From an optimization exercise on the open Yosys and OpenROAD flow, aimed at small area and a short achievable clock period; shortcuts taken in it are not production practice. Where RTL was checked, it was by simulation tests only, not by an equivalence proof against the original. The series may have gaps, and a smaller design here may also do less where the tests do not look. For runs 4 and 5, only the layout was checked, not whether the RTL still works.

`design/flow/config.mk`:
```
export PLATFORM = sky130hd
export DESIGN_NAME = filter_mlab
export DESIGN_NICKNAME = filter_mlab
export VERILOG_FILES = /design/flow/design.v
export SDC_FILE = /design/flow/constraint.sdc
export NUM_CORES = 4
export LEC_CHECK = 0
export CAP_MARGIN = 20
export CORE_MARGIN = 2
export CORE_UTILIZATION = 40
export SLEW_MARGIN = 20
```
`design/flow/constraint.sdc`:
```
create_clock -name core_clock -period 10.0 [get_ports {i_clk}]
set_input_delay 2.0000 -clock core_clock [delete_from_list [all_inputs] [get_ports {i_clk}]]
set_output_delay 2.0000 -clock core_clock [all_outputs]
set_load 0.01 [all_outputs]
```
`design/flow/design.v`:
```
`timescale 1 ns / 1 ns
module filter_mlab
               (
                i_clk,
                i_clk_enable,
                i_reset_n,
                filter_in,
                filter_out
                );
  input   i_clk;
  input   i_clk_enable;
  input   i_reset_n;
  input   signed [17:0] filter_in;
  output  signed [17:0] filter_out;
  reg  [3:0] cur_count;             
  reg  [3:0] vcnt;                  
  reg  signed [17:0] r [0:10];
  reg  signed [17:0] output_register;
  reg        is_s;                  
  reg  [3:0] sel1;                  
  reg  [3:0] sel2;                  
  wire [3:0] cnt_n  = is_s ? 4'd0 : cur_count + 4'd1;
  wire [3:0] vcnt_n = (is_s && vcnt != 4'd11) ? vcnt + 4'd1 : vcnt;
  function v;
    input [3:0] vc;
    input [3:0] a;
    v = (a < vc);
  endfunction
  reg [3:0] s1_n, s2_n;
  always @* begin
    s1_n = 4'd0;
    s2_n = 4'd0;
    case (cnt_n)
      4'd0: begin s1_n[0] = v(vcnt_n, 4'd7);  s2_n[0] = v(vcnt_n, 4'd6); end
      4'd1: begin s1_n[1] = v(vcnt_n, 4'd1);  s2_n[1] = v(vcnt_n, 4'd1); end
      4'd2: begin s1_n[1] = v(vcnt_n, 4'd7);  s2_n[0] = v(vcnt_n, 4'd7); end
      4'd3: begin s1_n[2] = v(vcnt_n, 4'd2);                             end
      4'd4: begin s1_n[3] = v(vcnt_n, 4'd9);  s2_n[2] = v(vcnt_n, 4'd5); end
      4'd5: begin s1_n[2] = v(vcnt_n, 4'd3);                             end
      4'd6: begin s1_n[3] = v(vcnt_n, 4'd10);                            end
      4'd7: begin s1_n[0] = v(vcnt_n, 4'd5);  s2_n[3] = v(vcnt_n, 4'd5); end
      default: begin s1_n[1] = v(vcnt_n, 4'd10); s2_n[1] = v(vcnt_n, 4'd10); end
    endcase
  end
  always @(posedge i_clk or negedge i_reset_n)
    if (!i_reset_n) begin
      cur_count <= 4'd8;
      vcnt      <= 4'd0;
      is_s      <= 1'b1;
      sel1      <= 4'd0;
      sel2      <= 4'd0;
    end
    else if (i_clk_enable) begin
      cur_count <= cnt_n;
      vcnt      <= vcnt_n;
      is_s      <= (cnt_n == 4'd8);
      sel1      <= s1_n;
      sel2      <= s2_n;
    end
  integer i;
  always @(posedge i_clk)
    if (i_clk_enable) begin
      r[0] <= is_s ? filter_in : r[10];
      for (i = 1; i < 11; i = i + 1)
        r[i] <= r[i-1];
    end
  wire [24:0] x5  = {{7{r[5][17]}},  r[5]};
  wire [24:0] x8  = {{7{r[8][17]}},  r[8]};
  wire [24:0] x10 = {{7{r[10][17]}}, r[10]};
  wire [24:0] v1 = ({25{sel1[0]}} & x8)
                 | ({25{sel1[1]}} & (x10 << 2))
                 | ({25{sel1[2]}} & (x10 << 3))
                 | ({25{sel1[3]}} & (x8 << 3));
  wire [24:0] v2 = ({25{sel2[0]}} & (x10 << 4))
                 | ({25{sel2[1]}} & x10)
                 | ({25{sel2[2]}} & (x5 << 3))
                 | ({25{sel2[3]}} & (x8 << 2));
  reg  [24:0] acc;
  reg         c1, c2;
  wire [24:0] base = is_s ? 25'd16 : acc;
  wire        ci1  = c1 & ~is_s;
  wire        ci2  = c2 & ~is_s;
  wire [24:0] nv1  = ~v1;
  wire [24:0] hs   = base ^ nv1 ^ v2;
  wire [24:0] hc   = (base & nv1) | (base & v2) | (nv1 & v2);
  wire [8:0]  s0   = {1'b0, hs[7:0]}   + {1'b0, hc[6:0], 1'b1};
  wire [9:0]  s1w  = {1'b0, hs[15:8], 1'b1} + {1'b0, hc[14:7], ci1};
  wire [9:0]  s2w  = {hs[24:16], 1'b1}      + {hc[23:15], ci2};
  wire [8:0]  s1   = s1w[9:1];
  wire [8:0]  s2   = s2w[9:1];
  always @(posedge i_clk)
    if (i_clk_enable) begin
      acc <= {s2[8:0], s1[7:0], s0[7:0]};
      c1  <= s0[8];
      c2  <= s1[8];
    end
  wire [16:0] hi   = acc[24:8] + {8'd0, c2, 7'd0, c1};
  wire [19:0] q    = {hi, acc[7:5]};
  wire        tie  = (acc[4:0] == 5'd0);
  wire        pos_ovf = ~q[19] & (q[18] | q[17]);
  wire        neg_ovf =  q[19] & ~(q[18] & q[17]);
  wire [17:0] yr   = {q[17:1], q[0] & ~tie};
  wire [17:0] y    = (vcnt == 4'd0) ? 18'd0 :
                     pos_ovf ? 18'h1ffff : neg_ovf ? 18'h20000 : yr;
  always @(posedge i_clk or negedge i_reset_n)
    if (!i_reset_n)
      output_register <= 18'sd0;
    else if (i_clk_enable && is_s)
      output_register <= y;
  assign filter_out = output_register;
endmodule
```
`design/flow/flow/run.sh`:
```
#!/bin/bash
set -o pipefail
bash standard.sh 'SETUP_SLACK_MARGIN=7.0' 'CTS_CLUSTER_SIZE=30' 'CTS_CLUSTER_DIAMETER=60' 'BUFFER_PORTS_ARGS=-buffer_cell sky130_fd_sc_hd__buf_2' finish 2>&1 | tee standard.log
```
`design/flow/standard.sh`:
```
#!/bin/bash
# synth_recipe.tcl (not shown) runs the flow's synth.tcl, then flattens the netlist and writes it again
# the make line also repeats each setting of config.mk as NAME=value (left out here)
make -C /OpenROAD-flow-scripts/flow DESIGN_CONFIG=/design/flow/config.mk WORK_HOME=/design/flow/orfs CLKGATE_MAP_FILE= SYNTH_SCRIPT=/design/flow/synth_recipe.tcl "${@:-finish}"
```
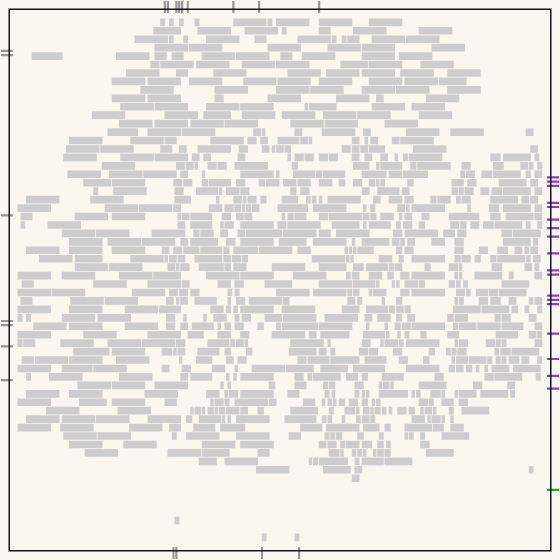
Fig. 1. Pin map (run 1).
Pins as bars across the die edge, other pins in grey.
[filter_out] purple | pins: 18 | direction: output | edge: east
[i_reset_n] green | pins: 1 | direction: input | edge: east
all pins by edge: 19 east, 9 north, 7 west, 4 south
DIE HEIGHT: 174 um
die width: 174 um
quantity of I/O buffers inserted on ports: 38

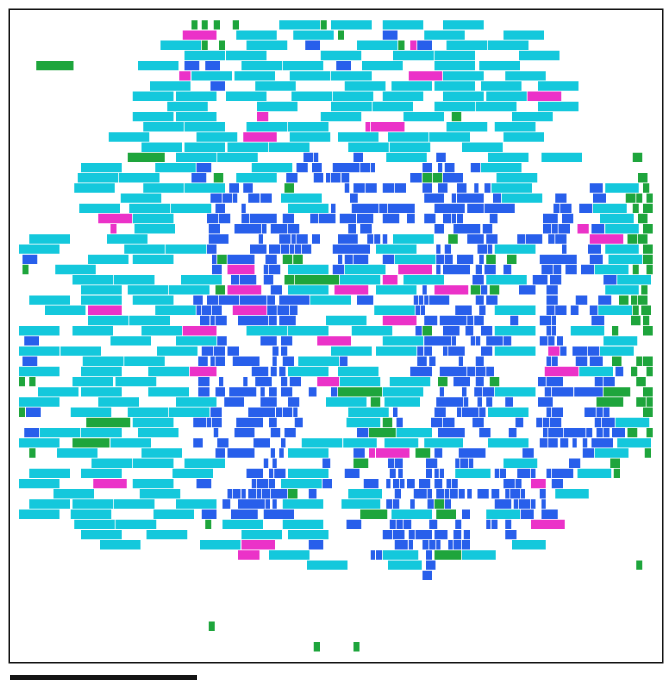
Fig. 2. Cell classes on the final placement (run 1).
Scale bar: 50 um.
[sequential cells] cyan | cells: 260
[remaining logic cells] blue | cells: 486
[remaining buffers and delay cells] green | cells: 96
[clock drivers and dummy loads] magenta | cells: 35

==> out/summary.txt, run 1 <==
number of antenna violations at the first check in global routing -> 0
drt drc -> 0
H-tree depth -> 1
first-pass GRT wire length -> 35900 um
setup violators final -> 0
critical path endpoint category -> register
number of enable flip-flop cells after synthesis -> 225
HPWL reported at the end of detailed placement -> 13700 um
cell types occupying the most area after synthesis -> edfxtp_1 (58%), dfrtp_1 (7.1%), fa_1 (4.7%)
Clk Latency, worst-skew pair -> 0.51 ns
minimum setup slack in the final design -> 6.92 ns
Tightest Hold Check Type -> reg2reg
Synth top area share -> 58.5%
series of cell instances along the critical path -> buf_12, a22o_1, a221oi_2, fa_1, fa_2, a21o_1, a21oi_2, nor2b_1, o21a_1, o221a_2, xor2_1
area growth from synthesis to final layout -> 17.8%
portion of the post-synthesis area used by sequential elements -> 66.1%
endpoint of the worst hold path -> r[5][14]
Synth Warn # -> 2
routed wire length -> 22900 um
total number of vias -> 6635
category of the most critical setup path -> reg2reg
worst reg2reg endpoint -> acc[15]
number of inserted diodes -> 0
delay of the slowest critical-path stage -> 0.51 ns
maximum root-to-sink buffer count -> 3
hold violation total from the final report -> 0
root buffer cell -> clkbuf_16
crit path DAT -> 3.33 ns
unrepaired setup endpoints after global routing -> true
Synth area leader -> edfxtp_1
gpl congestion -> 0.786
Final Critical Period -> 3.08 ns
startpoint of the most critical setup path -> sel1[1]
number of global-route vias before repair -> 6395
maxcap violations -> 0
clk sinks -> 260
Crit-path slowest cell -> fa_1
async set-or-reset flop fraction in the synthesized netlist -> 13.5%
global-route usage over all layers -> 15.1%
FF-to-FF Start -> sel1[1]
Synth Flop Type -> edfxtp_1
worst hold path startpoint -> r[4][14]
Netlist Area Pre-Place -> 0.0116 sq mm
number of instances in the synthesized netlist -> 777
worst hold path cell count -> 0
final period utilization -> 30.8%
pre-CTS setup slack -> 5.18 ns
clock transition at the registers of the reported paths -> 0.07 ns
number of cell rows -> 62
maximum clock frequency -> 0.325 GHz
required arrival time at the worst endpoint -> 10.25 ns
number of storage elements in the synthesis netlist -> 260
syn_nets -> 854
I/O pins -> 39
iteration count of the initial detailed-routing pass -> 5
Starting Density -> 40.5%
post-synth cell types -> 64
first-iteration detailed-routing DRC count -> 456
TritonCTS clock tree -> yes
# hold bufs at CTS -> 0
worst reg-to-reg path cell count -> 11
post-route setup TNS -> 0 ns
Critical path buffers and inverters -> 1
type of element launching the critical path -> register
result of the run -> no timing/DRC/antenna violations
largest net degree at the start of global routing -> 90
final setup skew -> 0.0180 ns
fraction of final layout cells sized beyond drive strength 1 -> 23.4%
Antenna Violating Nets Remaining -> 0
Routed WL per cell -> 18.2 um
final count of pins violating max slew -> 0
max-slew headroom at the worst pin -> 47.3%
reg-to-reg slack, setup -> 6.92 ns
Die ar. -> 0.0303 sq mm
remaining global-route overflow -> 0
Least-Margin Pin Slew -> 0.790 ns
worst-path maximum fanout -> 8
final layout net count -> 941
Worst path top cell family by delay -> compound AO/OA/AOI/OAI gates
via density per instance -> 5.26
total core area -> 0.0285 sq mm
Mapped Avg Cell Area -> 14.9 sq um
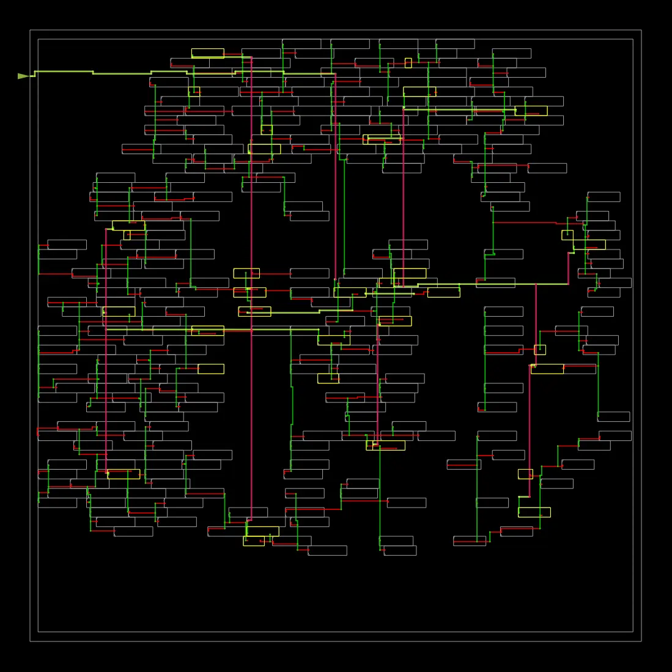
Fig. 3. Clock routing (run 1).
number of clock buffer instances in the layout: 21
number of flip-flops and latches: 260
number of clock buffers inserted by TritonCTS: 20

run 1: registers in the layout, summed over array words and instances (netlist names):
| signal | cells |
|---|---|
| output_register | 18 |
| c2 | 1 |
| acc | 25 |
| is_s | 1 |
| r | 198 |
| sel2 | 4 |
| vcnt | 4 |
| c1 | 1 |
| sel1 | 4 |
| cur_count | 4 |
run 1: worst max path at each step:
stage	endpoint	cells past startpoint	slack [ns]
final	acc[15]	11	6.92
after CTS	acc[14]	11	6.92
after global routing	acc[14]	11	6.73
after global placement	r[7][14]	3	5.22
after detailed placement	r[5][15]	3	5.18
after floorplan	acc[15]	13	6.88
run 1: per-layer routing:
layer | GRT usage [%] | routed length [um]
met1 | 22.3 | 10700
met2 | 23.2 | 10400
met3 | 2.27 | 1080
met4 | 4.69 | 700
met5 | 0 | 0
run 1: cells by family after synthesis:
kind of cell	Yosys count	synth area share, %
buffers and inverters	64	2.15
muxes	25	2.39
AOI/OAI and AO/OA	161	10.6
DFF	260	66.1
adders and majority gates	56	7.82
and+or+nand+nor	170	7.76
xor gates and xnor gates	41	3.24
run 1: synth_stat cells, drive strengths merged (3+ instances only):
cell type / n
edfxtp: 225
nand2: 44
dfrtp: 33
inv: 33
a22oi: 31
xnor2: 30
a21oi: 29
ha: 29
fa: 27
clkbuf: 23
nor2b: 23
nor2: 22
o21ai: 22
mux2: 21
nand2b: 17
nand3: 17
a22o: 16
a221oi: 15
a221o: 12
xor2: 11
buf: 8
nor3: 8
or3: 8
and3: 6
nand4: 6
and2: 5
o22a: 5
or2: 5
a21o: 4
mux2i: 4
a32o: 3
o21a: 3
o22ai: 3
run 1: placed cells by master, fill, tap and decap left out, types with 7 or more instances in the layout:
master / count
nor3_1: 8
nand2_1: 42
xor2_1: 10
a221oi_1: 8
nand3_1: 17
a22o_1: 16
a21oi_1: 19
buf_2: 37
a221o_1: 12
buf_4: 45
fa_1: 22
nor2_1: 21
a21oi_2: 7
nand2b_1: 17
a22oi_1: 31
o21ai_0: 17
clkbuf_16: 21
inv_1: 32
xnor2_1: 29
or3_1: 7
dfrtp_1: 28
edfxtp_1: 225
mux2_2: 21
nor2b_1: 22
a221oi_2: 7
ha_1: 29
run 1: repair_timing:
| action | in CTS | in global routing |
|---|---|---|
| setup buffers | 38 | 11 |
| setup endpoints to repair | 223 | 36 |
| cloned | 3 | 0 |
| resized for setup | 39 | 13 |
| pin swaps | 10 | 4 |
run 1: worst register-to-register path, cell delays in order (launching register included):
cell and delay, ns:
dfrtp_1 0.42, buf_12 0.15, a22o_1 0.23, a221oi_2 0.22, fa_1 0.51, fa_2 0.39
a21o_1 0.18, a21oi_2 0.13, nor2b_1 0.06, o21a_1 0.18, o221a_2 0.23, xor2_1 0.13
run 1: per-stage QoR:
step / area (sq um) / hold WS, ns / instances / utilization, %
detailed placement: 12200 / 0.405 / 1174 / 42.8
global route: 13600 / 0.418 / 1261 / 47.7
floorplan: 11700 / 0.400 / 777 / -
finish: 13600 / 0.414 / 1261 / 47.7
CTS: 13500 / 0.419 / 1250 / 47.2
global placement: 12200 / 0.400 / 1174 / 42.8
run 1: cell type report:
class	instances	area [sq um]
Sequential cell	260	7650
Clock buffer	21	526
Clock inverter	14	149
Multi-Input combinational cell	453	3850
Tap cell	384	480
Inverter	33	124
Fill cell	2482	14900
Timing Repair Buffer	96	841
Fig. 4: run 1, selected gate families
Scale bar: 50 um.
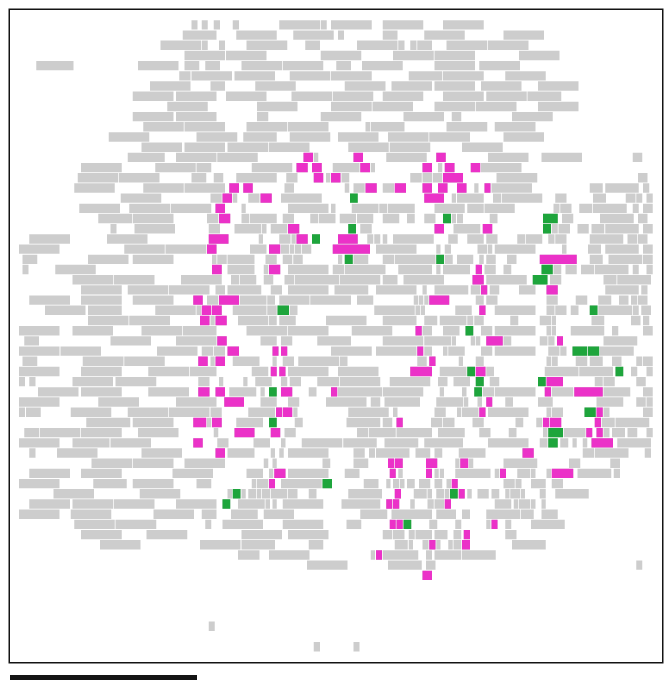

## Run 2: what changed since run 1
==> design/flow/flow/run.sh (replaced) <==
#!/bin/bash
set -o pipefail
bash standard.sh 'SETUP_SLACK_MARGIN=7.0' 'CTS_BUF_LIST=sky130_fd_sc_hd__clkbuf_8' 'BUFFER_PORTS_ARGS=-buffer_cell sky130_fd_sc_hd__buf_2' finish 2>&1 | tee standard.log
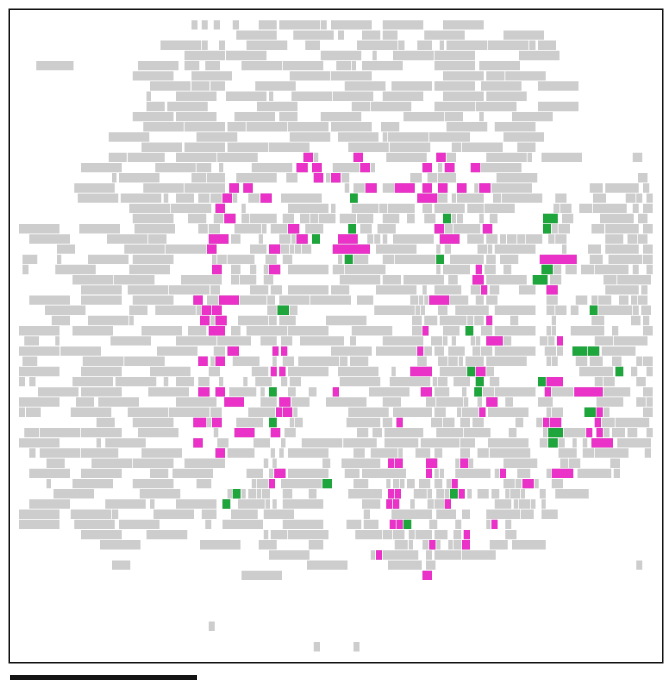
Fig. 5. Selected gate families (run 2).
Scale bar: 50 um.
[and/or cells] green | cells: 30 | most used: or3_1
[aoi and oai cells] magenta | cells: 115 | most used: a22oi_1
multi-input logic portion of the cell area: 27.9%
post-layout instance count excluding filler cells: 1316
most common cell after layout, fill and taps aside: edfxtp_1

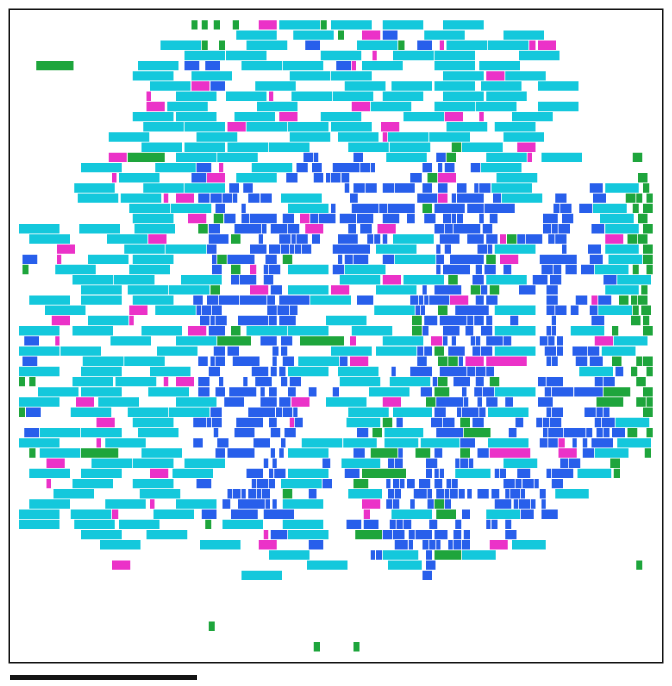
Fig. 6. Cell classes on the final placement (run 2).
Scale bar: 50 um.
[sequential cells] cyan | cells: 260
[remaining logic cells] blue | cells: 486
[remaining buffers and delay cells] green | cells: 108
[clock drivers and dummy loads] magenta | cells: 78
final instance area: 0.0139 sq mm
total core area: 0.0285 sq mm
fraction of standard cell area that is sequential: 55.1%
number of cell rows: 62
end-of-flow core utilization: 48.7%

==> out/summary.txt, run 2 <==
most instantiated cells after synthesis -> edfxtp_1 (225), nand2_1 (44), dfrtp_1 (33), inv_1 (33), a22oi_1 (31)
Netlist Area Pre-Place -> 0.0116 sq mm (unchanged)
Final Critical Period -> 3.08 ns (+0.000540 ns)
global-route usage over all layers -> 15.6% (+0.45 points)
most used cells in the layout excluding fill and tap cells -> edfxtp_1 (225), buf_4 (54), clkbuf_8 (45)
multiplexer area fraction after synthesis -> 2.39% (unchanged)
maximum root-to-sink buffer count -> 3 (unchanged)
Starting Density -> 40.5% (unchanged)
unrepaired setup endpoints after global routing -> true
maxcap violations -> 0 (unchanged)
cell types occupying the most area after synthesis -> edfxtp_1 (58%), dfrtp_1 (7.1%), fa_1 (4.7%)
via density per instance -> 5.24 (-0.42%)
Routed WL per cell -> 18.7 um (+2.9%)
register ranked first by flip-flop count -> r
result of the run -> no timing/DRC/antenna violations
Clk Latency, worst-skew pair -> 0.56 ns (+0.05 ns)
first-pass GRT wire length -> 36900 um (+2.9%)
Die ar. -> 0.0303 sq mm (unchanged)
FF-to-FF Start -> sel1[1]
number of antenna violations at the first check in global routing -> 0 (unchanged)
number of inserted diodes -> 0 (unchanged)
async set-or-reset flop fraction in the synthesized netlist -> 13.5% (unchanged)
max-slew headroom at the worst pin -> 46.5% (-0.81 points)
Synth area leader -> edfxtp_1
required arrival time at the worst endpoint -> 10.31 ns (+0.06 ns)
remaining global-route overflow -> 0 (unchanged)
Largest regs -> r x198, acc x25, output_register x18
crit path DAT -> 3.39 ns (+0.06 ns)
xor/xnor share of the synthesized area -> 3.24% (unchanged)
worst-path maximum fanout -> 8 (unchanged)
maximum clock frequency -> 0.325 GHz (about the same)
DIE HEIGHT -> 174 um (unchanged)
drt drc -> 0 (unchanged)
critical path endpoint category -> register
total number of vias -> 6895 (+3.9%)
die width -> 174 um (unchanged)
Synth Warn # -> 2 (unchanged)
clk sinks -> 260 (unchanged)
hold violation total from the final report -> 0 (unchanged)
series of cell instances along the critical path -> buf_12, a22o_1, a221oi_2, fa_1, fa_2, a21o_1, a21oi_2, nor2b_1, o21a_1, o211ai_1, xnor2_1
post-synth cell types -> 64 (unchanged)
HPWL reported at the end of detailed placement -> 13700 um (unchanged)
final setup skew -> 0.0286 ns (+0.0106 ns)
fraction of final layout cells sized beyond drive strength 1 -> 26.6% (+3.2 points)
Tightest Hold Check Type -> reg2reg
TritonCTS clock tree -> yes
I/O pins -> 39 (unchanged)
number of global-route vias before repair -> 6610 (+3.4%)
Synth Area in Compound Gates -> 10.6% (unchanged)
combinational family with the most area after synthesis -> compound AO/OA/AOI/OAI gates
Mapped Avg Cell Area -> 14.9 sq um (unchanged)
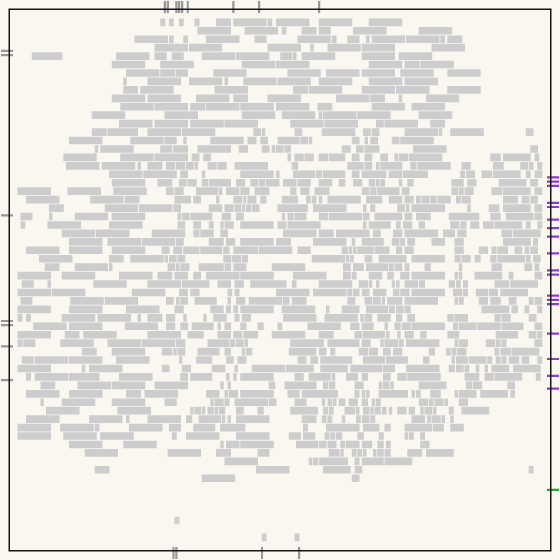
Fig. 7. Pin map (run 2).
Pins as bars across the die edge, other pins in grey.
[i_reset_n] green | pins: 1 | direction: input | edge: east
[filter_out] purple | pins: 18 | direction: output | edge: east

[run 2: area by class of cell]
cell class / instances / area (sq um)
tap: 384 / 480
fill: 2476 / 14600
clock buffer: 45 / 619
multi-input combinational: 453 / 3880
timing repair buffer: 108 / 940
inverter: 33 / 124
sequential: 260 / 7650
clock inverter: 33 / 199
[run 2: stage by stage]
step                worst slack, ns  cell area [sq um]  hold WS (ns)
global placement               5.22              12200         0.400
detailed placement             5.18              12200         0.405
global route                   6.81              13900         0.412
floorplan                      6.88              11700         0.400
finish                         6.92              13900         0.412
CTS                            6.89              13500         0.407
[run 2: worst max path at each step]
stage / cells past startpoint / slack, ns / to / startpoint
2_1_floorplan: 13 / 6.88 / acc[15] / is_s
3_3_place_gp: 3 / 5.22 / r[7][14] / i_clk_enable
3_5_place_dp: 3 / 5.18 / r[5][15] / i_clk_enable
4_1_cts: 1 / 6.89 / filter_out[14] / output_register[14]
5_1_grt: 11 / 6.81 / acc[23] / sel1[1]
6_report: 11 / 6.92 / acc[23] / sel1[1]
[run 2: cell families after synthesis]
group,after synthesis
AOI/OAI and AO/OA,161
and+or+nand+nor,170
DFF,260
buffers and inverters,64
xor gates and xnor gates,41
muxes,25
adders and majority gates,56
[run 2: timing repair]
action	4_1_cts	5_1_grt
cloned	2	1
pin swaps	9	8
setup endpoints to repair	223	31
hold buffers	0	0
setup buffers	33	28
gates resized for setup	37	23
[run 2: worst max-delay path, delay by kind of cell, from the launching register on]
kind	cells	cell delay, ns
compound gates	6	1.20
xor+xnor	1	0.10
fa+ha+maj	2	0.90
buf+inv	1	0.15
flops	1	0.41
simple gates	1	0.06
[run 2: metal layers]
layer / wire length (um) / GRT usage (%) / vias up / share of wire [%]
met5: 0 / 0 / - / 0
met3: 1570 / 3.32 / 54 / 6.4
met4: 572 / 4.87 / 0 / 2.3
met2: 11100 / 23.9 / 211 / 45
met1: 11300 / 22.3 / 3418 / 46
li1: - / - / 3212 / -
Fig. 8: run 2, wires at chosen ports, followed through buffers
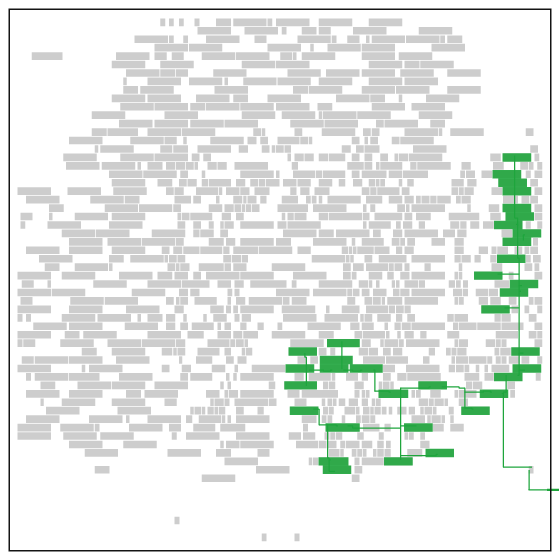

## Run 3: what changed since run 2
==> design/flow/flow/run.sh (replaced) <==
#!/bin/bash
# Standard ORFS layout (standard.sh, unchanged synthesis) with a
# tighter setup-repair target so that timing repair works towards a short
# achieved period. The clock period and constraints are not changed.
set -o pipefail
bash standard.sh SETUP_SLACK_MARGIN=7.0  finish 2>&1 | tee standard.log
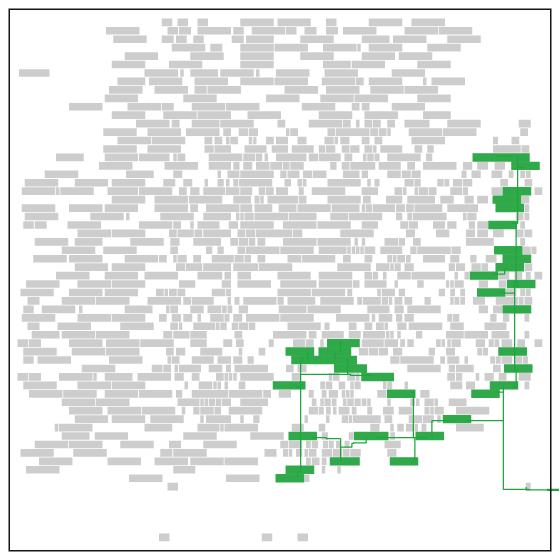
Fig. 9. Wires at chosen ports, followed through buffers (run 3).
[i_reset_n] green | direction: input | end cells: 35 | buffers: 1 | wire: 323 um

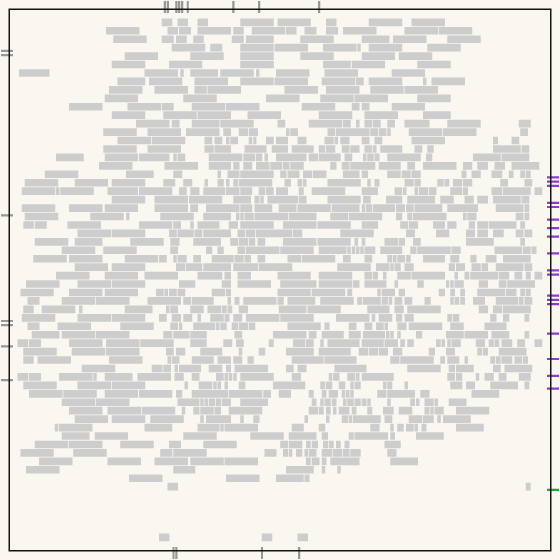
Fig. 10. Pin map (run 3).
Pins as bars across the die edge, other pins in grey.

==> out/summary.txt, run 3 <==
quantity of I/O buffers inserted on ports -> 38
first-iteration detailed-routing DRC count -> 559
most used cells in the layout excluding fill and tap cells -> edfxtp_1 (225), buf_4 (56), nand2_1 (42)
number of clock buffers inserted by TritonCTS -> 28
worst-path maximum fanout -> 7 (-1)
I/O pins -> 39 (unchanged)
cell types occupying the most area after synthesis -> edfxtp_1 (58%), dfrtp_1 (7.1%), fa_1 (4.7%)
H-tree depth -> 1
Tightest Hold Check Type -> reg2reg
register ranked first by flip-flop count -> r
setup violators final -> 0
Clk Latency, worst-skew pair -> 0.55 ns (about the same)
final layout net count -> 964
FF-to-FF Start -> sel1[1]
root buffer cell -> clkbuf_16
Synth top area share -> 58.5%
most common cell in the netlist -> edfxtp_1
hold violation total from the final report -> 0 (unchanged)
Largest regs -> r x198, acc x25, output_register x18
remaining global-route overflow -> 0 (unchanged)
Routed WL per cell -> 18.9 um (+1.4%)
number of cell rows -> 62 (unchanged)
via density per instance -> 5.28 (+0.72%)
total number of vias -> 6818 (-1.1%)
number of global-route vias before repair -> 6687 (+1.2%)
number of instances in the synthesized netlist -> 777
Final Hold Slack -> 0.411 ns (-0.000669 ns)
worst reg2reg endpoint -> acc[15]
post-route setup TNS -> 0 ns
Synth Flop Type -> edfxtp_1
iteration count of the initial detailed-routing pass -> 7
Mapped Avg Cell Area -> 14.9 sq um (unchanged)
max-slew headroom at the worst pin -> 45.8% (-0.74 points)
number of antenna violations at the first check in global routing -> 0 (unchanged)
gpl congestion -> 0.763
first-pass GRT wire length -> 38000 um (+3.0%)
Netlist Area Pre-Place -> 0.0116 sq mm (unchanged)
maxcap violations -> 0 (unchanged)
syn_nets -> 854
required arrival time at the worst endpoint -> 10.29 ns (-0.02 ns)
DIE HEIGHT -> 174 um (unchanged)
crit path DAT -> 3.40 ns (about the same)
most common cell after layout, fill and taps aside -> edfxtp_1
fraction of final layout cells sized beyond drive strength 1 -> 24.4% (-2.2 points)
HPWL reported at the end of detailed placement -> 13900 um (+1.0%)
area growth from synthesis to final layout -> 23.4%
maximum root-to-sink buffer count -> 3 (unchanged)
number of inserted diodes -> 0 (unchanged)
Antenna Violating Nets Remaining -> 0
final count of pins violating max slew -> 0
clk sinks -> 260 (unchanged)
maximum clock frequency -> 0.322 GHz (-0.99%)
drt drc -> 0 (unchanged)
final period utilization -> 31.1%
async set-or-reset flop fraction in the synthesized netlist -> 13.5% (unchanged)
global-route usage over all layers -> 16.1% (+0.50 points)
number of storage elements in the synthesis netlist -> 260
capture point of the critical path -> acc[15]
clock transition at the registers of the reported paths -> 0.06 ns
critical path endpoint category -> register
Starting Density -> 40.5% (unchanged)
final setup skew -> 0.0170 ns (-0.0116 ns)
Least-Margin Pin Slew -> 0.813 ns
portion of the post-synthesis area used by sequential elements -> 66.1%
type of element launching the critical path -> register
routed wire length -> 24500 um
startpoint of the most critical setup path -> sel1[1]
worst reg-to-reg path cell count -> 11
reg-to-reg slack, setup -> 6.89 ns
most instantiated cells after synthesis -> edfxtp_1 (225), nand2_1 (44), dfrtp_1 (33), inv_1 (33), a22oi_1 (31)
TritonCTS clock tree -> yes
unrepaired setup endpoints after global routing -> true
# hold bufs at CTS -> 0 (unchanged)
Final Critical Period -> 3.11 ns (+0.0308 ns)
category of the most critical setup path -> reg2reg
post-synth cell types -> 64 (unchanged)
Synth Warn # -> 2 (unchanged)
total core area -> 0.0285 sq mm (unchanged)
result of the run -> no timing/DRC/antenna violations
die width -> 174 um (unchanged)
Synth area leader -> edfxtp_1
Die ar. -> 0.0303 sq mm (unchanged)
number of enable flip-flop cells after synthesis -> 225
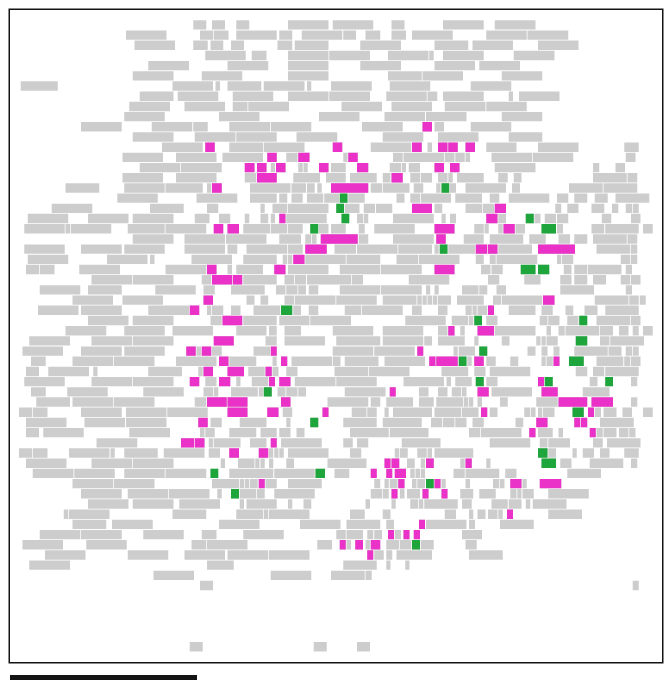
Fig. 11. Selected gate families (run 3).
Scale bar: 50 um.
multi-input logic portion of the cell area: 27.8%
post-layout instance count excluding filler cells: 1292

-- run 3: changes by cell type in the layout (fill, tap and decap cells not counted), sizes merged --
cell / delta
inv: -13
bufbuf: +1
bufinv: +4
clkinvlp: -1
clkdlybuf4s50: +18
buf: -14
clkinv: -7
clkbuf: -12
-- run 3: cell families (layout without fill, tap and decap cells) --
| group | after synthesis | count (layout) | share of synthesized area, % |
|---|---|---|---|
| AO/OA/AOI/OAI | 161 | 161 | 10.6 |
| XOR/XNOR | 41 | 41 | 3.24 |
| adder cells (fa/ha/maj) | 56 | 56 | 7.82 |
| buffers and inverters | 64 | 195 | 2.15 |
| flip-flops | 260 | 260 | 66.1 |
| multiplexers | 25 | 25 | 2.39 |
| AND/OR/NAND/NOR | 170 | 170 | 7.76 |
-- run 3: how the worst min path moves through the flow --
stage / startpoint / end / cells after the start
after floorplan: r[9][0] / r[10][0] / 0
after detailed placement: r[9][10] / r[10][10] / 0
after global placement: r[9][11] / r[10][11] / 0
final: r[4][2] / r[5][2] / 0
after CTS: r[7][16] / r[8][16] / 0
after global routing: r[7][1] / r[8][1] / 0
-- run 3: final cells by class --
class,instances,area [sq um]
fillers,2463,14300
multi-input cells,453,3960
inverters,33,124
clock buffers,35,727
flip-flops and latches,260,7660
well taps,384,480
repair buffers,111,1060
clock inverters,16,238
-- run 3: critical path, cell delays in order, from the launching register on --
cell and delay, ns:
dfrtp_1 0.41, buf_12 0.16, a22o_1 0.21, a221oi_2 0.22, fa_1 0.51, fa_2 0.38
a21o_1 0.17, a21oi_2 0.15, nor2b_1 0.07, o21a_1 0.20, o221a_2 0.24, xor2_1 0.14
-- run 3: metrics by stage --
stage               instance area [sq um]  cells  setup slack, ns  utilization, %
floorplan                           11700    777             6.88               -
global placement                    12400   1172             5.22            43.4
detailed placement                  12400   1172             5.17            43.4
CTS                                 13900   1269             6.92            48.7
global route                        14300   1292             6.79            49.9
finish                              14300   1292             6.89            49.9
-- run 3: layer usage --
metal,global-route usage (%),vias to the layer above,wire length (um)
li1,-,3184,-
met1,23.3,3403,11500
met2,25.0,185,11000
met3,2.89,46,1330
met4,4.48,0,620
met5,0,-,0
-- run 3: what timing repair did --
action,in CTS,in global routing
pin swaps,11,15
gates cloned,3,0
hold endpoints to repair,0,0
gates resized for setup,119,37
buffers inserted,43,23
setup endpoints to repair,228,37
Fig. 12: run 3, cell classes on the final placement
Scale bar: 50 um.
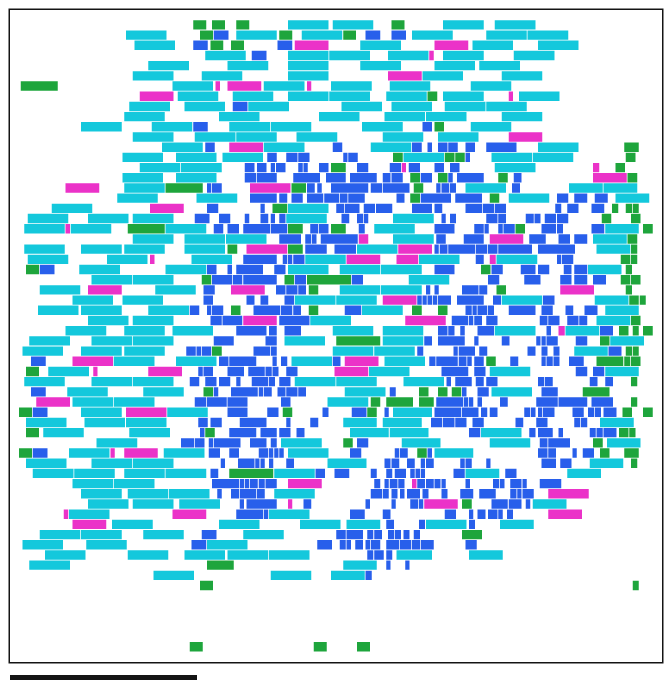

## Run 4: what changed since run 3
--- a/design/flow/design.v
+++ b/design/flow/design.v
@@ -84,10 +84,8 @@
   wire [24:0] hs   = base ^ nv1 ^ v2;
   wire [24:0] hc   = (base & nv1) | (base & v2) | (nv1 & v2);
   wire [8:0]  s0   = {1'b0, hs[7:0]}   + {1'b0, hc[6:0], 1'b1};
-  wire [9:0]  s1w  = {1'b0, hs[15:8], 1'b1} + {1'b0, hc[14:7], ci1};
-  wire [9:0]  s2w  = {hs[24:16], 1'b1}      + {hc[23:15], ci2};
-  wire [8:0]  s1   = s1w[9:1];
-  wire [8:0]  s2   = s2w[9:1];
+  wire [8:0]  s1   = {1'b0, hs[15:8]}  + {1'b0, hc[14:7]} + {8'd0, ci1};
+  wire [8:0]  s2   = {hs[24:16]}       + {hc[23:15]}      + {8'd0, ci2};
   always @(posedge i_clk)
     if (i_clk_enable) begin
       acc <= {s2[8:0], s1[7:0], s0[7:0]};
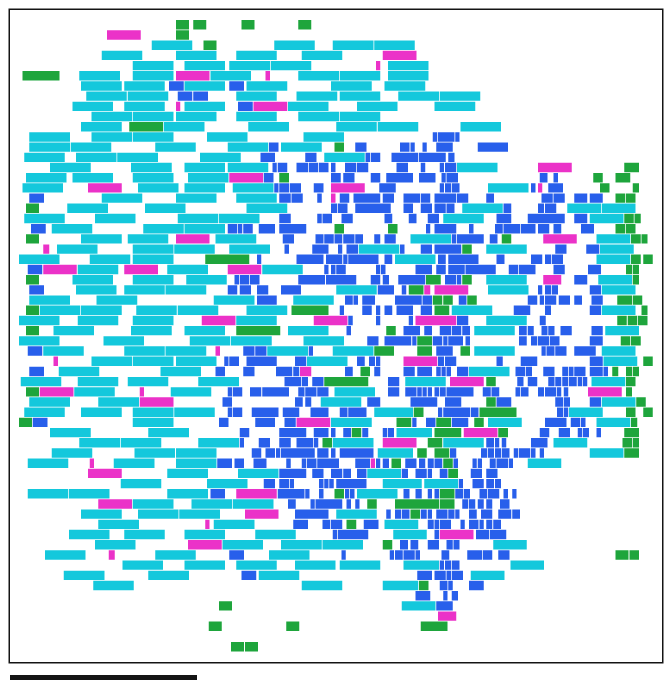
Fig. 13. Cell classes on the final placement (run 4).
Scale bar: 50 um.
fraction of standard cell area that is sequential: 54.0%
final instance area: 0.0142 sq mm
end-of-flow core utilization: 49.6%

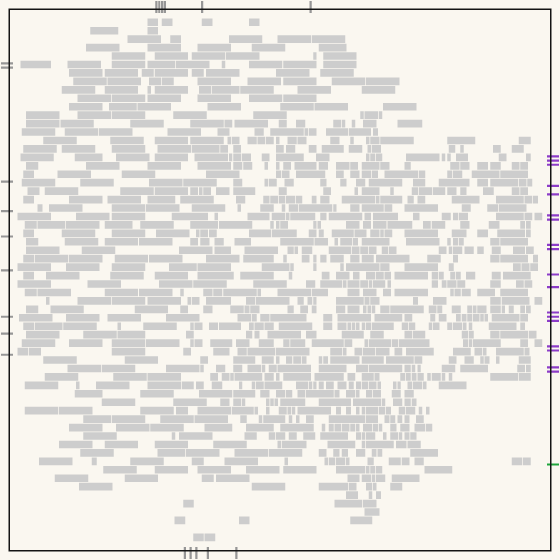
Fig. 14. Pin map (run 4).
Pins as bars across the die edge, other pins in grey.
[i_reset_n] green | pins: 1 | direction: input | edge: east
[filter_out] purple | pins: 18 | direction: output | edge: east
all pins by edge: 19 east, 9 west, 6 north, 5 south
die width: 174 um
DIE HEIGHT: 174 um

==> out/summary.txt, run 4 <==
max-slew headroom at the worst pin -> 66.1% (+20 points)
gpl congestion -> 0.791 (+3.6%)
Die ar. -> 0.0303 sq mm (about the same)
TritonCTS clock tree -> yes
result of the run -> no timing/DRC/antenna violations
most common cell in the netlist -> edfxtp_1
number of cell rows -> 62 (unchanged)
category of the most critical setup path -> reg2reg
remaining global-route overflow -> 0 (unchanged)
routed wire length -> 25000 um (+2.2%)
number of instances in the synthesized netlist -> 791 (+1.8%)
final layout net count -> 978 (+1.5%)
maximum root-to-sink buffer count -> 3 (unchanged)
number of storage elements in the synthesis netlist -> 260 (unchanged)
post-synth cell types -> 61 (-4.7%)
metal1 wirelength -> 11500 um (-0.27%)
most instantiated cells after synthesis -> edfxtp_1 (225), nand2_1 (67), a22oi_1 (34)
Final Critical Period -> 3.56 ns (+0.450 ns)
H-tree depth -> 1 (unchanged)
Synth area leader -> edfxtp_1
Largest regs -> r x198, acc x25, output_register x18
type of element launching the critical path -> register
unrepaired setup endpoints after global routing -> true
total met2 wirelength after detailed routing -> 11300 um (+2.3%)
HPWL reported at the end of detailed placement -> 14600 um (+5.5%)
cell types occupying the most area after synthesis -> edfxtp_1 (58%), dfrtp_1 (7.1%), fa_1 (5.0%)
minimum setup slack in the final design -> 6.44 ns (-0.450 ns)
async set-or-reset flop fraction in the synthesized netlist -> 13.5% (unchanged)
pre-CTS setup slack -> 5.80 ns (+0.633 ns)
first-iteration detailed-routing DRC count -> 564 (+0.89%)
maximum clock frequency -> 0.281 GHz (-13%)
number of enable flip-flop cells after synthesis -> 225 (unchanged)
first-pass GRT wire length -> 38500 um (+1.3%)
Starting Density -> 40.5% (about the same)
final count of pins violating max slew -> 0 (unchanged)
fraction of final layout cells sized beyond drive strength 1 -> 23.7% (-0.73 points)
filler instances -> 2436 (-1.1%)
root buffer cell -> clkbuf_16
met3 wire length -> 1540 um (+16%)
syn_nets -> 868 (+1.6%)
worst-path maximum fanout -> 2 (-5)
via density per instance -> 5.34 (+1.2%)
# hold bufs at CTS -> 0 (unchanged)
highest metal layer used by the detailed router -> met5
Routed WL per cell -> 19.2 um (+1.3%)
area growth from synthesis to final layout -> 22.6%
required arrival time at the worst endpoint -> 10.28 ns (about the same)
register ranked first by flip-flop count -> r
clock transition at the registers of the reported paths -> 0.06 ns (about the same)
I/O pins -> 39 (unchanged)
hold violation total from the final report -> 0 (unchanged)
number of clock buffers inserted by TritonCTS -> 28 (unchanged)
most used cells in the layout excluding fill and tap cells -> edfxtp_1 (225), nand2_1 (63), buf_4 (52)
final period utilization -> 35.6% (+4.5 points)
setup violators final -> 0 (unchanged)
maxcap violations -> 0 (unchanged)
most common cell after layout, fill and taps aside -> edfxtp_1
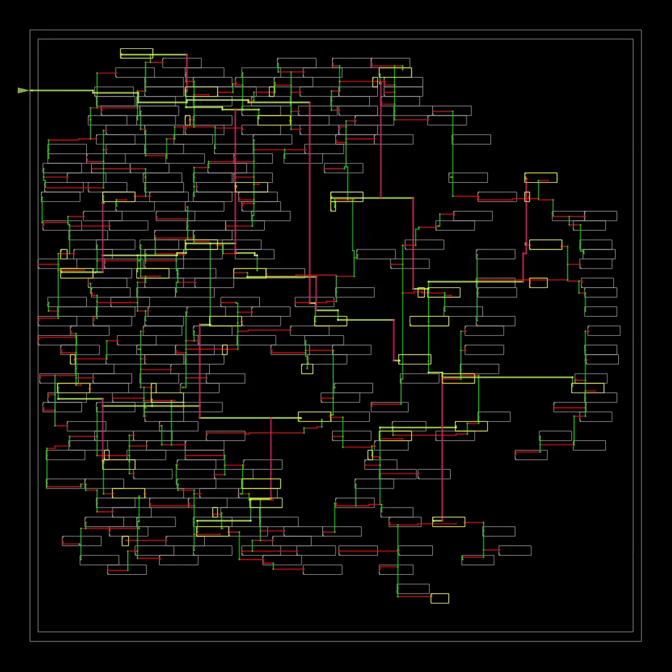
Fig. 15. Clock routing (run 4).
final setup skew: 0.0385 ns
clk sinks: 260
Clk Latency, worst-skew pair: 0.57 ns

[run 4: metrics by stage]
| stage | hold WS [ns] | cells | cell area (sq um) | util, % |
|---|---|---|---|---|
| global route | 0.420 | 1303 | 14200 | 49.6 |
| detailed placement | 0.405 | 1187 | 12400 | 43.4 |
| finish | 0.416 | 1303 | 14200 | 49.6 |
| CTS | 0.417 | 1286 | 13900 | 48.7 |
| floorplan | 0.400 | 791 | 11700 | - |
| global placement | 0.400 | 1187 | 12400 | 43.4 |
[run 4: per-layer routing]
metal / track usage (%) / up-vias
met5: 0 / -
met4: 5.04 / 2
met3: 3.08 / 59
li1: - / 3210
met1: 23.8 / 3464
met2: 24.8 / 221
[run 4: area by class of cell]
type	instances	share of cell area, %
flip-flops and latches	260	54.0
multi-input cells	466	27.5
repair buffers	112	7.95
clock buffers	40	5.56
well taps	384	3.39
inverters	33	0.901
clock inverters	8	0.645
[run 4: critical path, stage by stage (launching register included)]
cell	delay [ns]
dfrtp_2	0.42
buf_12	0.14
a22o_1	0.23
a221oi_4	0.25
fa_1	0.48
fa_2	0.42
fa_2	0.38
a21o_1	0.17
a21oi_2	0.13
nor2b_1	0.06
o21a_1	0.18
o41a_1	0.32
xnor2_1	0.13
[run 4: timing repair]
| item | 4_1_cts | 5_1_grt |
|---|---|---|
| endpoints found under the hold margin | 0 | 0 |
| gates resized for setup | 127 | 23 |
| endpoints found under the setup margin | 209 | 45 |
| gates cloned | 4 | 2 |
| buffers inserted | 47 | 15 |
| pin swaps | 21 | 23 |
[run 4: final timing paths]
check / startpoint / end / slack, ns / depth (start not counted)
hold / removal: r[2][8] / r[3][8] / 0.42 / 0
setup / recovery: sel1[1] / acc[24] / 6.44 / 12
min in group asynchronous: i_reset_n / vcnt[1] / 1.87 / 2
setup reg to reg: sel1[1] / acc[24] / 6.44 / 12
hold reg to reg: r[2][8] / r[3][8] / 0.42 / 0
max in group asynchronous: i_reset_n / sel2[0] / 7.76 / 2
[run 4: cells by family (layout without fill, tap and decap cells)]
logic type	Yosys count	count (layout)	synth area share, %
compound gates	165	166	10.7
fa+ha+maj	56	56	7.95
simple gates	181	181	7.74
flops	260	260	66.1
buf+inv	66	193	2.22
xor+xnor	38	38	2.88
mux	25	25	2.42
Fig. 16: run 4, wires at chosen ports, followed through buffers
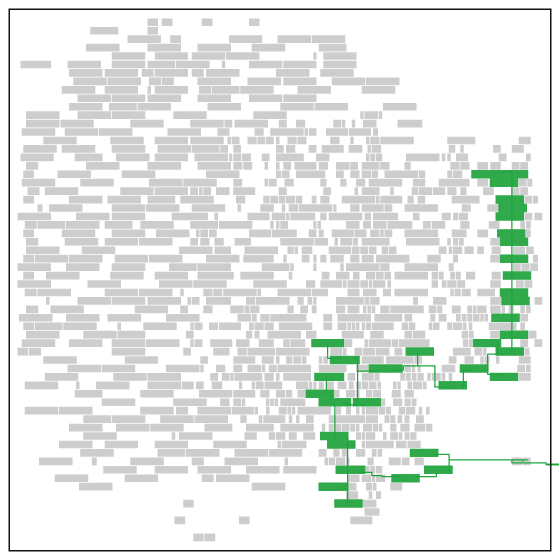

## Run 5: what changed since run 4
==> design/flow/flow/run.sh (replaced) <==
#!/bin/bash
# Standard ORFS layout (standard.sh, unchanged synthesis) with a
# tighter setup-repair target so that timing repair works towards a short
# achieved period. The clock period and constraints are not changed.
set -o pipefail
bash standard.sh SETUP_SLACK_MARGIN=7.5  finish 2>&1 | tee standard.log
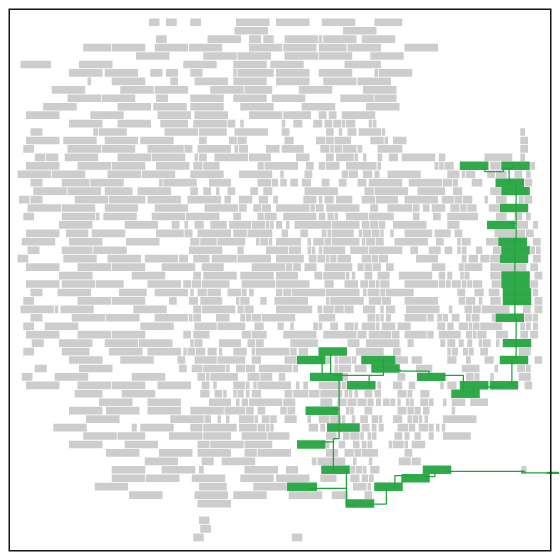
Fig. 17. Wires at chosen ports, followed through buffers (run 5).
I/O pins: 39

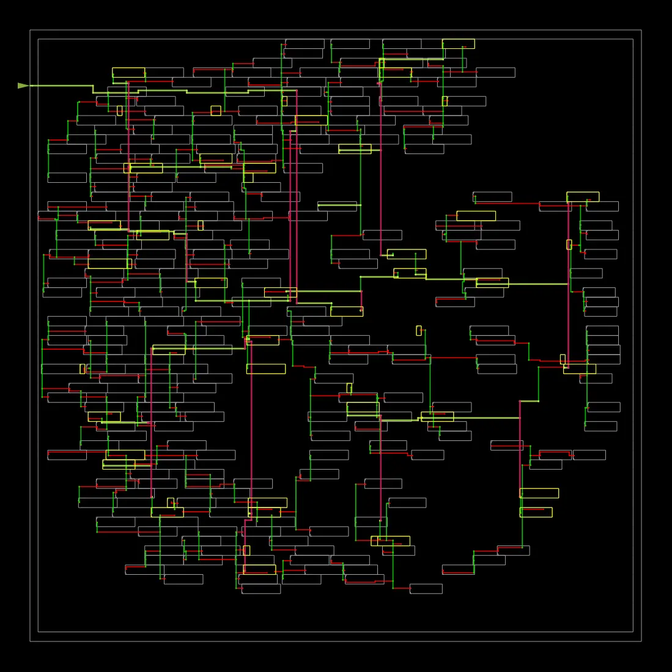
Fig. 18. Clock routing (run 5).
number of clock buffer instances in the layout: 36
Clk Latency, worst-skew pair: 0.56 ns
number of clock buffers inserted by TritonCTS: 28
final setup skew: 0.0161 ns

==> out/summary.txt, run 5 <==
result of the run -> no timing/DRC/antenna violations
setup violators final -> 0 (unchanged)
first-iteration detailed-routing DRC count -> 542 (-3.9%)
Worst path top cell family by delay -> compound AO/OA/AOI/OAI gates
most common cell in the netlist -> edfxtp_1
post-layout instance count excluding filler cells -> 1341 (+2.9%)
gpl congestion -> 0.774 (-2.2%)
number of instances in the synthesized netlist -> 791 (unchanged)
most common cell after layout, fill and taps aside -> edfxtp_1
most used cells in the layout excluding fill and tap cells -> edfxtp_1 (225), buf_4 (70), nand2_1 (56)
required arrival time at the worst endpoint -> 10.30 ns (+0.02 ns)
most repeated library cell on the critical path -> fa_2
Starting Density -> 40.5% (unchanged)
Synth area leader -> edfxtp_1
fraction of final layout cells sized beyond drive strength 1 -> 29.6% (+5.9 points)
Critical path buffers and inverters -> 0 (-1)
portion of the post-synthesis area used by sequential elements -> 66.1%
cell types occupying the most area after synthesis -> edfxtp_1 (58%), dfrtp_1 (7.1%), fa_1 (5.0%)
most instantiated cells after synthesis -> edfxtp_1 (225), nand2_1 (67), a22oi_1 (34)
pre-CTS setup slack -> 5.89 ns (+0.0969 ns)
delay of the slowest critical-path stage -> 0.51 ns (+0.03 ns)
first-pass GRT wire length -> 40100 um (+4.1%)
syn_nets -> 868 (unchanged)
die width -> 174 um (unchanged)
register ranked first by flip-flop count -> r
Crit-path slowest cell -> dfrtp_4
final layout net count -> 1012 (+3.5%)
Die ar. -> 0.0303 sq mm (unchanged)
number of cell rows -> 62 (unchanged)
maximum root-to-sink buffer count -> 3 (unchanged)
DIE HEIGHT -> 174 um (unchanged)
# hold bufs at CTS -> 0 (unchanged)
hold violation total from the final report -> 0 (unchanged)
final period utilization -> 34.6% (-1.0 points)
maximum clock frequency -> 0.289 GHz (+2.9%)
category of the most critical setup path -> reg2reg
HPWL reported at the end of detailed placement -> 14800 um (+1.0%)
TritonCTS clock tree -> yes
H-tree depth -> 1 (unchanged)
remaining global-route overflow -> 0 (unchanged)
clock transition at the registers of the reported paths -> 0.06 ns (about the same)
Largest regs -> r x198, acc x25, output_register x18
maxcap violations -> 0 (unchanged)
worst hold path cell count -> 0 (unchanged)
worst reg-to-reg path cell count -> 11 (-1)
worst-path maximum fanout -> 3 (+1)
via density per instance -> 5.29 (-0.93%)
number of enable flip-flop cells after synthesis -> 225 (unchanged)
routed wire length -> 25800 um (+3.4%)
post-synth cell types -> 61 (unchanged)
clk sinks -> 260 (unchanged)
type of element launching the critical path -> register
total placed cells including tap cells -> 1189 (+0.17%)
series of cell instances along the critical path -> a22o_1, a221oi_2, fa_1, fa_2, fa_2, a21o_1, a21oi_2, nor2b_1, o21a_1, o41a_1, xnor2_1
Final Critical Period -> 3.46 ns (-0.100 ns)
Routed WL per cell -> 19.3 um (+0.45%)
instance count on the critical path -> 11 (-1)
max-slew headroom at the worst pin -> 47.3% (-19 points)
number of storage elements in the synthesis netlist -> 260 (unchanged)
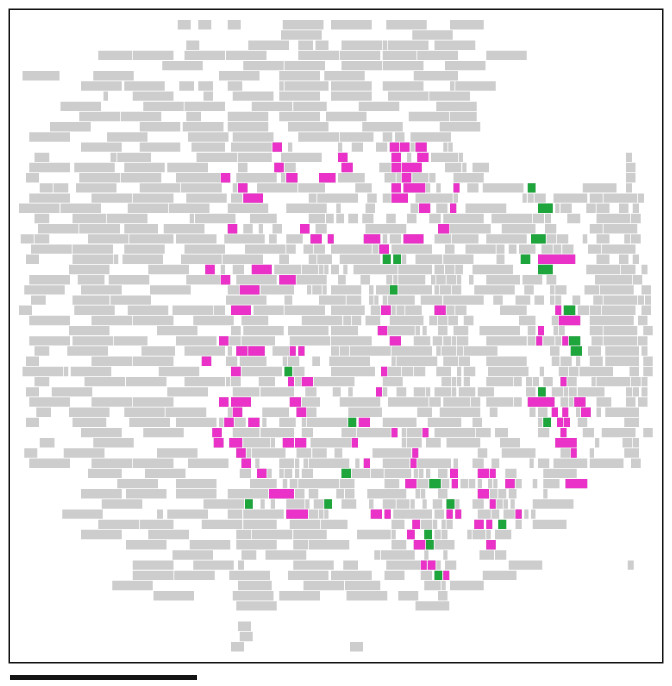
Fig. 19. Selected gate families (run 5).
Scale bar: 50 um.
[and/or cells] green | cells: 24 | most used: or2_2
[aoi and oai cells] magenta | cells: 116 | most used: a22oi_1

[run 5: cell counts after synthesis]
No cell type changed its count.
[run 5: layout make-up]
type | count | area [sq um] | area share (%)
inverter | 33 | 128 | 0.857
tap | 384 | 480 | 3.23
sequential | 260 | 7650 | 51.4
multi-input combinational | 465 | 4070 | 27.3
clock inverter | 16 | 256 | 1.72
clock buffer | 36 | 731 | 4.91
timing repair buffer | 147 | 1580 | 10.6
[run 5: per-layer routing]
metal	vias to the layer above	part of all wire [%]	global-route usage (%)
met5	-	0	0
met1	3549	46	24.5
met2	217	47	26.4
met3	46	5.2	2.71
li1	3280	-	-
met4	0	2.4	5.11
[run 5: logic make-up (layout without fill, tap and decap cells)]
kind of cell,count (synthesis),after routing,synth area share [%]
adder cells (fa/ha/maj),56,56,7.95
buffers and inverters,66,232,2.22
AO/OA/AOI/OAI,165,165,10.7
XOR/XNOR,38,38,2.88
multiplexers,25,25,2.42
AND/OR/NAND/NOR,181,181,7.74
flip-flops,260,260,66.1
[run 5: per-stage QoR]
step / hold WS (ns) / util [%] / area (sq um)
after floorplan: 0.400 / - / 11900
after global placement: 0.401 / 43.6 / 12500
after detailed placement: 0.405 / 43.6 / 12500
after CTS: 0.413 / 50.8 / 14500
after global routing: 0.424 / 52.2 / 14900
final: 0.414 / 52.2 / 14900
[run 5: worst paths after layout]
check	from	endpoint	slack (ns)
worst max-delay path	sel1[1]	acc[24]	6.54
worst min-delay path	r[0][13]	r[1][13]	0.41
worst max register to register	sel1[1]	acc[24]	6.54
worst min register to register	r[0][13]	r[1][13]	0.41
max in group asynchronous	i_reset_n	sel1[2]	7.89
min in group asynchronous	i_reset_n	vcnt[0]	1.52
[run 5: what timing repair did]
action                                  CTS  global route
pin swaps                                31            27
endpoints found under the setup margin  200            59
gates resized for setup                 157            30
buffers inserted                         68            22
cloned                                    8             2
Fig. 20: run 5, pin map
Pins as bars across the die edge, other pins in grey.
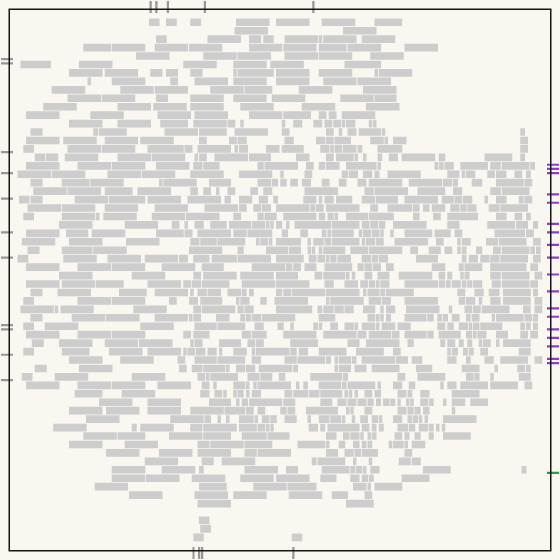

## Run 6: what changed since run 5
--- a/design/flow/design.v
+++ b/design/flow/design.v
@@ -16,7 +16,7 @@
   reg  [3:0] vcnt;                  
   reg  signed [17:0] r [0:10];
   reg  signed [17:0] output_register;
-  reg        is_s;                  
+  wire       is_s = cur_count[3];   
   reg  [3:0] sel1;                  
   reg  [3:0] sel2;                  
   wire [3:0] cnt_n  = is_s ? 4'd0 : cur_count + 4'd1;
@@ -46,14 +46,12 @@
     if (!i_reset_n) begin
       cur_count <= 4'd8;
       vcnt      <= 4'd0;
-      is_s      <= 1'b1;
       sel1      <= 4'd0;
       sel2      <= 4'd0;
     end
     else if (i_clk_enable) begin
       cur_count <= cnt_n;
       vcnt      <= vcnt_n;
-      is_s      <= (cnt_n == 4'd8);
       sel1      <= s1_n;
       sel2      <= s2_n;
     end
@@ -84,8 +82,10 @@
   wire [24:0] hs   = base ^ nv1 ^ v2;
   wire [24:0] hc   = (base & nv1) | (base & v2) | (nv1 & v2);
   wire [8:0]  s0   = {1'b0, hs[7:0]}   + {1'b0, hc[6:0], 1'b1};
-  wire [8:0]  s1   = {1'b0, hs[15:8]}  + {1'b0, hc[14:7]} + {8'd0, ci1};
-  wire [8:0]  s2   = {hs[24:16]}       + {hc[23:15]}      + {8'd0, ci2};
+  wire [9:0]  s1w  = {1'b0, hs[15:8], 1'b1} + {1'b0, hc[14:7], ci1};
+  wire [9:0]  s2w  = {hs[24:16], 1'b1}      + {hc[23:15], ci2};
+  wire [8:0]  s1   = s1w[9:1];
+  wire [8:0]  s2   = s2w[9:1];
   always @(posedge i_clk)
     if (i_clk_enable) begin
       acc <= {s2[8:0], s1[7:0], s0[7:0]};
==> design/flow/flow/run.sh (replaced) <==
#!/bin/bash
set -o pipefail
bash standard.sh 'SETUP_SLACK_MARGIN=6.9' 'CTS_CLUSTER_SIZE=30' 'CTS_CLUSTER_DIAMETER=60' 'BUFFER_PORTS_ARGS=-buffer_cell sky130_fd_sc_hd__buf_2' finish 2>&1 | tee standard.log
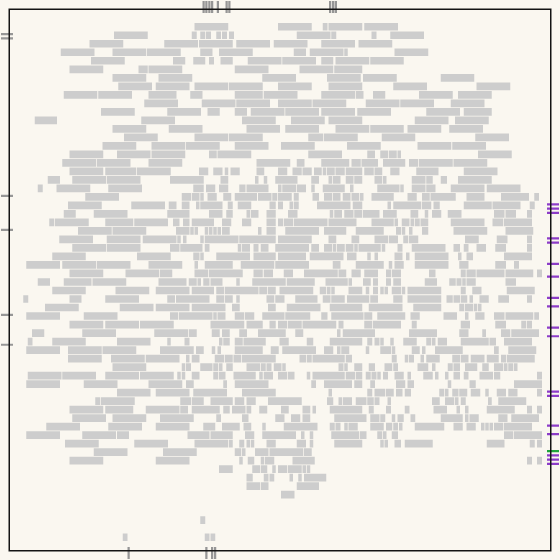
Fig. 21. Pin map (run 6).
Pins as bars across the die edge, other pins in grey.
[filter_out] purple | pins: 18 | direction: output | edge: east
[i_reset_n] green | pins: 1 | direction: input | edge: east
DIE HEIGHT: 173 um
die width: 173 um

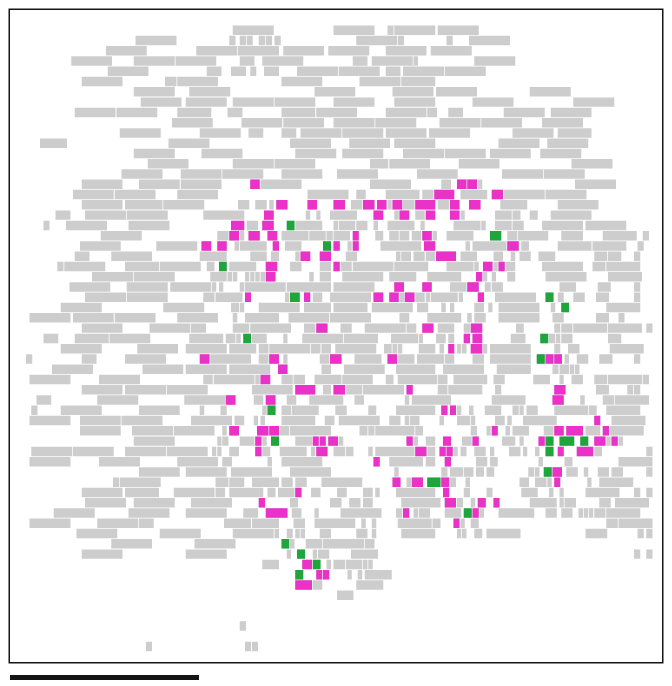
Fig. 22. Selected gate families (run 6).
Scale bar: 50 um.
multi-input logic portion of the cell area: 27.3%
post-layout instance count excluding filler cells: 1247

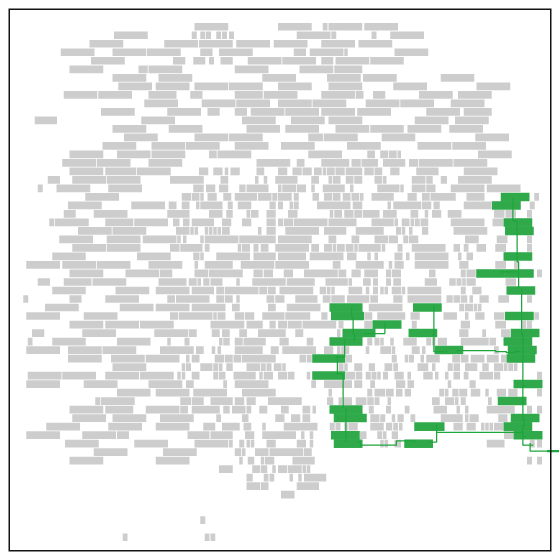
Fig. 23. Wires at chosen ports, followed through buffers (run 6).
[i_reset_n] green | direction: input | end cells: 34 | buffers: 1 | wire: 259 um

==> out/summary.txt, run 6 <==
result of the run -> no timing/DRC/antenna violations
Final Critical Period -> 3.06 ns (-0.397 ns)
number of storage elements in the synthesis netlist -> 259 (-0.38%)
worst reg-to-reg path cell count -> 10 (-1)
register ranked first by flip-flop count -> r
number of inserted diodes -> 0
Synth top area share -> 59.4%
routed wire length -> 23600 um (-8.5%)
async set-or-reset flop fraction in the synthesized netlist -> 13.1%
most common cell in the netlist -> edfxtp_1
final count of pins violating max slew -> 0
most repeated library cell on the critical path -> a21oi_2
post-route setup TNS -> 0 ns
HPWL reported at the end of detailed placement -> 14400 um (-2.5%)
endpoint of the worst hold path -> r[10][8]
syn_nets -> 856 (-1.4%)
crit path DAT -> 3.32 ns
worst reg2reg endpoint -> acc[15]
required arrival time at the worst endpoint -> 10.25 ns (-0.05 ns)
global-route usage over all layers -> 15.7%
remaining global-route overflow -> 0 (unchanged)
worst-path maximum fanout -> 6 (+3)
post-synth cell types -> 56 (-8.2%)
critical path endpoint category -> register
portion of the post-synthesis area used by sequential elements -> 66.9% (+0.81 points)
end-of-flow core utilization -> 47.6% (-4.6 points)
maxcap violations -> 0 (unchanged)
first-pass GRT wire length -> 36800 um (-8.2%)
TritonCTS clock tree -> yes
gpl congestion -> 0.789 (+2.0%)
maximum root-to-sink buffer count -> 3 (unchanged)
# hold bufs at CTS -> 0 (unchanged)
total number of vias -> 6612
Clk Latency, worst-skew pair -> 0.52 ns (-0.04 ns)
most common cell after layout, fill and taps aside -> edfxtp_1
fraction of final layout cells sized beyond drive strength 1 -> 20.7% (-8.9 points)
largest net degree at the start of global routing -> 73
H-tree depth -> 1 (unchanged)
Synth Flop Type -> edfxtp_1
Synth area leader -> edfxtp_1
Mapped Avg Cell Area -> 14.6 sq um
worst hold path cell count -> 0 (unchanged)
final layout net count -> 932 (-7.9%)
Crit-path slowest cell -> dfrtp_4
maximum clock frequency -> 0.326 GHz (+13%)
cell types occupying the most area after synthesis -> edfxtp_1 (59%), dfrtp_1 (7.3%), fa_1 (4.8%)
total core area -> 0.0279 sq mm
type of element launching the critical path -> register
filler instances -> 2444
number of enable flip-flop cells after synthesis -> 225 (unchanged)
first-iteration detailed-routing DRC count -> 713 (+32%)
drt drc -> 0
Synth Warn # -> 2
clock transition at the registers of the reported paths -> 0.08 ns (+0.02 ns)
Largest regs -> r x198, acc x25, output_register x18
number of antenna violations at the first check in global routing -> 0
unrepaired setup endpoints after global routing -> true
most instantiated cells after synthesis -> edfxtp_1 (225), nand2_1 (67), inv_1 (39)
number of clock buffers inserted by TritonCTS -> 20 (-29%)
FF-to-FF Start -> sel1[1]
via density per instance -> 5.30 (+0.26%)
category of the most critical setup path -> reg2reg
Tightest Hold Check Type -> reg2reg
reg-to-reg slack, setup -> 6.94 ns (+0.40 ns)
number of instances in the synthesized netlist -> 779 (-1.5%)
root buffer cell -> clkbuf_16
final setup skew -> 0.0265 ns (+0.0103 ns)
quantity of I/O buffers inserted on ports -> 38
most used cells in the layout excluding fill and tap cells -> edfxtp_1 (225), nand2_1 (65), buf_4 (39)
Least-Margin Pin Slew -> 0.755 ns
series of cell instances along the critical path -> a22o_1, a221oi_2, fa_1, fa_2, a21o_1, a21oi_2, o21bai_1, a21oi_2, a22oi_1, xor2_1
Routed WL per cell -> 19.0 um (-1.7%)
Starting Density -> 40.8% (+0.36 points)
max-slew headroom at the worst pin -> 49.6% (+2.4 points)
max FFs per register -> 198
iteration count of the initial detailed-routing pass -> 5
area growth from synthesis to final layout -> 16.5%
Die ar. -> 0.0298 sq mm (-1.5%)
worst hold path startpoint -> r[9][8]
delay of the slowest critical-path stage -> 0.53 ns (+0.02 ns)
I/O pins -> 39 (unchanged)
hold violation total from the final report -> 0 (unchanged)
final period utilization -> 30.6% (-4.0 points)
clk sinks -> 259 (-0.38%)
number of cell rows -> 61 (-1.6%)
Antenna Violating Nets Remaining -> 0
setup violators final -> 0 (unchanged)
Netlist Area Pre-Place -> 0.0114 sq mm
number of global-route vias before repair -> 6428
run 6: cell types whose count changed after synthesis, moves of 4 or more:
cell	before	now
clkbuf_1	26	21
inv_1	33	39
mux2_2	23	18
nor2b_1	27	23
nor3_1	12	7
or3_1	0	5
run 6: worst max-delay path by stage:
stage,cells after the start,to,slack (ns),startpoint
global placement,3,acc[21],5.63,i_clk_enable
finish,10,acc[15],6.94,sel1[1]
global route,10,acc[23],6.87,sel1[1]
floorplan,11,acc[15],6.85,cur_count[3]
CTS,13,acc[5],6.91,cur_count[3]
detailed placement,3,acc[24],5.59,i_clk_enable
run 6: layout make-up:
cell class	instances	area (sq um)	area share, %
flip-flops and latches	259	7640	57.7
multi-input cells	450	3610	27.3
repair buffers	84	638	4.82
clock buffers	23	543	4.10
well taps	378	473	3.57
clock inverters	13	186	1.41
inverters	39	150	1.13
repair inverters	1	5.00	0.0378
run 6: worst max-delay path: cells and delay by family, from the launching register on:
family	cells	cell delay (ns)
xor+xnor	1	0.15
fa+ha+maj	2	0.91
compound gates	7	1.21
flops	1	0.53
run 6: cells by family after synthesis:
logic type | after synthesis | synth area share [%]
fa+ha+maj | 56 | 7.94
mux | 20 | 1.96
xor+xnor | 38 | 2.93
compound gates | 165 | 10.6
buf+inv | 70 | 2.39
flops | 259 | 66.9
simple gates | 171 | 7.31
run 6: per-layer routing:
layer | vias up | GRT usage, % | part of all wire, %
met1 | 3294 | 23.8 | 48
met5 | - | 0 | 0
met2 | 195 | 23.3 | 44
met3 | 38 | 2.81 | 5.7
li1 | 3085 | - | -
met4 | 0 | 3.99 | 2.3
run 6: what timing repair did:
item | in CTS | in global routing
gates resized for setup | 37 | 22
hold endpoints to repair | 0 | 0
endpoints found under the setup margin | 107 | 91
setup buffers | 27 | 13
gates cloned | 2 | 1
pin swaps | 3 | 14
run 6: through the flow:
step           hold WS (ns)  cells  setup slack (ns)  area (sq um)
2_1_floorplan         0.400    779              6.85         11400
3_3_place_gp          0.400   1168              5.63         12000
3_5_place_dp          0.405   1168              5.59         12000
4_1_cts               0.404   1233              6.91         13000
5_1_grt               0.409   1247              6.87         13200
6_report              0.406   1247              6.94         13200
Fig. 24: run 6, cell classes on the final placement
Scale bar: 50 um.
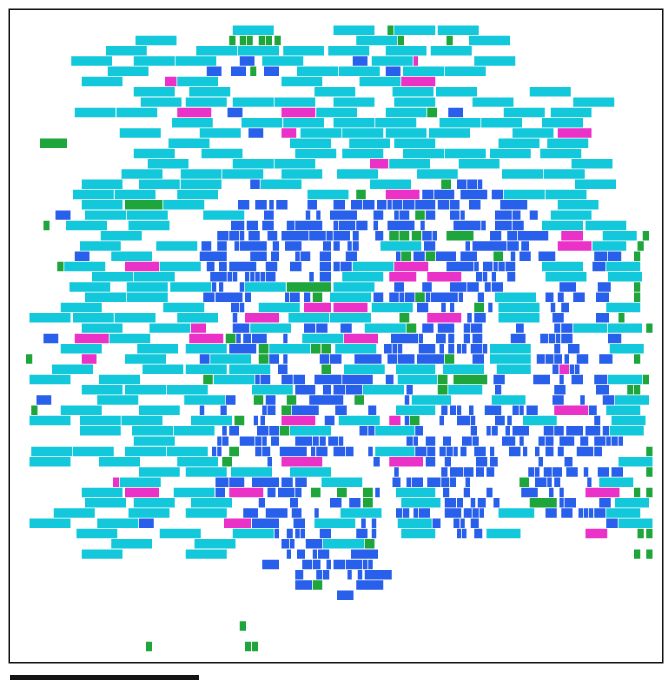

## Run 7: what changed since run 6
==> design/flow/flow/run.sh (replaced) <==
#!/bin/bash
set -o pipefail
bash standard.sh 'SETUP_SLACK_MARGIN=7.0' 'CTS_CLUSTER_SIZE=40' 'CTS_CLUSTER_DIAMETER=70' 'BUFFER_PORTS_ARGS=-buffer_cell sky130_fd_sc_hd__buf_2' finish 2>&1 | tee standard.log
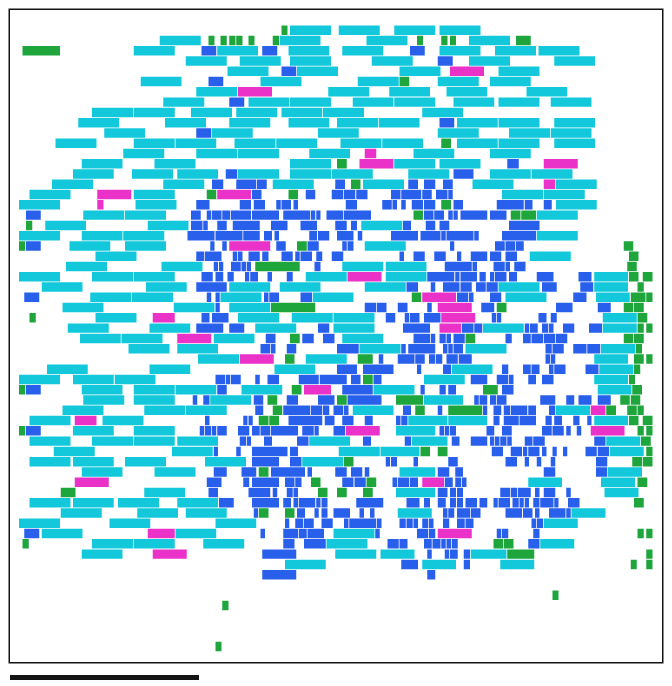
Fig. 25. Cell classes on the final placement (run 7).
Scale bar: 50 um.
number of cell rows: 61
final instance area: 0.0135 sq mm
fraction of standard cell area that is sequential: 56.7%
end-of-flow core utilization: 48.3%
total core area: 0.0279 sq mm

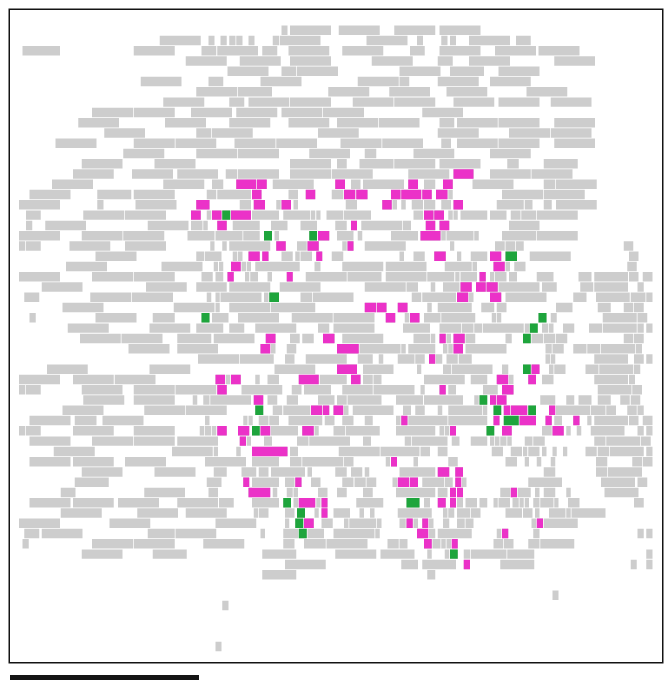
Fig. 26. Selected gate families (run 7).
Scale bar: 50 um.
post-layout instance count excluding filler cells: 1263
multi-input logic portion of the cell area: 27.9%

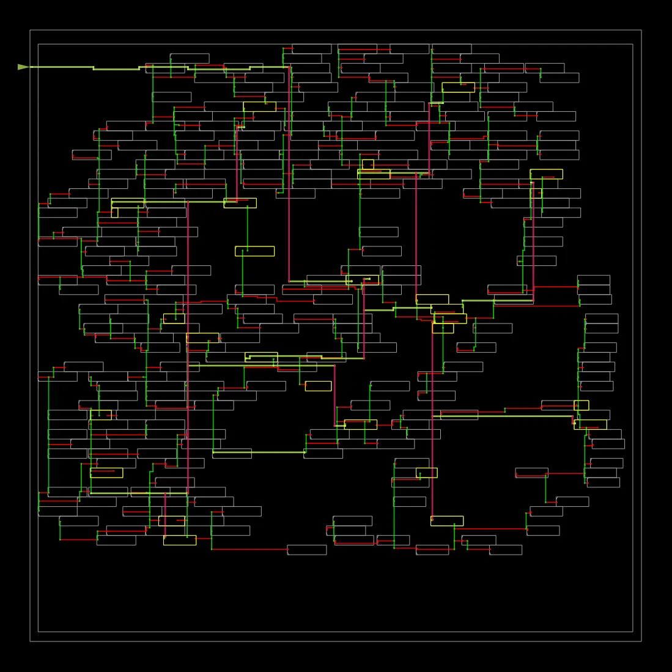
Fig. 27. Clock routing (run 7).
Clk Latency, worst-skew pair: 0.53 ns
number of clock buffers inserted by TritonCTS: 16
clk sinks: 259
final setup skew: 0.0380 ns
number of clock buffer instances in the layout: 17

==> out/summary.txt, run 7 <==
Synth area leader -> edfxtp_1
Routed WL per cell -> 19.1 um (+0.80%)
number of instances in the synthesized netlist -> 779 (unchanged)
async set-or-reset flop fraction in the synthesized netlist -> 13.1% (unchanged)
DIE HEIGHT -> 173 um (unchanged)
Die ar. -> 0.0298 sq mm (unchanged)
final count of pins violating max slew -> 0 (unchanged)
most used cells in the layout excluding fill and tap cells -> edfxtp_1 (225), nand2_1 (65), buf_4 (58)
Critical path buffers and inverters -> 1 (+1)
post-route setup TNS -> 0 ns (unchanged)
Final Hold Slack -> 0.390 ns (-0.0160 ns)
number of global-route vias before repair -> 6358 (-1.1%)
Synth top area share -> 59.4% (unchanged)
Starting Density -> 40.8% (unchanged)
combinational family with the most area after synthesis -> compound AO/OA/AOI/OAI gates
register ranked first by flip-flop count -> r
Antenna Violating Nets Remaining -> 0 (unchanged)
gpl congestion -> 0.779 (-1.3%)
syn_nets -> 856 (unchanged)
most instantiated cells after synthesis -> edfxtp_1 (225), nand2_1 (67), inv_1 (39)
remaining global-route overflow -> 0 (unchanged)
number of antenna violations at the first check in global routing -> 1 (+1)
final layout net count -> 951 (+2.0%)
total number of vias -> 6687 (+1.1%)
minimum setup slack in the final design -> 6.91 ns (-0.0305 ns)
result of the run -> no timing/DRC/antenna violations
TritonCTS clock tree -> yes
maximum clock frequency -> 0.323 GHz (-0.99%)
required arrival time at the worst endpoint -> 10.26 ns (about the same)
post-synth cell types -> 56 (unchanged)
first-iteration detailed-routing DRC count -> 534 (-25%)
root buffer cell -> clkbuf_16
Least-Margin Pin Slew -> 0.732 ns (-0.0230 ns)
number of storage elements in the synthesis netlist -> 259 (unchanged)
most common cell after layout, fill and taps aside -> edfxtp_1
Final Critical Period -> 3.09 ns (+0.0305 ns)
xor/xnor share of the synthesized area -> 2.93% (unchanged)
final period utilization -> 30.9% (+0.31 points)
maxcap violations -> 0 (unchanged)
Placed Area -> 0.0120 sq mm (about the same)
run 7: cell counts after synthesis:
No cell type changed its count.
run 7: layout make-up:
class	count	area [sq um]	share of cell area (%)
multi-input combinational	450	3760	27.9
timing repair inverter	1	5.00	0.0372
sequential	259	7630	56.7
clock inverter	11	169	1.25
tap	378	473	3.51
clock buffer	17	425	3.16
timing repair buffer	107	848	6.30
inverter	39	150	1.11
antenna	1	2.50	0.0186
run 7: final timing paths:
kind                       startpoint      end  slack (ns)  cells past startpoint
hold / removal                r[4][3]  r[5][3]        0.39                      0
hold reg to reg               r[4][3]  r[5][3]        0.39                      0
min in group asynchronous   i_reset_n  sel2[0]        1.54                      1
setup / recovery              sel1[1]  acc[23]        6.91                     11
max in group asynchronous   i_reset_n  sel2[2]        7.91                      1
setup reg to reg              sel1[1]  acc[23]        6.91                     11
run 7: logic make-up after synthesis:
logic type	after synthesis
compound gates	165
xor+xnor	38
mux	20
flops	259
fa+ha+maj	56
buf+inv	70
simple gates	171
run 7: metal layers:
layer / up-vias / wire length [um] / global-route usage, %
met5: - / 0 / 0
met4: 0 / 533 / 4.24
met3: 34 / 1450 / 2.70
met2: 194 / 10700 / 22.9
met1: 3339 / 11500 / 24.1
li1: 3120 / - / -
run 7: per-stage QoR:
| stage | cells |
|---|---|
| 2_1_floorplan | 779 |
| 3_3_place_gp | 1167 |
| 3_5_place_dp | 1167 |
| 4_1_cts | 1237 |
| 5_1_grt | 1262 |
| 6_report | 1263 |
run 7: timing repair:
action / in CTS / in global routing
gates cloned: 3 / 1
hold buffers: 0 / 0
resized for setup: 35 / 39
pin swaps: 15 / 20
setup endpoints to repair: 217 / 111
endpoints found under the hold margin: 0 / 0
buffers inserted: 39 / 24
Fig. 28: run 7, wires at chosen ports, followed through buffers
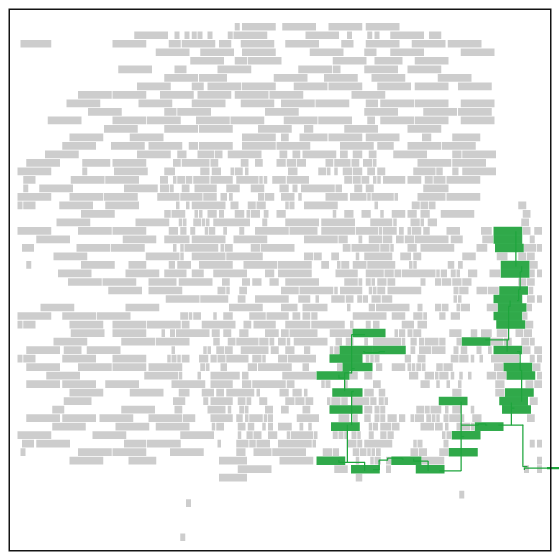

## Run 8: what changed since run 7
==> design/flow/flow/run.sh (replaced) <==
#!/bin/bash
set -o pipefail
bash standard.sh 'SETUP_SLACK_MARGIN=6.6' 'CTS_CLUSTER_SIZE=30' 'CTS_CLUSTER_DIAMETER=60' 'BUFFER_PORTS_ARGS=-buffer_cell sky130_fd_sc_hd__buf_2' finish 2>&1 | tee standard.log
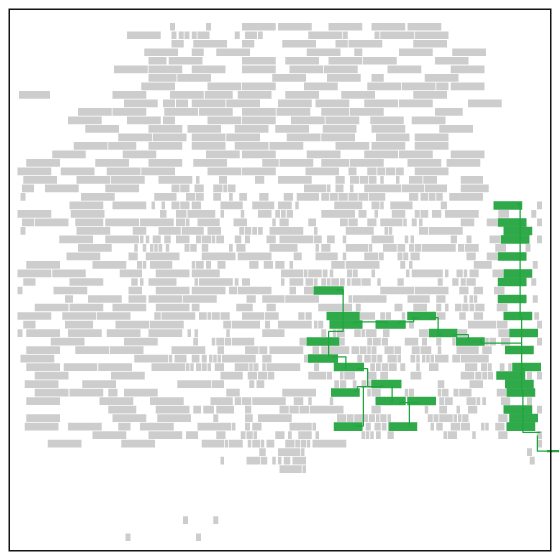
Fig. 29. Wires at chosen ports, followed through buffers (run 8).
[i_reset_n] green | direction: input | end cells: 34 | buffers: 1 | wire: 232 um

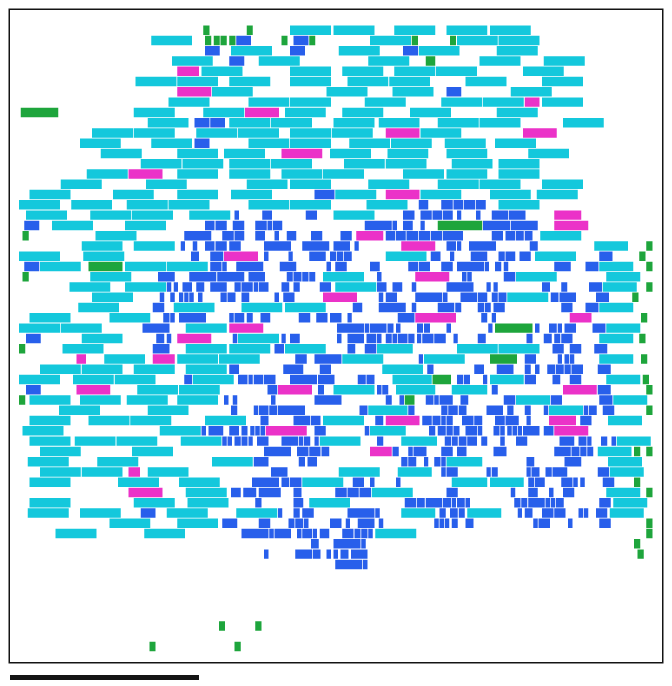
Fig. 30. Cell classes on the final placement (run 8).
Scale bar: 50 um.
[sequential cells] cyan | cells: 259
[remaining logic cells] blue | cells: 490
[clock drivers and dummy loads] magenta | cells: 32
[remaining buffers and delay cells] green | cells: 45

==> out/summary.txt, run 8 <==
met1 Usage GRT -> 23.2% (-0.89 points)
first-pass GRT wire length -> 34900 um
syn_nets -> 856 (unchanged)
crit path DAT -> 3.61 ns
final period utilization -> 33.6% (+2.7 points)
final layout net count -> 891 (-6.3%)
Largest regs -> r x198, acc x25, output_register x18
global-route usage over all layers -> 14.7%
I/O pins -> 39
remaining global-route overflow -> 0 (unchanged)
Die ar. -> 0.0298 sq mm (unchanged)
drt drc -> 0
result of the run -> no timing/DRC/antenna violations
xor/xnor share of the synthesized area -> 2.93% (unchanged)
worst-path maximum fanout -> 11
global routing met2 resource utilization -> 21.3% (-1.7 points)
post-synth cell types -> 56 (unchanged)
final count of pins violating max slew -> 0 (unchanged)
reg-to-reg slack, setup -> 6.64 ns (-0.27 ns)
number of global-route vias before repair -> 5993 (-5.7%)
number of inserted diodes -> 0 (-1)
unrepaired setup endpoints after global routing -> true
total core area -> 0.0279 sq mm (unchanged)
Routed WL per cell -> 18.6 um (-2.6%)
number of storage elements in the synthesis netlist -> 259 (unchanged)
TritonCTS clock tree -> yes
end-of-flow core utilization -> 46.1% (-2.2 points)
area growth from synthesis to final layout -> 13.0%
most instantiated cells after synthesis -> edfxtp_1 (225), nand2_1 (67), inv_1 (39)
Synth Flop Type -> edfxtp_1
number of clock buffers inserted by TritonCTS -> 18 (+2)
number of enable flip-flop cells after synthesis -> 225
final setup skew -> 0.0172 ns (-0.0207 ns)
Tightest Hold Check Type -> reg2reg
met3 global-route usage -> 2.20% (-0.51 points)
clock transition at the registers of the reported paths -> 0.10 ns
first-iteration detailed-routing DRC count -> 579 (+8.4%)
number of cell rows -> 61 (unchanged)
register ranked first by flip-flop count -> r
H-tree depth -> 1
Antenna Violating Nets Remaining -> 0 (unchanged)
DIE HEIGHT -> 173 um (unchanged)
maximum root-to-sink buffer count -> 3
hold violation total from the final report -> 0
post-route setup TNS -> 0 ns (unchanged)
number of antenna violations at the first check in global routing -> 0 (-1)
Critical path buffers and inverters -> 0 (-1)
Netlist Area Pre-Place -> 0.0114 sq mm
gpl congestion -> 0.789 (+1.2%)
async set-or-reset flop fraction in the synthesized netlist -> 13.1% (unchanged)
routed wire length -> 22400 um
combinational family with the most area after synthesis -> compound AO/OA/AOI/OAI gates
Synth area leader -> edfxtp_1
most used cells in the layout excluding fill and tap cells -> edfxtp_1 (225), nand2_1 (66), inv_1 (38)
number of instances in the synthesized netlist -> 779 (unchanged)
HPWL reported at the end of detailed placement -> 13800 um
maxcap violations -> 0 (unchanged)
fraction of final layout cells sized beyond drive strength 1 -> 14.9%
Least-Margin Pin Slew -> 0.738 ns (+0.00559 ns)
root buffer cell -> clkbuf_16
Final Critical Period -> 3.36 ns (+0.266 ns)
Starting Density -> 40.8% (unchanged)
clk sinks -> 259 (unchanged)
required arrival time at the worst endpoint -> 10.25 ns (about the same)
simple-gate share of the synthesized area -> 7.31%
gr busiest metal -> met1
die width -> 173 um
largest net degree at the start of global routing -> 105
setup violators final -> 0
total number of vias -> 6390 (-4.4%)
Crit-path slowest cell -> dfrtp_4
max FFs per register -> 198
most common cell after layout, fill and taps aside -> edfxtp_1
Synth top area share -> 59.4% (unchanged)
maximum clock frequency -> 0.298 GHz (-7.9%)
type of element launching the critical path -> register
Clk Latency, worst-skew pair -> 0.51 ns (-0.02 ns)
critical path endpoint category -> register
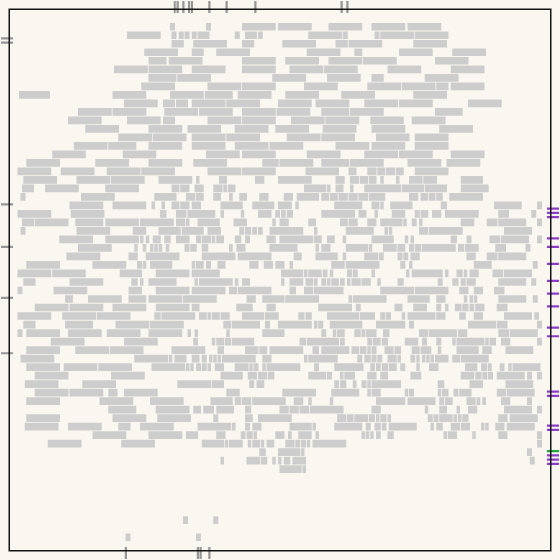
Fig. 31. Pin map (run 8).
Pins as bars across the die edge, other pins in grey.

## run 8: cell count changes in the layout (fill, tap and decap cells not counted), sizes merged
cell	delta
buf	-61
clkbuf	+2
bufbuf	-1
bufinv	+1
clkinv	-1
clkinvlp	+1
diode	-1
inv	+1
## run 8: logic make-up after synthesis
group / after synthesis
XOR/XNOR: 38
AND/OR/NAND/NOR: 171
flip-flops: 259
buffers and inverters: 70
multiplexers: 20
adder cells (fa/ha/maj): 56
AO/OA/AOI/OAI: 165
## run 8: what timing repair did
item                                    CTS  global route
setup buffers                             1             2
cloned                                    1             2
hold buffers                              0             0
endpoints found under the setup margin   29            22
gates resized for setup                  16            12
## run 8: per-stage QoR
step | instance area (sq um) | hold slack [ns] | setup WS [ns] | instances
detailed placement | 12000 | 0.405 | 5.56 | 1166
global placement | 12000 | 0.400 | 5.65 | 1166
CTS | 12800 | 0.414 | 6.60 | 1200
floorplan | 11400 | 0.400 | 6.64 | 779
finish | 12900 | 0.412 | 6.64 | 1204
global route | 12900 | 0.416 | 6.48 | 1204
## run 8: path summary, 6_finish.rpt
kind,to,depth (start not counted),startpoint
hold / removal,r[3][12],0,r[2][12]
max in group asynchronous,sel2[0],1,i_reset_n
hold reg to reg,r[3][12],0,r[2][12]
setup / recovery,acc[15],10,sel1[1]
min in group asynchronous,output_register[16],1,i_reset_n
setup reg to reg,acc[15],10,sel1[1]
## run 8: final cells by class
class	count	area (sq um)
Multi-Input combinational cell	450	3540
Inverter	39	150
Timing Repair inverter	1	5.00
Tap cell	378	473
Clock inverter	13	243
Timing Repair Buffer	45	347
Sequential cell	259	7630
Fill cell	2445	15000
Clock buffer	19	475
## run 8: per-layer routing
metal / routed length, um / share of wire (%)
met5: 0 / 0
met4: 402 / 1.8
met3: 1040 / 4.7
met2: 9900 / 44
met1: 11100 / 49
Fig. 32: run 8, selected gate families
Scale bar: 50 um.
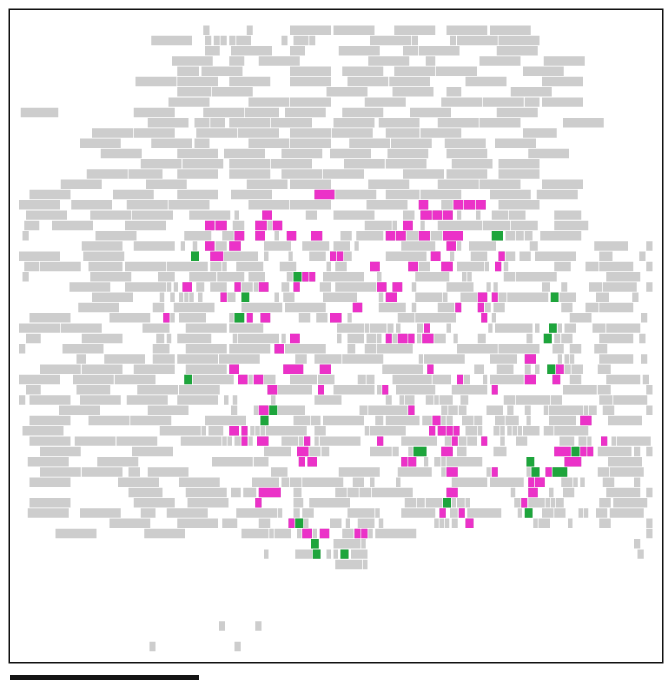

## Run 9: what changed since run 8
==> design/flow/flow/run.sh (replaced) <==
#!/bin/bash
set -o pipefail
bash standard.sh 'SETUP_SLACK_MARGIN=6.8' 'CTS_CLUSTER_SIZE=30' 'CTS_CLUSTER_DIAMETER=60' 'BUFFER_PORTS_ARGS=-buffer_cell sky130_fd_sc_hd__buf_2' finish 2>&1 | tee standard.log
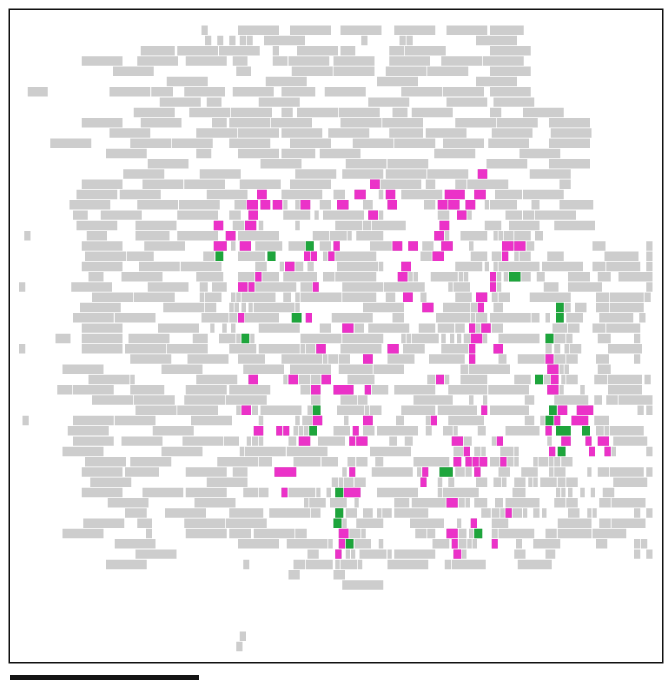
Fig. 33. Selected gate families (run 9).
Scale bar: 50 um.
post-layout instance count excluding filler cells: 1228
multi-input logic portion of the cell area: 27.2%

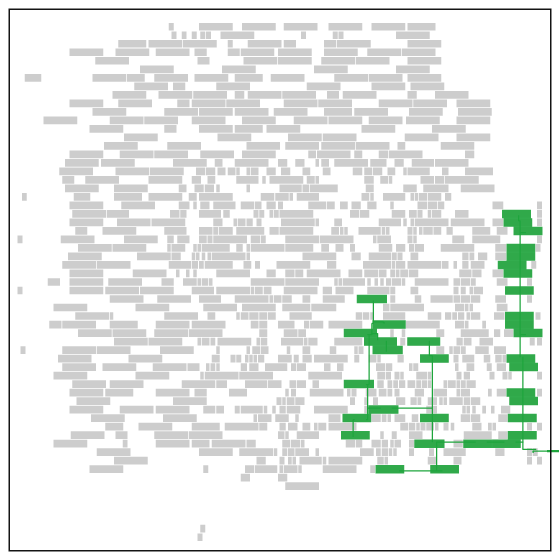
Fig. 34. Wires at chosen ports, followed through buffers (run 9).

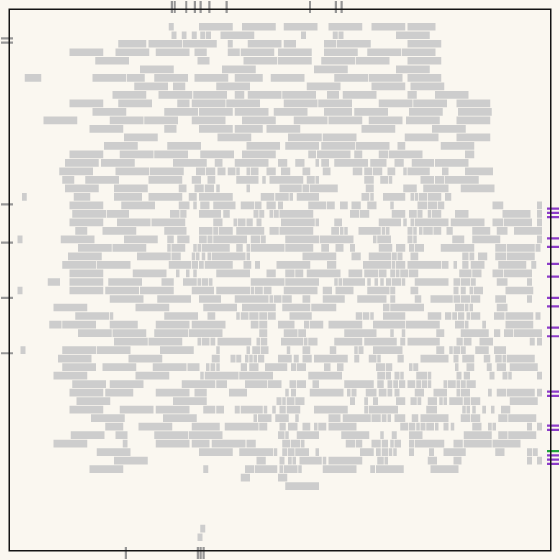
Fig. 35. Pin map (run 9).
Pins as bars across the die edge, other pins in grey.
[filter_out] purple | pins: 18 | direction: output | edge: east
[i_reset_n] green | pins: 1 | direction: input | edge: east
all pins by edge: 19 east, 10 north, 6 west, 4 south

==> out/summary.txt, run 9 <==
drt drc -> 0 (unchanged)
total core area -> 0.0279 sq mm (unchanged)
number of inserted diodes -> 0 (unchanged)
Synth top area share -> 59.4% (unchanged)
most instantiated cells after synthesis -> edfxtp_1 (225), nand2_1 (67), inv_1 (39)
Antenna Violating Nets Remaining -> 0 (unchanged)
crit path DAT -> 3.44 ns (-0.17 ns)
minimum setup slack in the final design -> 6.82 ns (+0.182 ns)
global-route usage over all layers -> 15.0% (+0.36 points)
worst-path maximum fanout -> 6 (-5)
hold violation total from the final report -> 0 (unchanged)
max FFs per register -> 198 (unchanged)
syn_nets -> 856 (unchanged)
clock transition at the registers of the reported paths -> 0.09 ns (about the same)
async set-or-reset flop fraction in the synthesized netlist -> 13.1% (unchanged)
final period utilization -> 31.8% (-1.8 points)
final layout net count -> 913 (+2.5%)
number of enable flip-flop cells after synthesis -> 225 (unchanged)
clk sinks -> 259 (unchanged)
maximum clock frequency -> 0.315 GHz (+5.7%)
number of cell rows -> 61 (unchanged)
most common cell after layout, fill and taps aside -> edfxtp_1
Starting Density -> 40.8% (unchanged)
fraction of final layout cells sized beyond drive strength 1 -> 17.9% (+3.0 points)
Largest regs -> r x198, acc x25, output_register x18
first-pass GRT wire length -> 35400 um (+1.6%)
total number of vias -> 6528 (+2.2%)
most used cells in the layout excluding fill and tap cells -> edfxtp_1 (225), nand2_1 (65), inv_1 (38)
type of element launching the critical path -> register
critical path endpoint category -> register
post-route setup TNS -> 0 ns (unchanged)
first-iteration detailed-routing DRC count -> 634 (+9.5%)
Final Critical Period -> 3.18 ns (-0.182 ns)
Clk Latency, worst-skew pair -> 0.52 ns (about the same)
Die ar. -> 0.0298 sq mm (unchanged)
gpl congestion -> 0.796 (+0.93%)
Synth area leader -> edfxtp_1
post-synth cell types -> 56 (unchanged)
root buffer cell -> clkbuf_16
result of the run -> no timing/DRC/antenna violations
unrepaired setup endpoints after global routing -> true
largest net degree at the start of global routing -> 86 (-18%)
setup violators final -> 0 (unchanged)
area growth from synthesis to final layout -> 15.0%
pre-CTS setup slack -> 5.52 ns (-0.0411 ns)
final setup skew -> 0.0247 ns (+0.00748 ns)
Routed WL per cell -> 18.7 um (+0.49%)
Netlist Area Pre-Place -> 0.0114 sq mm (unchanged)
Tightest Hold Check Type -> reg2reg
I/O pins -> 39 (unchanged)
TritonCTS clock tree -> yes
number of global-route vias before repair -> 6256 (+4.4%)
routed wire length -> 23000 um (+2.5%)
DIE HEIGHT -> 173 um (unchanged)
number of clock buffers inserted by TritonCTS -> 21 (+3)
filler instances -> 2404 (-1.7%)
H-tree depth -> 1 (unchanged)
==> run 9: changes by cell type in the layout (fill, tap and decap cells not counted), moves of 3 or more <==
cell | before | now
o21ai_0 | 23 | 20
inv_16 | 3 | 0
buf_4 | 2 | 18
buf_12 | 1 | 5
==> run 9: cells by family (layout without fill, tap and decap cells) <==
family / Yosys count / after routing / synth area share (%)
xor+xnor: 38 / 38 / 2.93
fa+ha+maj: 56 / 56 / 7.94
flops: 259 / 259 / 66.9
simple gates: 171 / 171 / 7.31
mux: 20 / 20 / 1.96
buf+inv: 70 / 141 / 2.39
compound gates: 165 / 165 / 10.6
==> run 9: final cells by class <==
class                   count  area [sq um]  area share, %
flip-flops and latches    259          7630           58.3
repair buffers             64           487           3.72
clock buffers              22           529           4.05
clock inverters            15           245           1.88
well taps                 378           473           3.62
multi-input cells         450          3560           27.2
inverters                  39           150           1.15
repair inverters            1          5.00         0.0383
==> run 9: metal layers <==
layer / track usage, % / vias to the layer above / part of all wire [%] / wire, um
met5: 0 / - / 0 / 0
met4: 3.31 / 0 / 1.8 / 408
li1: - / 3057 / - / -
met2: 23.3 / 193 / 45 / 10400
met3: 2.66 / 27 / 5.6 / 1290
met1: 22.3 / 3251 / 47 / 10900
==> run 9: critical path, stage by stage, from the launching register on <==
cell and delay (ns):
dfrtp_4 0.54, buf_12 0.15, a22o_1 0.21, a221oi_2 0.23
fa_1 0.51, fa_2 0.42, a21o_1 0.19, a21oi_2 0.16
o21bai_1 0.11, a21oi_2 0.16, a22oi_1 0.09, xor2_1 0.15
==> run 9: path summary, 6_finish.rpt <==
check	startpoint	to	slack (ns)	cells after the start
max reg2reg	sel1[1]	acc[15]	6.82	11
max	sel1[1]	acc[15]	6.82	11
min in group asynchronous	i_reset_n	output_register[14]	1.55	1
min	r[9][15]	r[10][15]	0.42	0
min reg2reg	r[9][15]	r[10][15]	0.42	0
max in group asynchronous	i_reset_n	sel1[0]	7.90	1
==> run 9: timing repair <==
action                                  CTS  global route
endpoints found under the hold margin     0             0
endpoints found under the setup margin  103            13
gates cloned                              1             1
pin swaps                                 2             8
resized for setup                        28            13
setup buffers                            10            11
==> run 9: metrics by stage <==
| step | std cells | util (%) | cell area, sq um | hold WS (ns) |
|---|---|---|---|---|
| 2_1_floorplan | 779 | - | 11400 | 0.400 |
| 3_3_place_gp | 1168 | 42.9 | 12000 | 0.400 |
| 3_5_place_dp | 1168 | 42.9 | 12000 | 0.405 |
| 4_1_cts | 1216 | 46.3 | 12900 | 0.422 |
| 5_1_grt | 1228 | 46.9 | 13100 | 0.426 |
| 6_report | 1228 | 46.9 | 13100 | 0.420 |
Fig. 36: run 9, clock routing
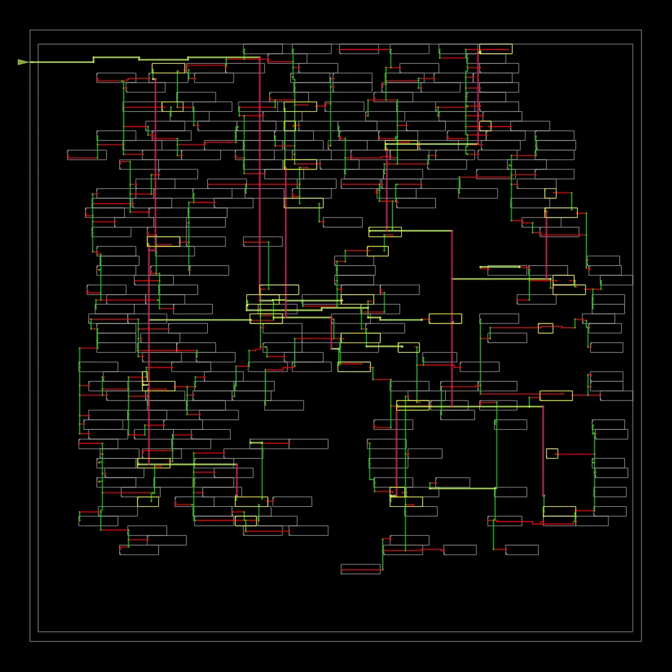

## Run 10: what changed since run 9
==> design/flow/flow/run.sh (replaced) <==
#!/bin/bash
set -o pipefail
bash standard.sh 'SETUP_SLACK_MARGIN=6.9' 'CTS_CLUSTER_SIZE=30' 'CTS_CLUSTER_DIAMETER=60' 'BUFFER_PORTS_ARGS=-buffer_cell sky130_fd_sc_hd__buf_1' finish 2>&1 | tee standard.log
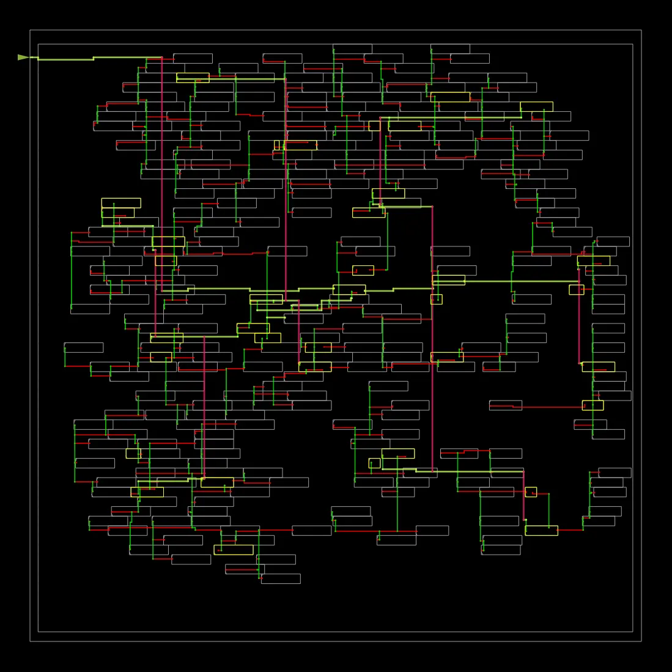
Fig. 37. Clock routing (run 10).
Clk Latency, worst-skew pair: 0.52 ns
number of clock buffers inserted by TritonCTS: 21
final setup skew: 0.0153 ns

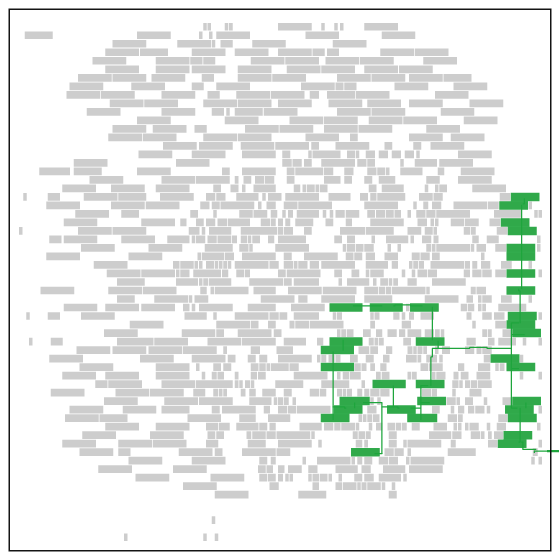
Fig. 38. Wires at chosen ports, followed through buffers (run 10).

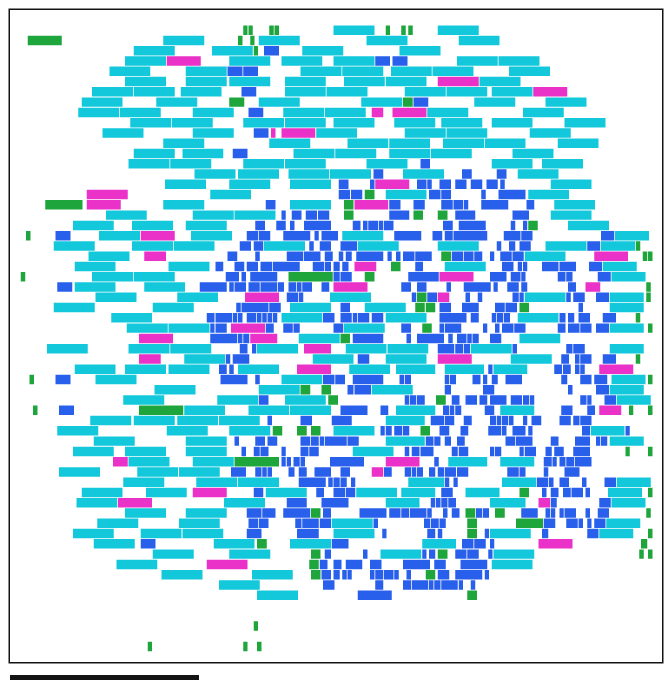
Fig. 39. Cell classes on the final placement (run 10).
Scale bar: 50 um.
final instance area: 0.0133 sq mm
end-of-flow core utilization: 47.6%

==> out/summary.txt, run 10 <==
quantity of I/O buffers inserted on ports -> 38
post-route setup TNS -> 0 ns (unchanged)
Netlist Area Pre-Place -> 0.0114 sq mm (unchanged)
max-slew headroom at the worst pin -> 43.4%
type of element launching the critical path -> register
routed wire length -> 23600 um (+2.9%)
iteration count of the initial detailed-routing pass -> 5
total core area -> 0.0279 sq mm (unchanged)
met3 wire length -> 1230 um (-4.4%)
post-synth cell types -> 56 (unchanged)
critical path endpoint category -> register
Tightest Hold Check Type -> reg2reg
async set-or-reset flop fraction in the synthesized netlist -> 13.1% (unchanged)
highest metal layer used by the detailed router -> met4
most common cell after layout, fill and taps aside -> edfxtp_1
maxcap violations -> 0
Routed WL per cell -> 19.0 um (+1.5%)
most common cell in the netlist -> edfxtp_1
DIE HEIGHT -> 173 um (unchanged)
Starting Density -> 40.8% (unchanged)
Largest regs -> r x198, acc x25, output_register x18
Antenna Violating Nets Remaining -> 0 (unchanged)
max FFs per register -> 198 (unchanged)
global-route usage over all layers -> 15.8% (+0.72 points)
# hold bufs at CTS -> 0
first-iteration detailed-routing DRC count -> 652 (+2.8%)
unrepaired setup endpoints after global routing -> true
crit path DAT -> 3.30 ns (-0.14 ns)
Mapped Avg Cell Area -> 14.6 sq um
H-tree depth -> 1 (unchanged)
setup violators final -> 0 (unchanged)
Least-Margin Pin Slew -> 0.849 ns
die width -> 173 um
final layout net count -> 930 (+1.9%)
final period utilization -> 30.4% (-1.4 points)
number of storage elements in the synthesis netlist -> 259
number of inserted diodes -> 0 (unchanged)
portion of the post-synthesis area used by sequential elements -> 66.9%
syn_nets -> 856 (unchanged)
cell types occupying the most area after synthesis -> edfxtp_1 (59%), dfrtp_1 (7.3%), fa_1 (4.8%)
remaining global-route overflow -> 0
Synth Flop Type -> edfxtp_1
via density per instance -> 5.34
number of enable flip-flop cells after synthesis -> 225 (unchanged)
clock transition at the registers of the reported paths -> 0.10 ns (about the same)
fraction of final layout cells sized beyond drive strength 1 -> 16.4% (-1.5 points)
I/O pins -> 39 (unchanged)
reg-to-reg slack, setup -> 6.96 ns (+0.14 ns)
result of the run -> no timing/DRC/antenna violations
area growth from synthesis to final layout -> 16.7%
total number of vias -> 6648 (+1.8%)
number of cell rows -> 61 (unchanged)
worst-path maximum fanout -> 7 (+1)
clk sinks -> 259 (unchanged)
most used cells in the layout excluding fill and tap cells -> edfxtp_1 (225), nand2_1 (65), inv_1 (38)
metal1 wirelength -> 11200 um (+2.9%)
most instantiated cells after synthesis -> edfxtp_1 (225), nand2_1 (67), inv_1 (39)
Synth top area share -> 59.4% (unchanged)
maximum root-to-sink buffer count -> 3
Die ar. -> 0.0298 sq mm (unchanged)
number of global-route vias before repair -> 6481 (+3.6%)
TritonCTS clock tree -> yes
filler instances -> 2410 (+0.25%)
largest net degree at the start of global routing -> 81 (-5.8%)
root buffer cell -> clkbuf_16
HPWL reported at the end of detailed placement -> 14200 um
gpl congestion -> 0.762 (-4.3%)
Synth area leader -> edfxtp_1
maximum clock frequency -> 0.329 GHz (+4.6%)
first-pass GRT wire length -> 37200 um (+4.8%)
Final Critical Period -> 3.04 ns (-0.140 ns)
drt drc -> 0 (unchanged)
register ranked first by flip-flop count -> r
required arrival time at the worst endpoint -> 10.26 ns
total met2 wirelength after detailed routing -> 10700 um (+2.8%)
number of antenna violations at the first check in global routing -> 0
hold violation total from the final report -> 0 (unchanged)
[run 10: cell families after synthesis]
kind of cell / count (synthesis) / share of synthesized area (%)
xor gates and xnor gates: 38 / 2.93
buffers and inverters: 70 / 2.39
and+or+nand+nor: 171 / 7.31
DFF: 259 / 66.9
adders and majority gates: 56 / 7.94
muxes: 20 / 1.96
AOI/OAI and AO/OA: 165 / 10.6
[run 10: worst paths after layout]
path / startpoint / to / cells after the start
min in group asynchronous: i_reset_n / output_register[16] / 1
max in group asynchronous: i_reset_n / sel1[3] / 1
worst max register to register: sel1[0] / acc[23] / 10
worst min-delay path: r[4][15] / r[5][15] / 0
worst max-delay path: sel1[0] / acc[23] / 10
worst min register to register: r[4][15] / r[5][15] / 0
[run 10: cell type report]
type	count	area, sq um	area share, %
clock buffers	21	526	3.96
clock inverters	16	256	1.93
inverters	39	150	1.13
multi-input cells	450	3630	27.3
flip-flops and latches	259	7630	57.5
well taps	378	473	3.56
repair buffers	81	599	4.52
repair inverters	1	5.00	0.0377
[run 10: metal layers]
| layer | vias to the layer above | track usage (%) |
|---|---|---|
| met5 | - | 0 |
| met4 | 0 | 3.63 |
| met3 | 32 | 2.42 |
| met2 | 200 | 24.5 |
| met1 | 3328 | 23.4 |
| li1 | 3088 | - |
[run 10: repair_timing]
action,4_1_cts,5_1_grt
gates cloned,4,0
resized for setup,32,20
pin swaps,5,10
endpoints found under the setup margin,122,64
buffers inserted,22,13
[run 10: per-stage QoR]
stage               setup WS, ns  cell area, sq um  instances  hold slack [ns]
floorplan                   6.85             11400        779            0.400
global placement            5.76             11900       1169            0.400
detailed placement          5.72             11900       1169            0.405
CTS                         6.84             13100       1232            0.415
global route                6.86             13300       1245            0.426
finish                      6.96             13300       1245            0.413
[run 10: worst max-delay path, cell delays in order (launching register included)]
cell	delay, ns
dfrtp_4	0.54
a22o_1	0.23
a221oi_2	0.20
fa_1	0.50
fa_2	0.40
a21o_1	0.22
a21oi_4	0.15
nor2b_1	0.06
o21a_1	0.19
o211ai_1	0.21
xnor2_1	0.10
Fig. 40: run 10, selected gate families
Scale bar: 50 um.
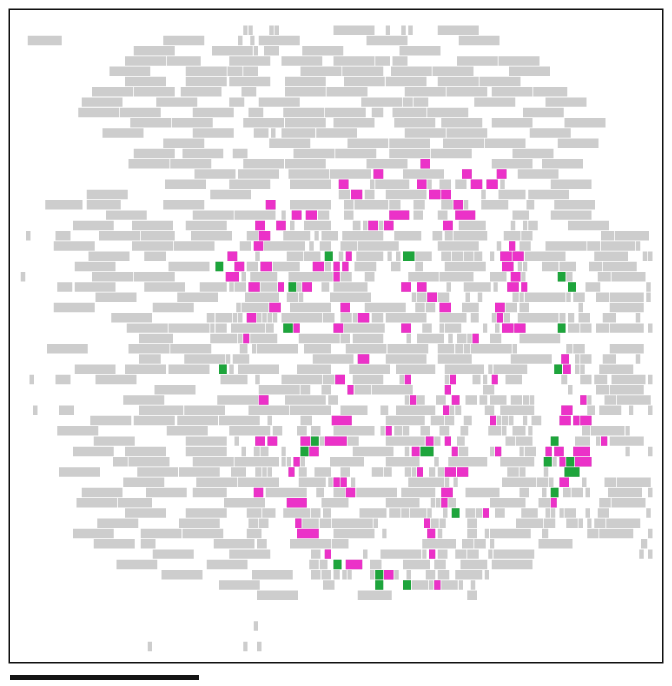

## Run 11: what changed since run 10
==> design/flow/flow/run.sh (replaced) <==
#!/bin/bash
set -o pipefail
bash standard.sh 'SETUP_SLACK_MARGIN=6.9' 'CTS_CLUSTER_SIZE=30' 'CTS_CLUSTER_DIAMETER=60' 'BUFFER_PORTS_ARGS=-buffer_cell sky130_fd_sc_hd__buf_1' 'CORE_UTILIZATION=60' 'PLACE_DENSITY=0.75' finish 2>&1 | tee standard.log
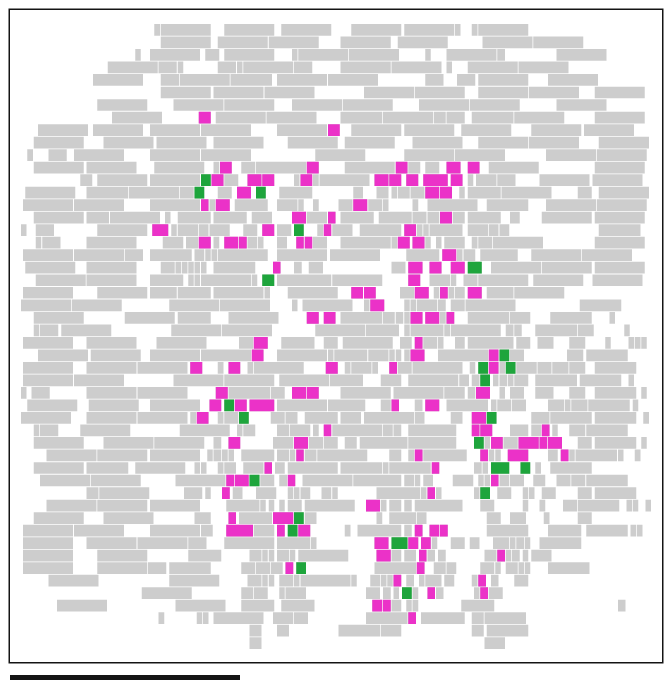
Fig. 41. Selected gate families (run 11).
Scale bar: 50 um.
[and/or cells] green | cells: 23 | most used: and3_1
[aoi and oai cells] magenta | cells: 121 | most used: a22oi_1
multi-input logic portion of the cell area: 28.1%
post-layout instance count excluding filler cells: 1078

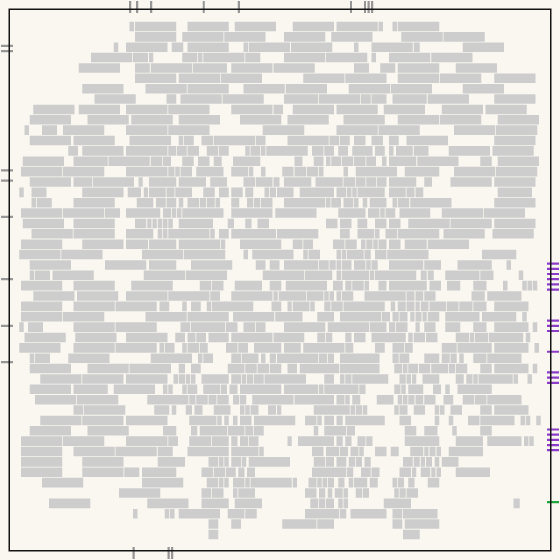
Fig. 42. Pin map (run 11).
Pins as bars across the die edge, other pins in grey.
[i_reset_n] green | pins: 1 | direction: input | edge: east
[filter_out] purple | pins: 18 | direction: output | edge: east
all pins by edge: 19 east, 9 north, 8 west, 3 south

==> out/summary.txt, run 11 <==
result of the run -> no timing/DRC/antenna violations
worst-path maximum fanout -> 7 (unchanged)
via density per instance -> 6.20 (+16%)
hold violation total from the final report -> 0 (unchanged)
total core area -> 0.0186 sq mm (-33%)
number of storage elements in the synthesis netlist -> 259 (unchanged)
portion of the post-synthesis area used by sequential elements -> 66.9% (unchanged)
fraction of final layout cells sized beyond drive strength 1 -> 13.6% (-2.8 points)
critical path endpoint category -> register
most used cells in the layout excluding fill and tap cells -> edfxtp_1 (225), nand2_1 (65), inv_1 (38)
maximum root-to-sink buffer count -> 3 (unchanged)
final period utilization -> 31.4% (+1.1 points)
root buffer cell -> clkbuf_16
cell types occupying the most area after synthesis -> edfxtp_1 (59%), dfrtp_1 (7.3%), fa_1 (4.8%)
Starting Density -> 61.0% (+20 points)
unrepaired setup endpoints after global routing -> true
max-slew headroom at the worst pin -> 44.0% (+0.65 points)
final setup skew -> 0.0192 ns (+0.00392 ns)
worst reg2reg endpoint -> acc[23]
# hold bufs at CTS -> 0 (unchanged)
Mapped Avg Cell Area -> 14.6 sq um (unchanged)
clock transition at the registers of the reported paths -> 0.10 ns (about the same)
TritonCTS clock tree -> yes
most instantiated cells after synthesis -> edfxtp_1 (225), nand2_1 (67), inv_1 (39)
Final Hold Slack -> 0.417 ns (+0.00380 ns)
required arrival time at the worst endpoint -> 10.25 ns (about the same)
worst hold path cell count -> 0 (unchanged)
maxcap violations -> 0 (unchanged)
first-iteration detailed-routing DRC count -> 606 (-7.1%)
Routed WL per cell -> 20.8 um (+9.9%)
quantity of I/O buffers inserted on ports -> 38 (unchanged)
post-synth cell types -> 56 (unchanged)
Tightest Hold Check Type -> reg2reg
number of global-route vias before repair -> 6379 (-1.6%)
largest net degree at the start of global routing -> 204 (+150%)
maximum clock frequency -> 0.318 GHz (-3.4%)
endpoint of the worst hold path -> r[5][14]
Synth Flop Type -> edfxtp_1
total number of vias -> 6681 (+0.50%)
number of antenna violations at the first check in global routing -> 0 (unchanged)
reg-to-reg slack, setup -> 6.86 ns (-0.11 ns)
first-pass GRT wire length -> 35100 um (-5.6%)
die width -> 142 um (-18%)
met1 Usage GRT -> 34.0% (+11 points)
minimum setup slack in the final design -> 6.86 ns (-0.106 ns)
number of cell rows -> 50 (-18%)
worst reg-to-reg path cell count -> 10 (unchanged)
Least-Margin Pin Slew -> 0.839 ns (-0.00972 ns)
most common cell after layout, fill and taps aside -> edfxtp_1
HPWL reported at the end of detailed placement -> 13500 um (-5.1%)
global-route usage over all layers -> 22.5% (+6.7 points)
Largest regs -> r x198, acc x25, output_register x18
final layout net count -> 911 (-2.0%)
drt drc -> 0 (unchanged)
Antenna Violating Nets Remaining -> 0 (unchanged)
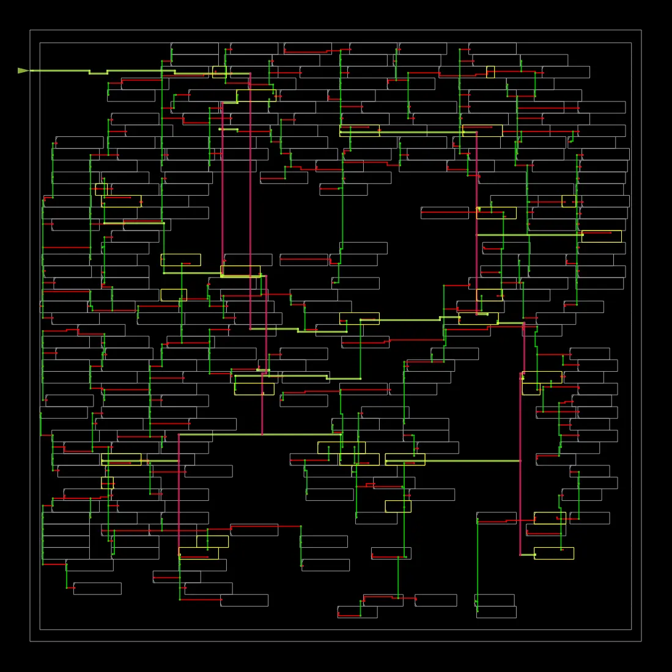
Fig. 43. Clock routing (run 11).
Clk Latency, worst-skew pair: 0.51 ns
number of clock buffers inserted by TritonCTS: 17

## run 11: cell types whose count changed in the layout (fill, tap and decap cells not counted), moves of 3 or more
cell and change:
ha_4 -3, clkbuf_16 -3, ha_1 +3, buf_4 -14
## run 11: cells by family after synthesis
| group | Yosys count | synth area share (%) |
|---|---|---|
| AOI/OAI and AO/OA | 165 | 10.6 |
| xor gates and xnor gates | 38 | 2.93 |
| adders and majority gates | 56 | 7.94 |
| buffers and inverters | 70 | 2.39 |
| DFF | 259 | 66.9 |
| muxes | 20 | 1.96 |
| and+or+nand+nor | 171 | 7.31 |
## run 11: cell type report
cell class / count / area share [%]
sequential: 259 / 60.1
inverter: 39 / 1.18
tap: 234 / 2.30
timing repair inverter: 1 / 0.0394
clock inverter: 12 / 1.32
clock buffer: 17 / 3.35
multi-input combinational: 450 / 28.1
timing repair buffer: 66 / 3.60
## run 11: worst max-delay path, stage by stage, from the launching register on
cell,delay [ns]
dfrtp_4,0.55
a22o_1,0.24
a221oi_2,0.23
fa_1,0.51
fa_2,0.42
a21o_1,0.19
a21oi_2,0.15
nor2b_1,0.06
o21a_1,0.19
o211ai_1,0.24
xnor2_1,0.11
## run 11: what timing repair did
action                     4_1_cts  5_1_grt
pin swaps                        4       13
setup endpoints to repair      241      229
cloned                           2        2
setup buffers                   10       13
gates resized for setup         30       14
## run 11: stage by stage
step	area [sq um]	cells
finish	12700	1078
floorplan	11400	779
global placement	11700	1022
global route	12700	1078
CTS	12500	1063
detailed placement	11700	1022
## run 11: how the worst max path moves through the flow
| stage | cells after the start | startpoint | slack [ns] | end |
|---|---|---|---|---|
| 6_report | 10 | sel1[1] | 6.86 | acc[23] |
| 5_1_grt | 10 | sel1[1] | 6.77 | acc[23] |
| 4_1_cts | 10 | sel1[1] | 6.90 | acc[23] |
| 3_5_place_dp | 5 | i_clk_enable | 5.79 | output_register[11] |
| 3_3_place_gp | 5 | i_clk_enable | 5.92 | output_register[2] |
| 2_1_floorplan | 11 | cur_count[3] | 6.85 | acc[15] |
## run 11: metal layers
metal,part of all wire (%),wire (um)
met3,6.9,1550
met1,46,10200
met4,2.6,586
met5,0,0
met2,45,10100

==> afterwards: timing with drivers on the ports <==
The results above use ideal ports. As a check the final layouts listed here were re-extracted and re-timed, cells and wires unchanged.
Step 1, drivers: a clkbuf_16 drives i_clk and a buf_2 each remaining input, both assumed.
Step 2 adds t to the input delays and takes it off the output delays; t is the mean of the earliest and latest rising clock arrival at the registers after step 1. Input paths then give back, and output paths get back, about the clock's delay inside the block.
Slacks: no drivers / after step 1 / after step 2; pairs: no drivers / after step 1.
| run | shift t [ns] | setup slack, ns | hold slack, ns | pins driven straight from the clock port |
|---|---|---|---|---|
| run 1 | 0.552 | 6.921 / 6.921 / 6.397 | 0.414 / 0.414 / 0.414 | 1 |
| run 2 | 0.591 | 6.921 / 6.882 / 6.293 | 0.412 / 0.412 / 0.412 | 1 |
| run 3 | 0.592 | 6.890 / 6.886 / 6.406 | 0.411 / 0.411 / 0.411 | 1 |
| run 4 | 0.593 | 6.440 / 6.440 / 6.440 | 0.416 / 0.416 / 0.416 | 1 |
| run 5 | 0.599 | 6.540 / 6.540 / 6.540 | 0.414 / 0.414 / 0.414 | 1 |
| run 6 | 0.552 | 6.937 / 6.922 / 6.484 | 0.406 / 0.406 / 0.406 | 1 |
| run 7 | 0.555 | 6.906 / 6.900 / 6.482 | 0.390 / 0.390 / 0.390 | 1 |
| run 8 | 0.550 | 6.640 / 6.640 / 6.198 | 0.412 / 0.412 / 0.412 | 1 |
| run 9 | 0.559 | 6.823 / 6.823 / 6.341 | 0.420 / 0.420 / 0.420 | 1 |
| run 10 | 0.556 | 6.963 / 6.924 / 6.432 | 0.413 / 0.413 / 0.413 | 1 |
| run 11 | 0.538 | 6.857 / 6.857 / 6.462 | 0.417 / 0.417 / 0.417 | 1 |
After both steps every run listed still meets setup and hold. For run 2, which loses most, drivers alone change the setup slack by -0.039 ns; drivers and shift together by -0.628 ns.
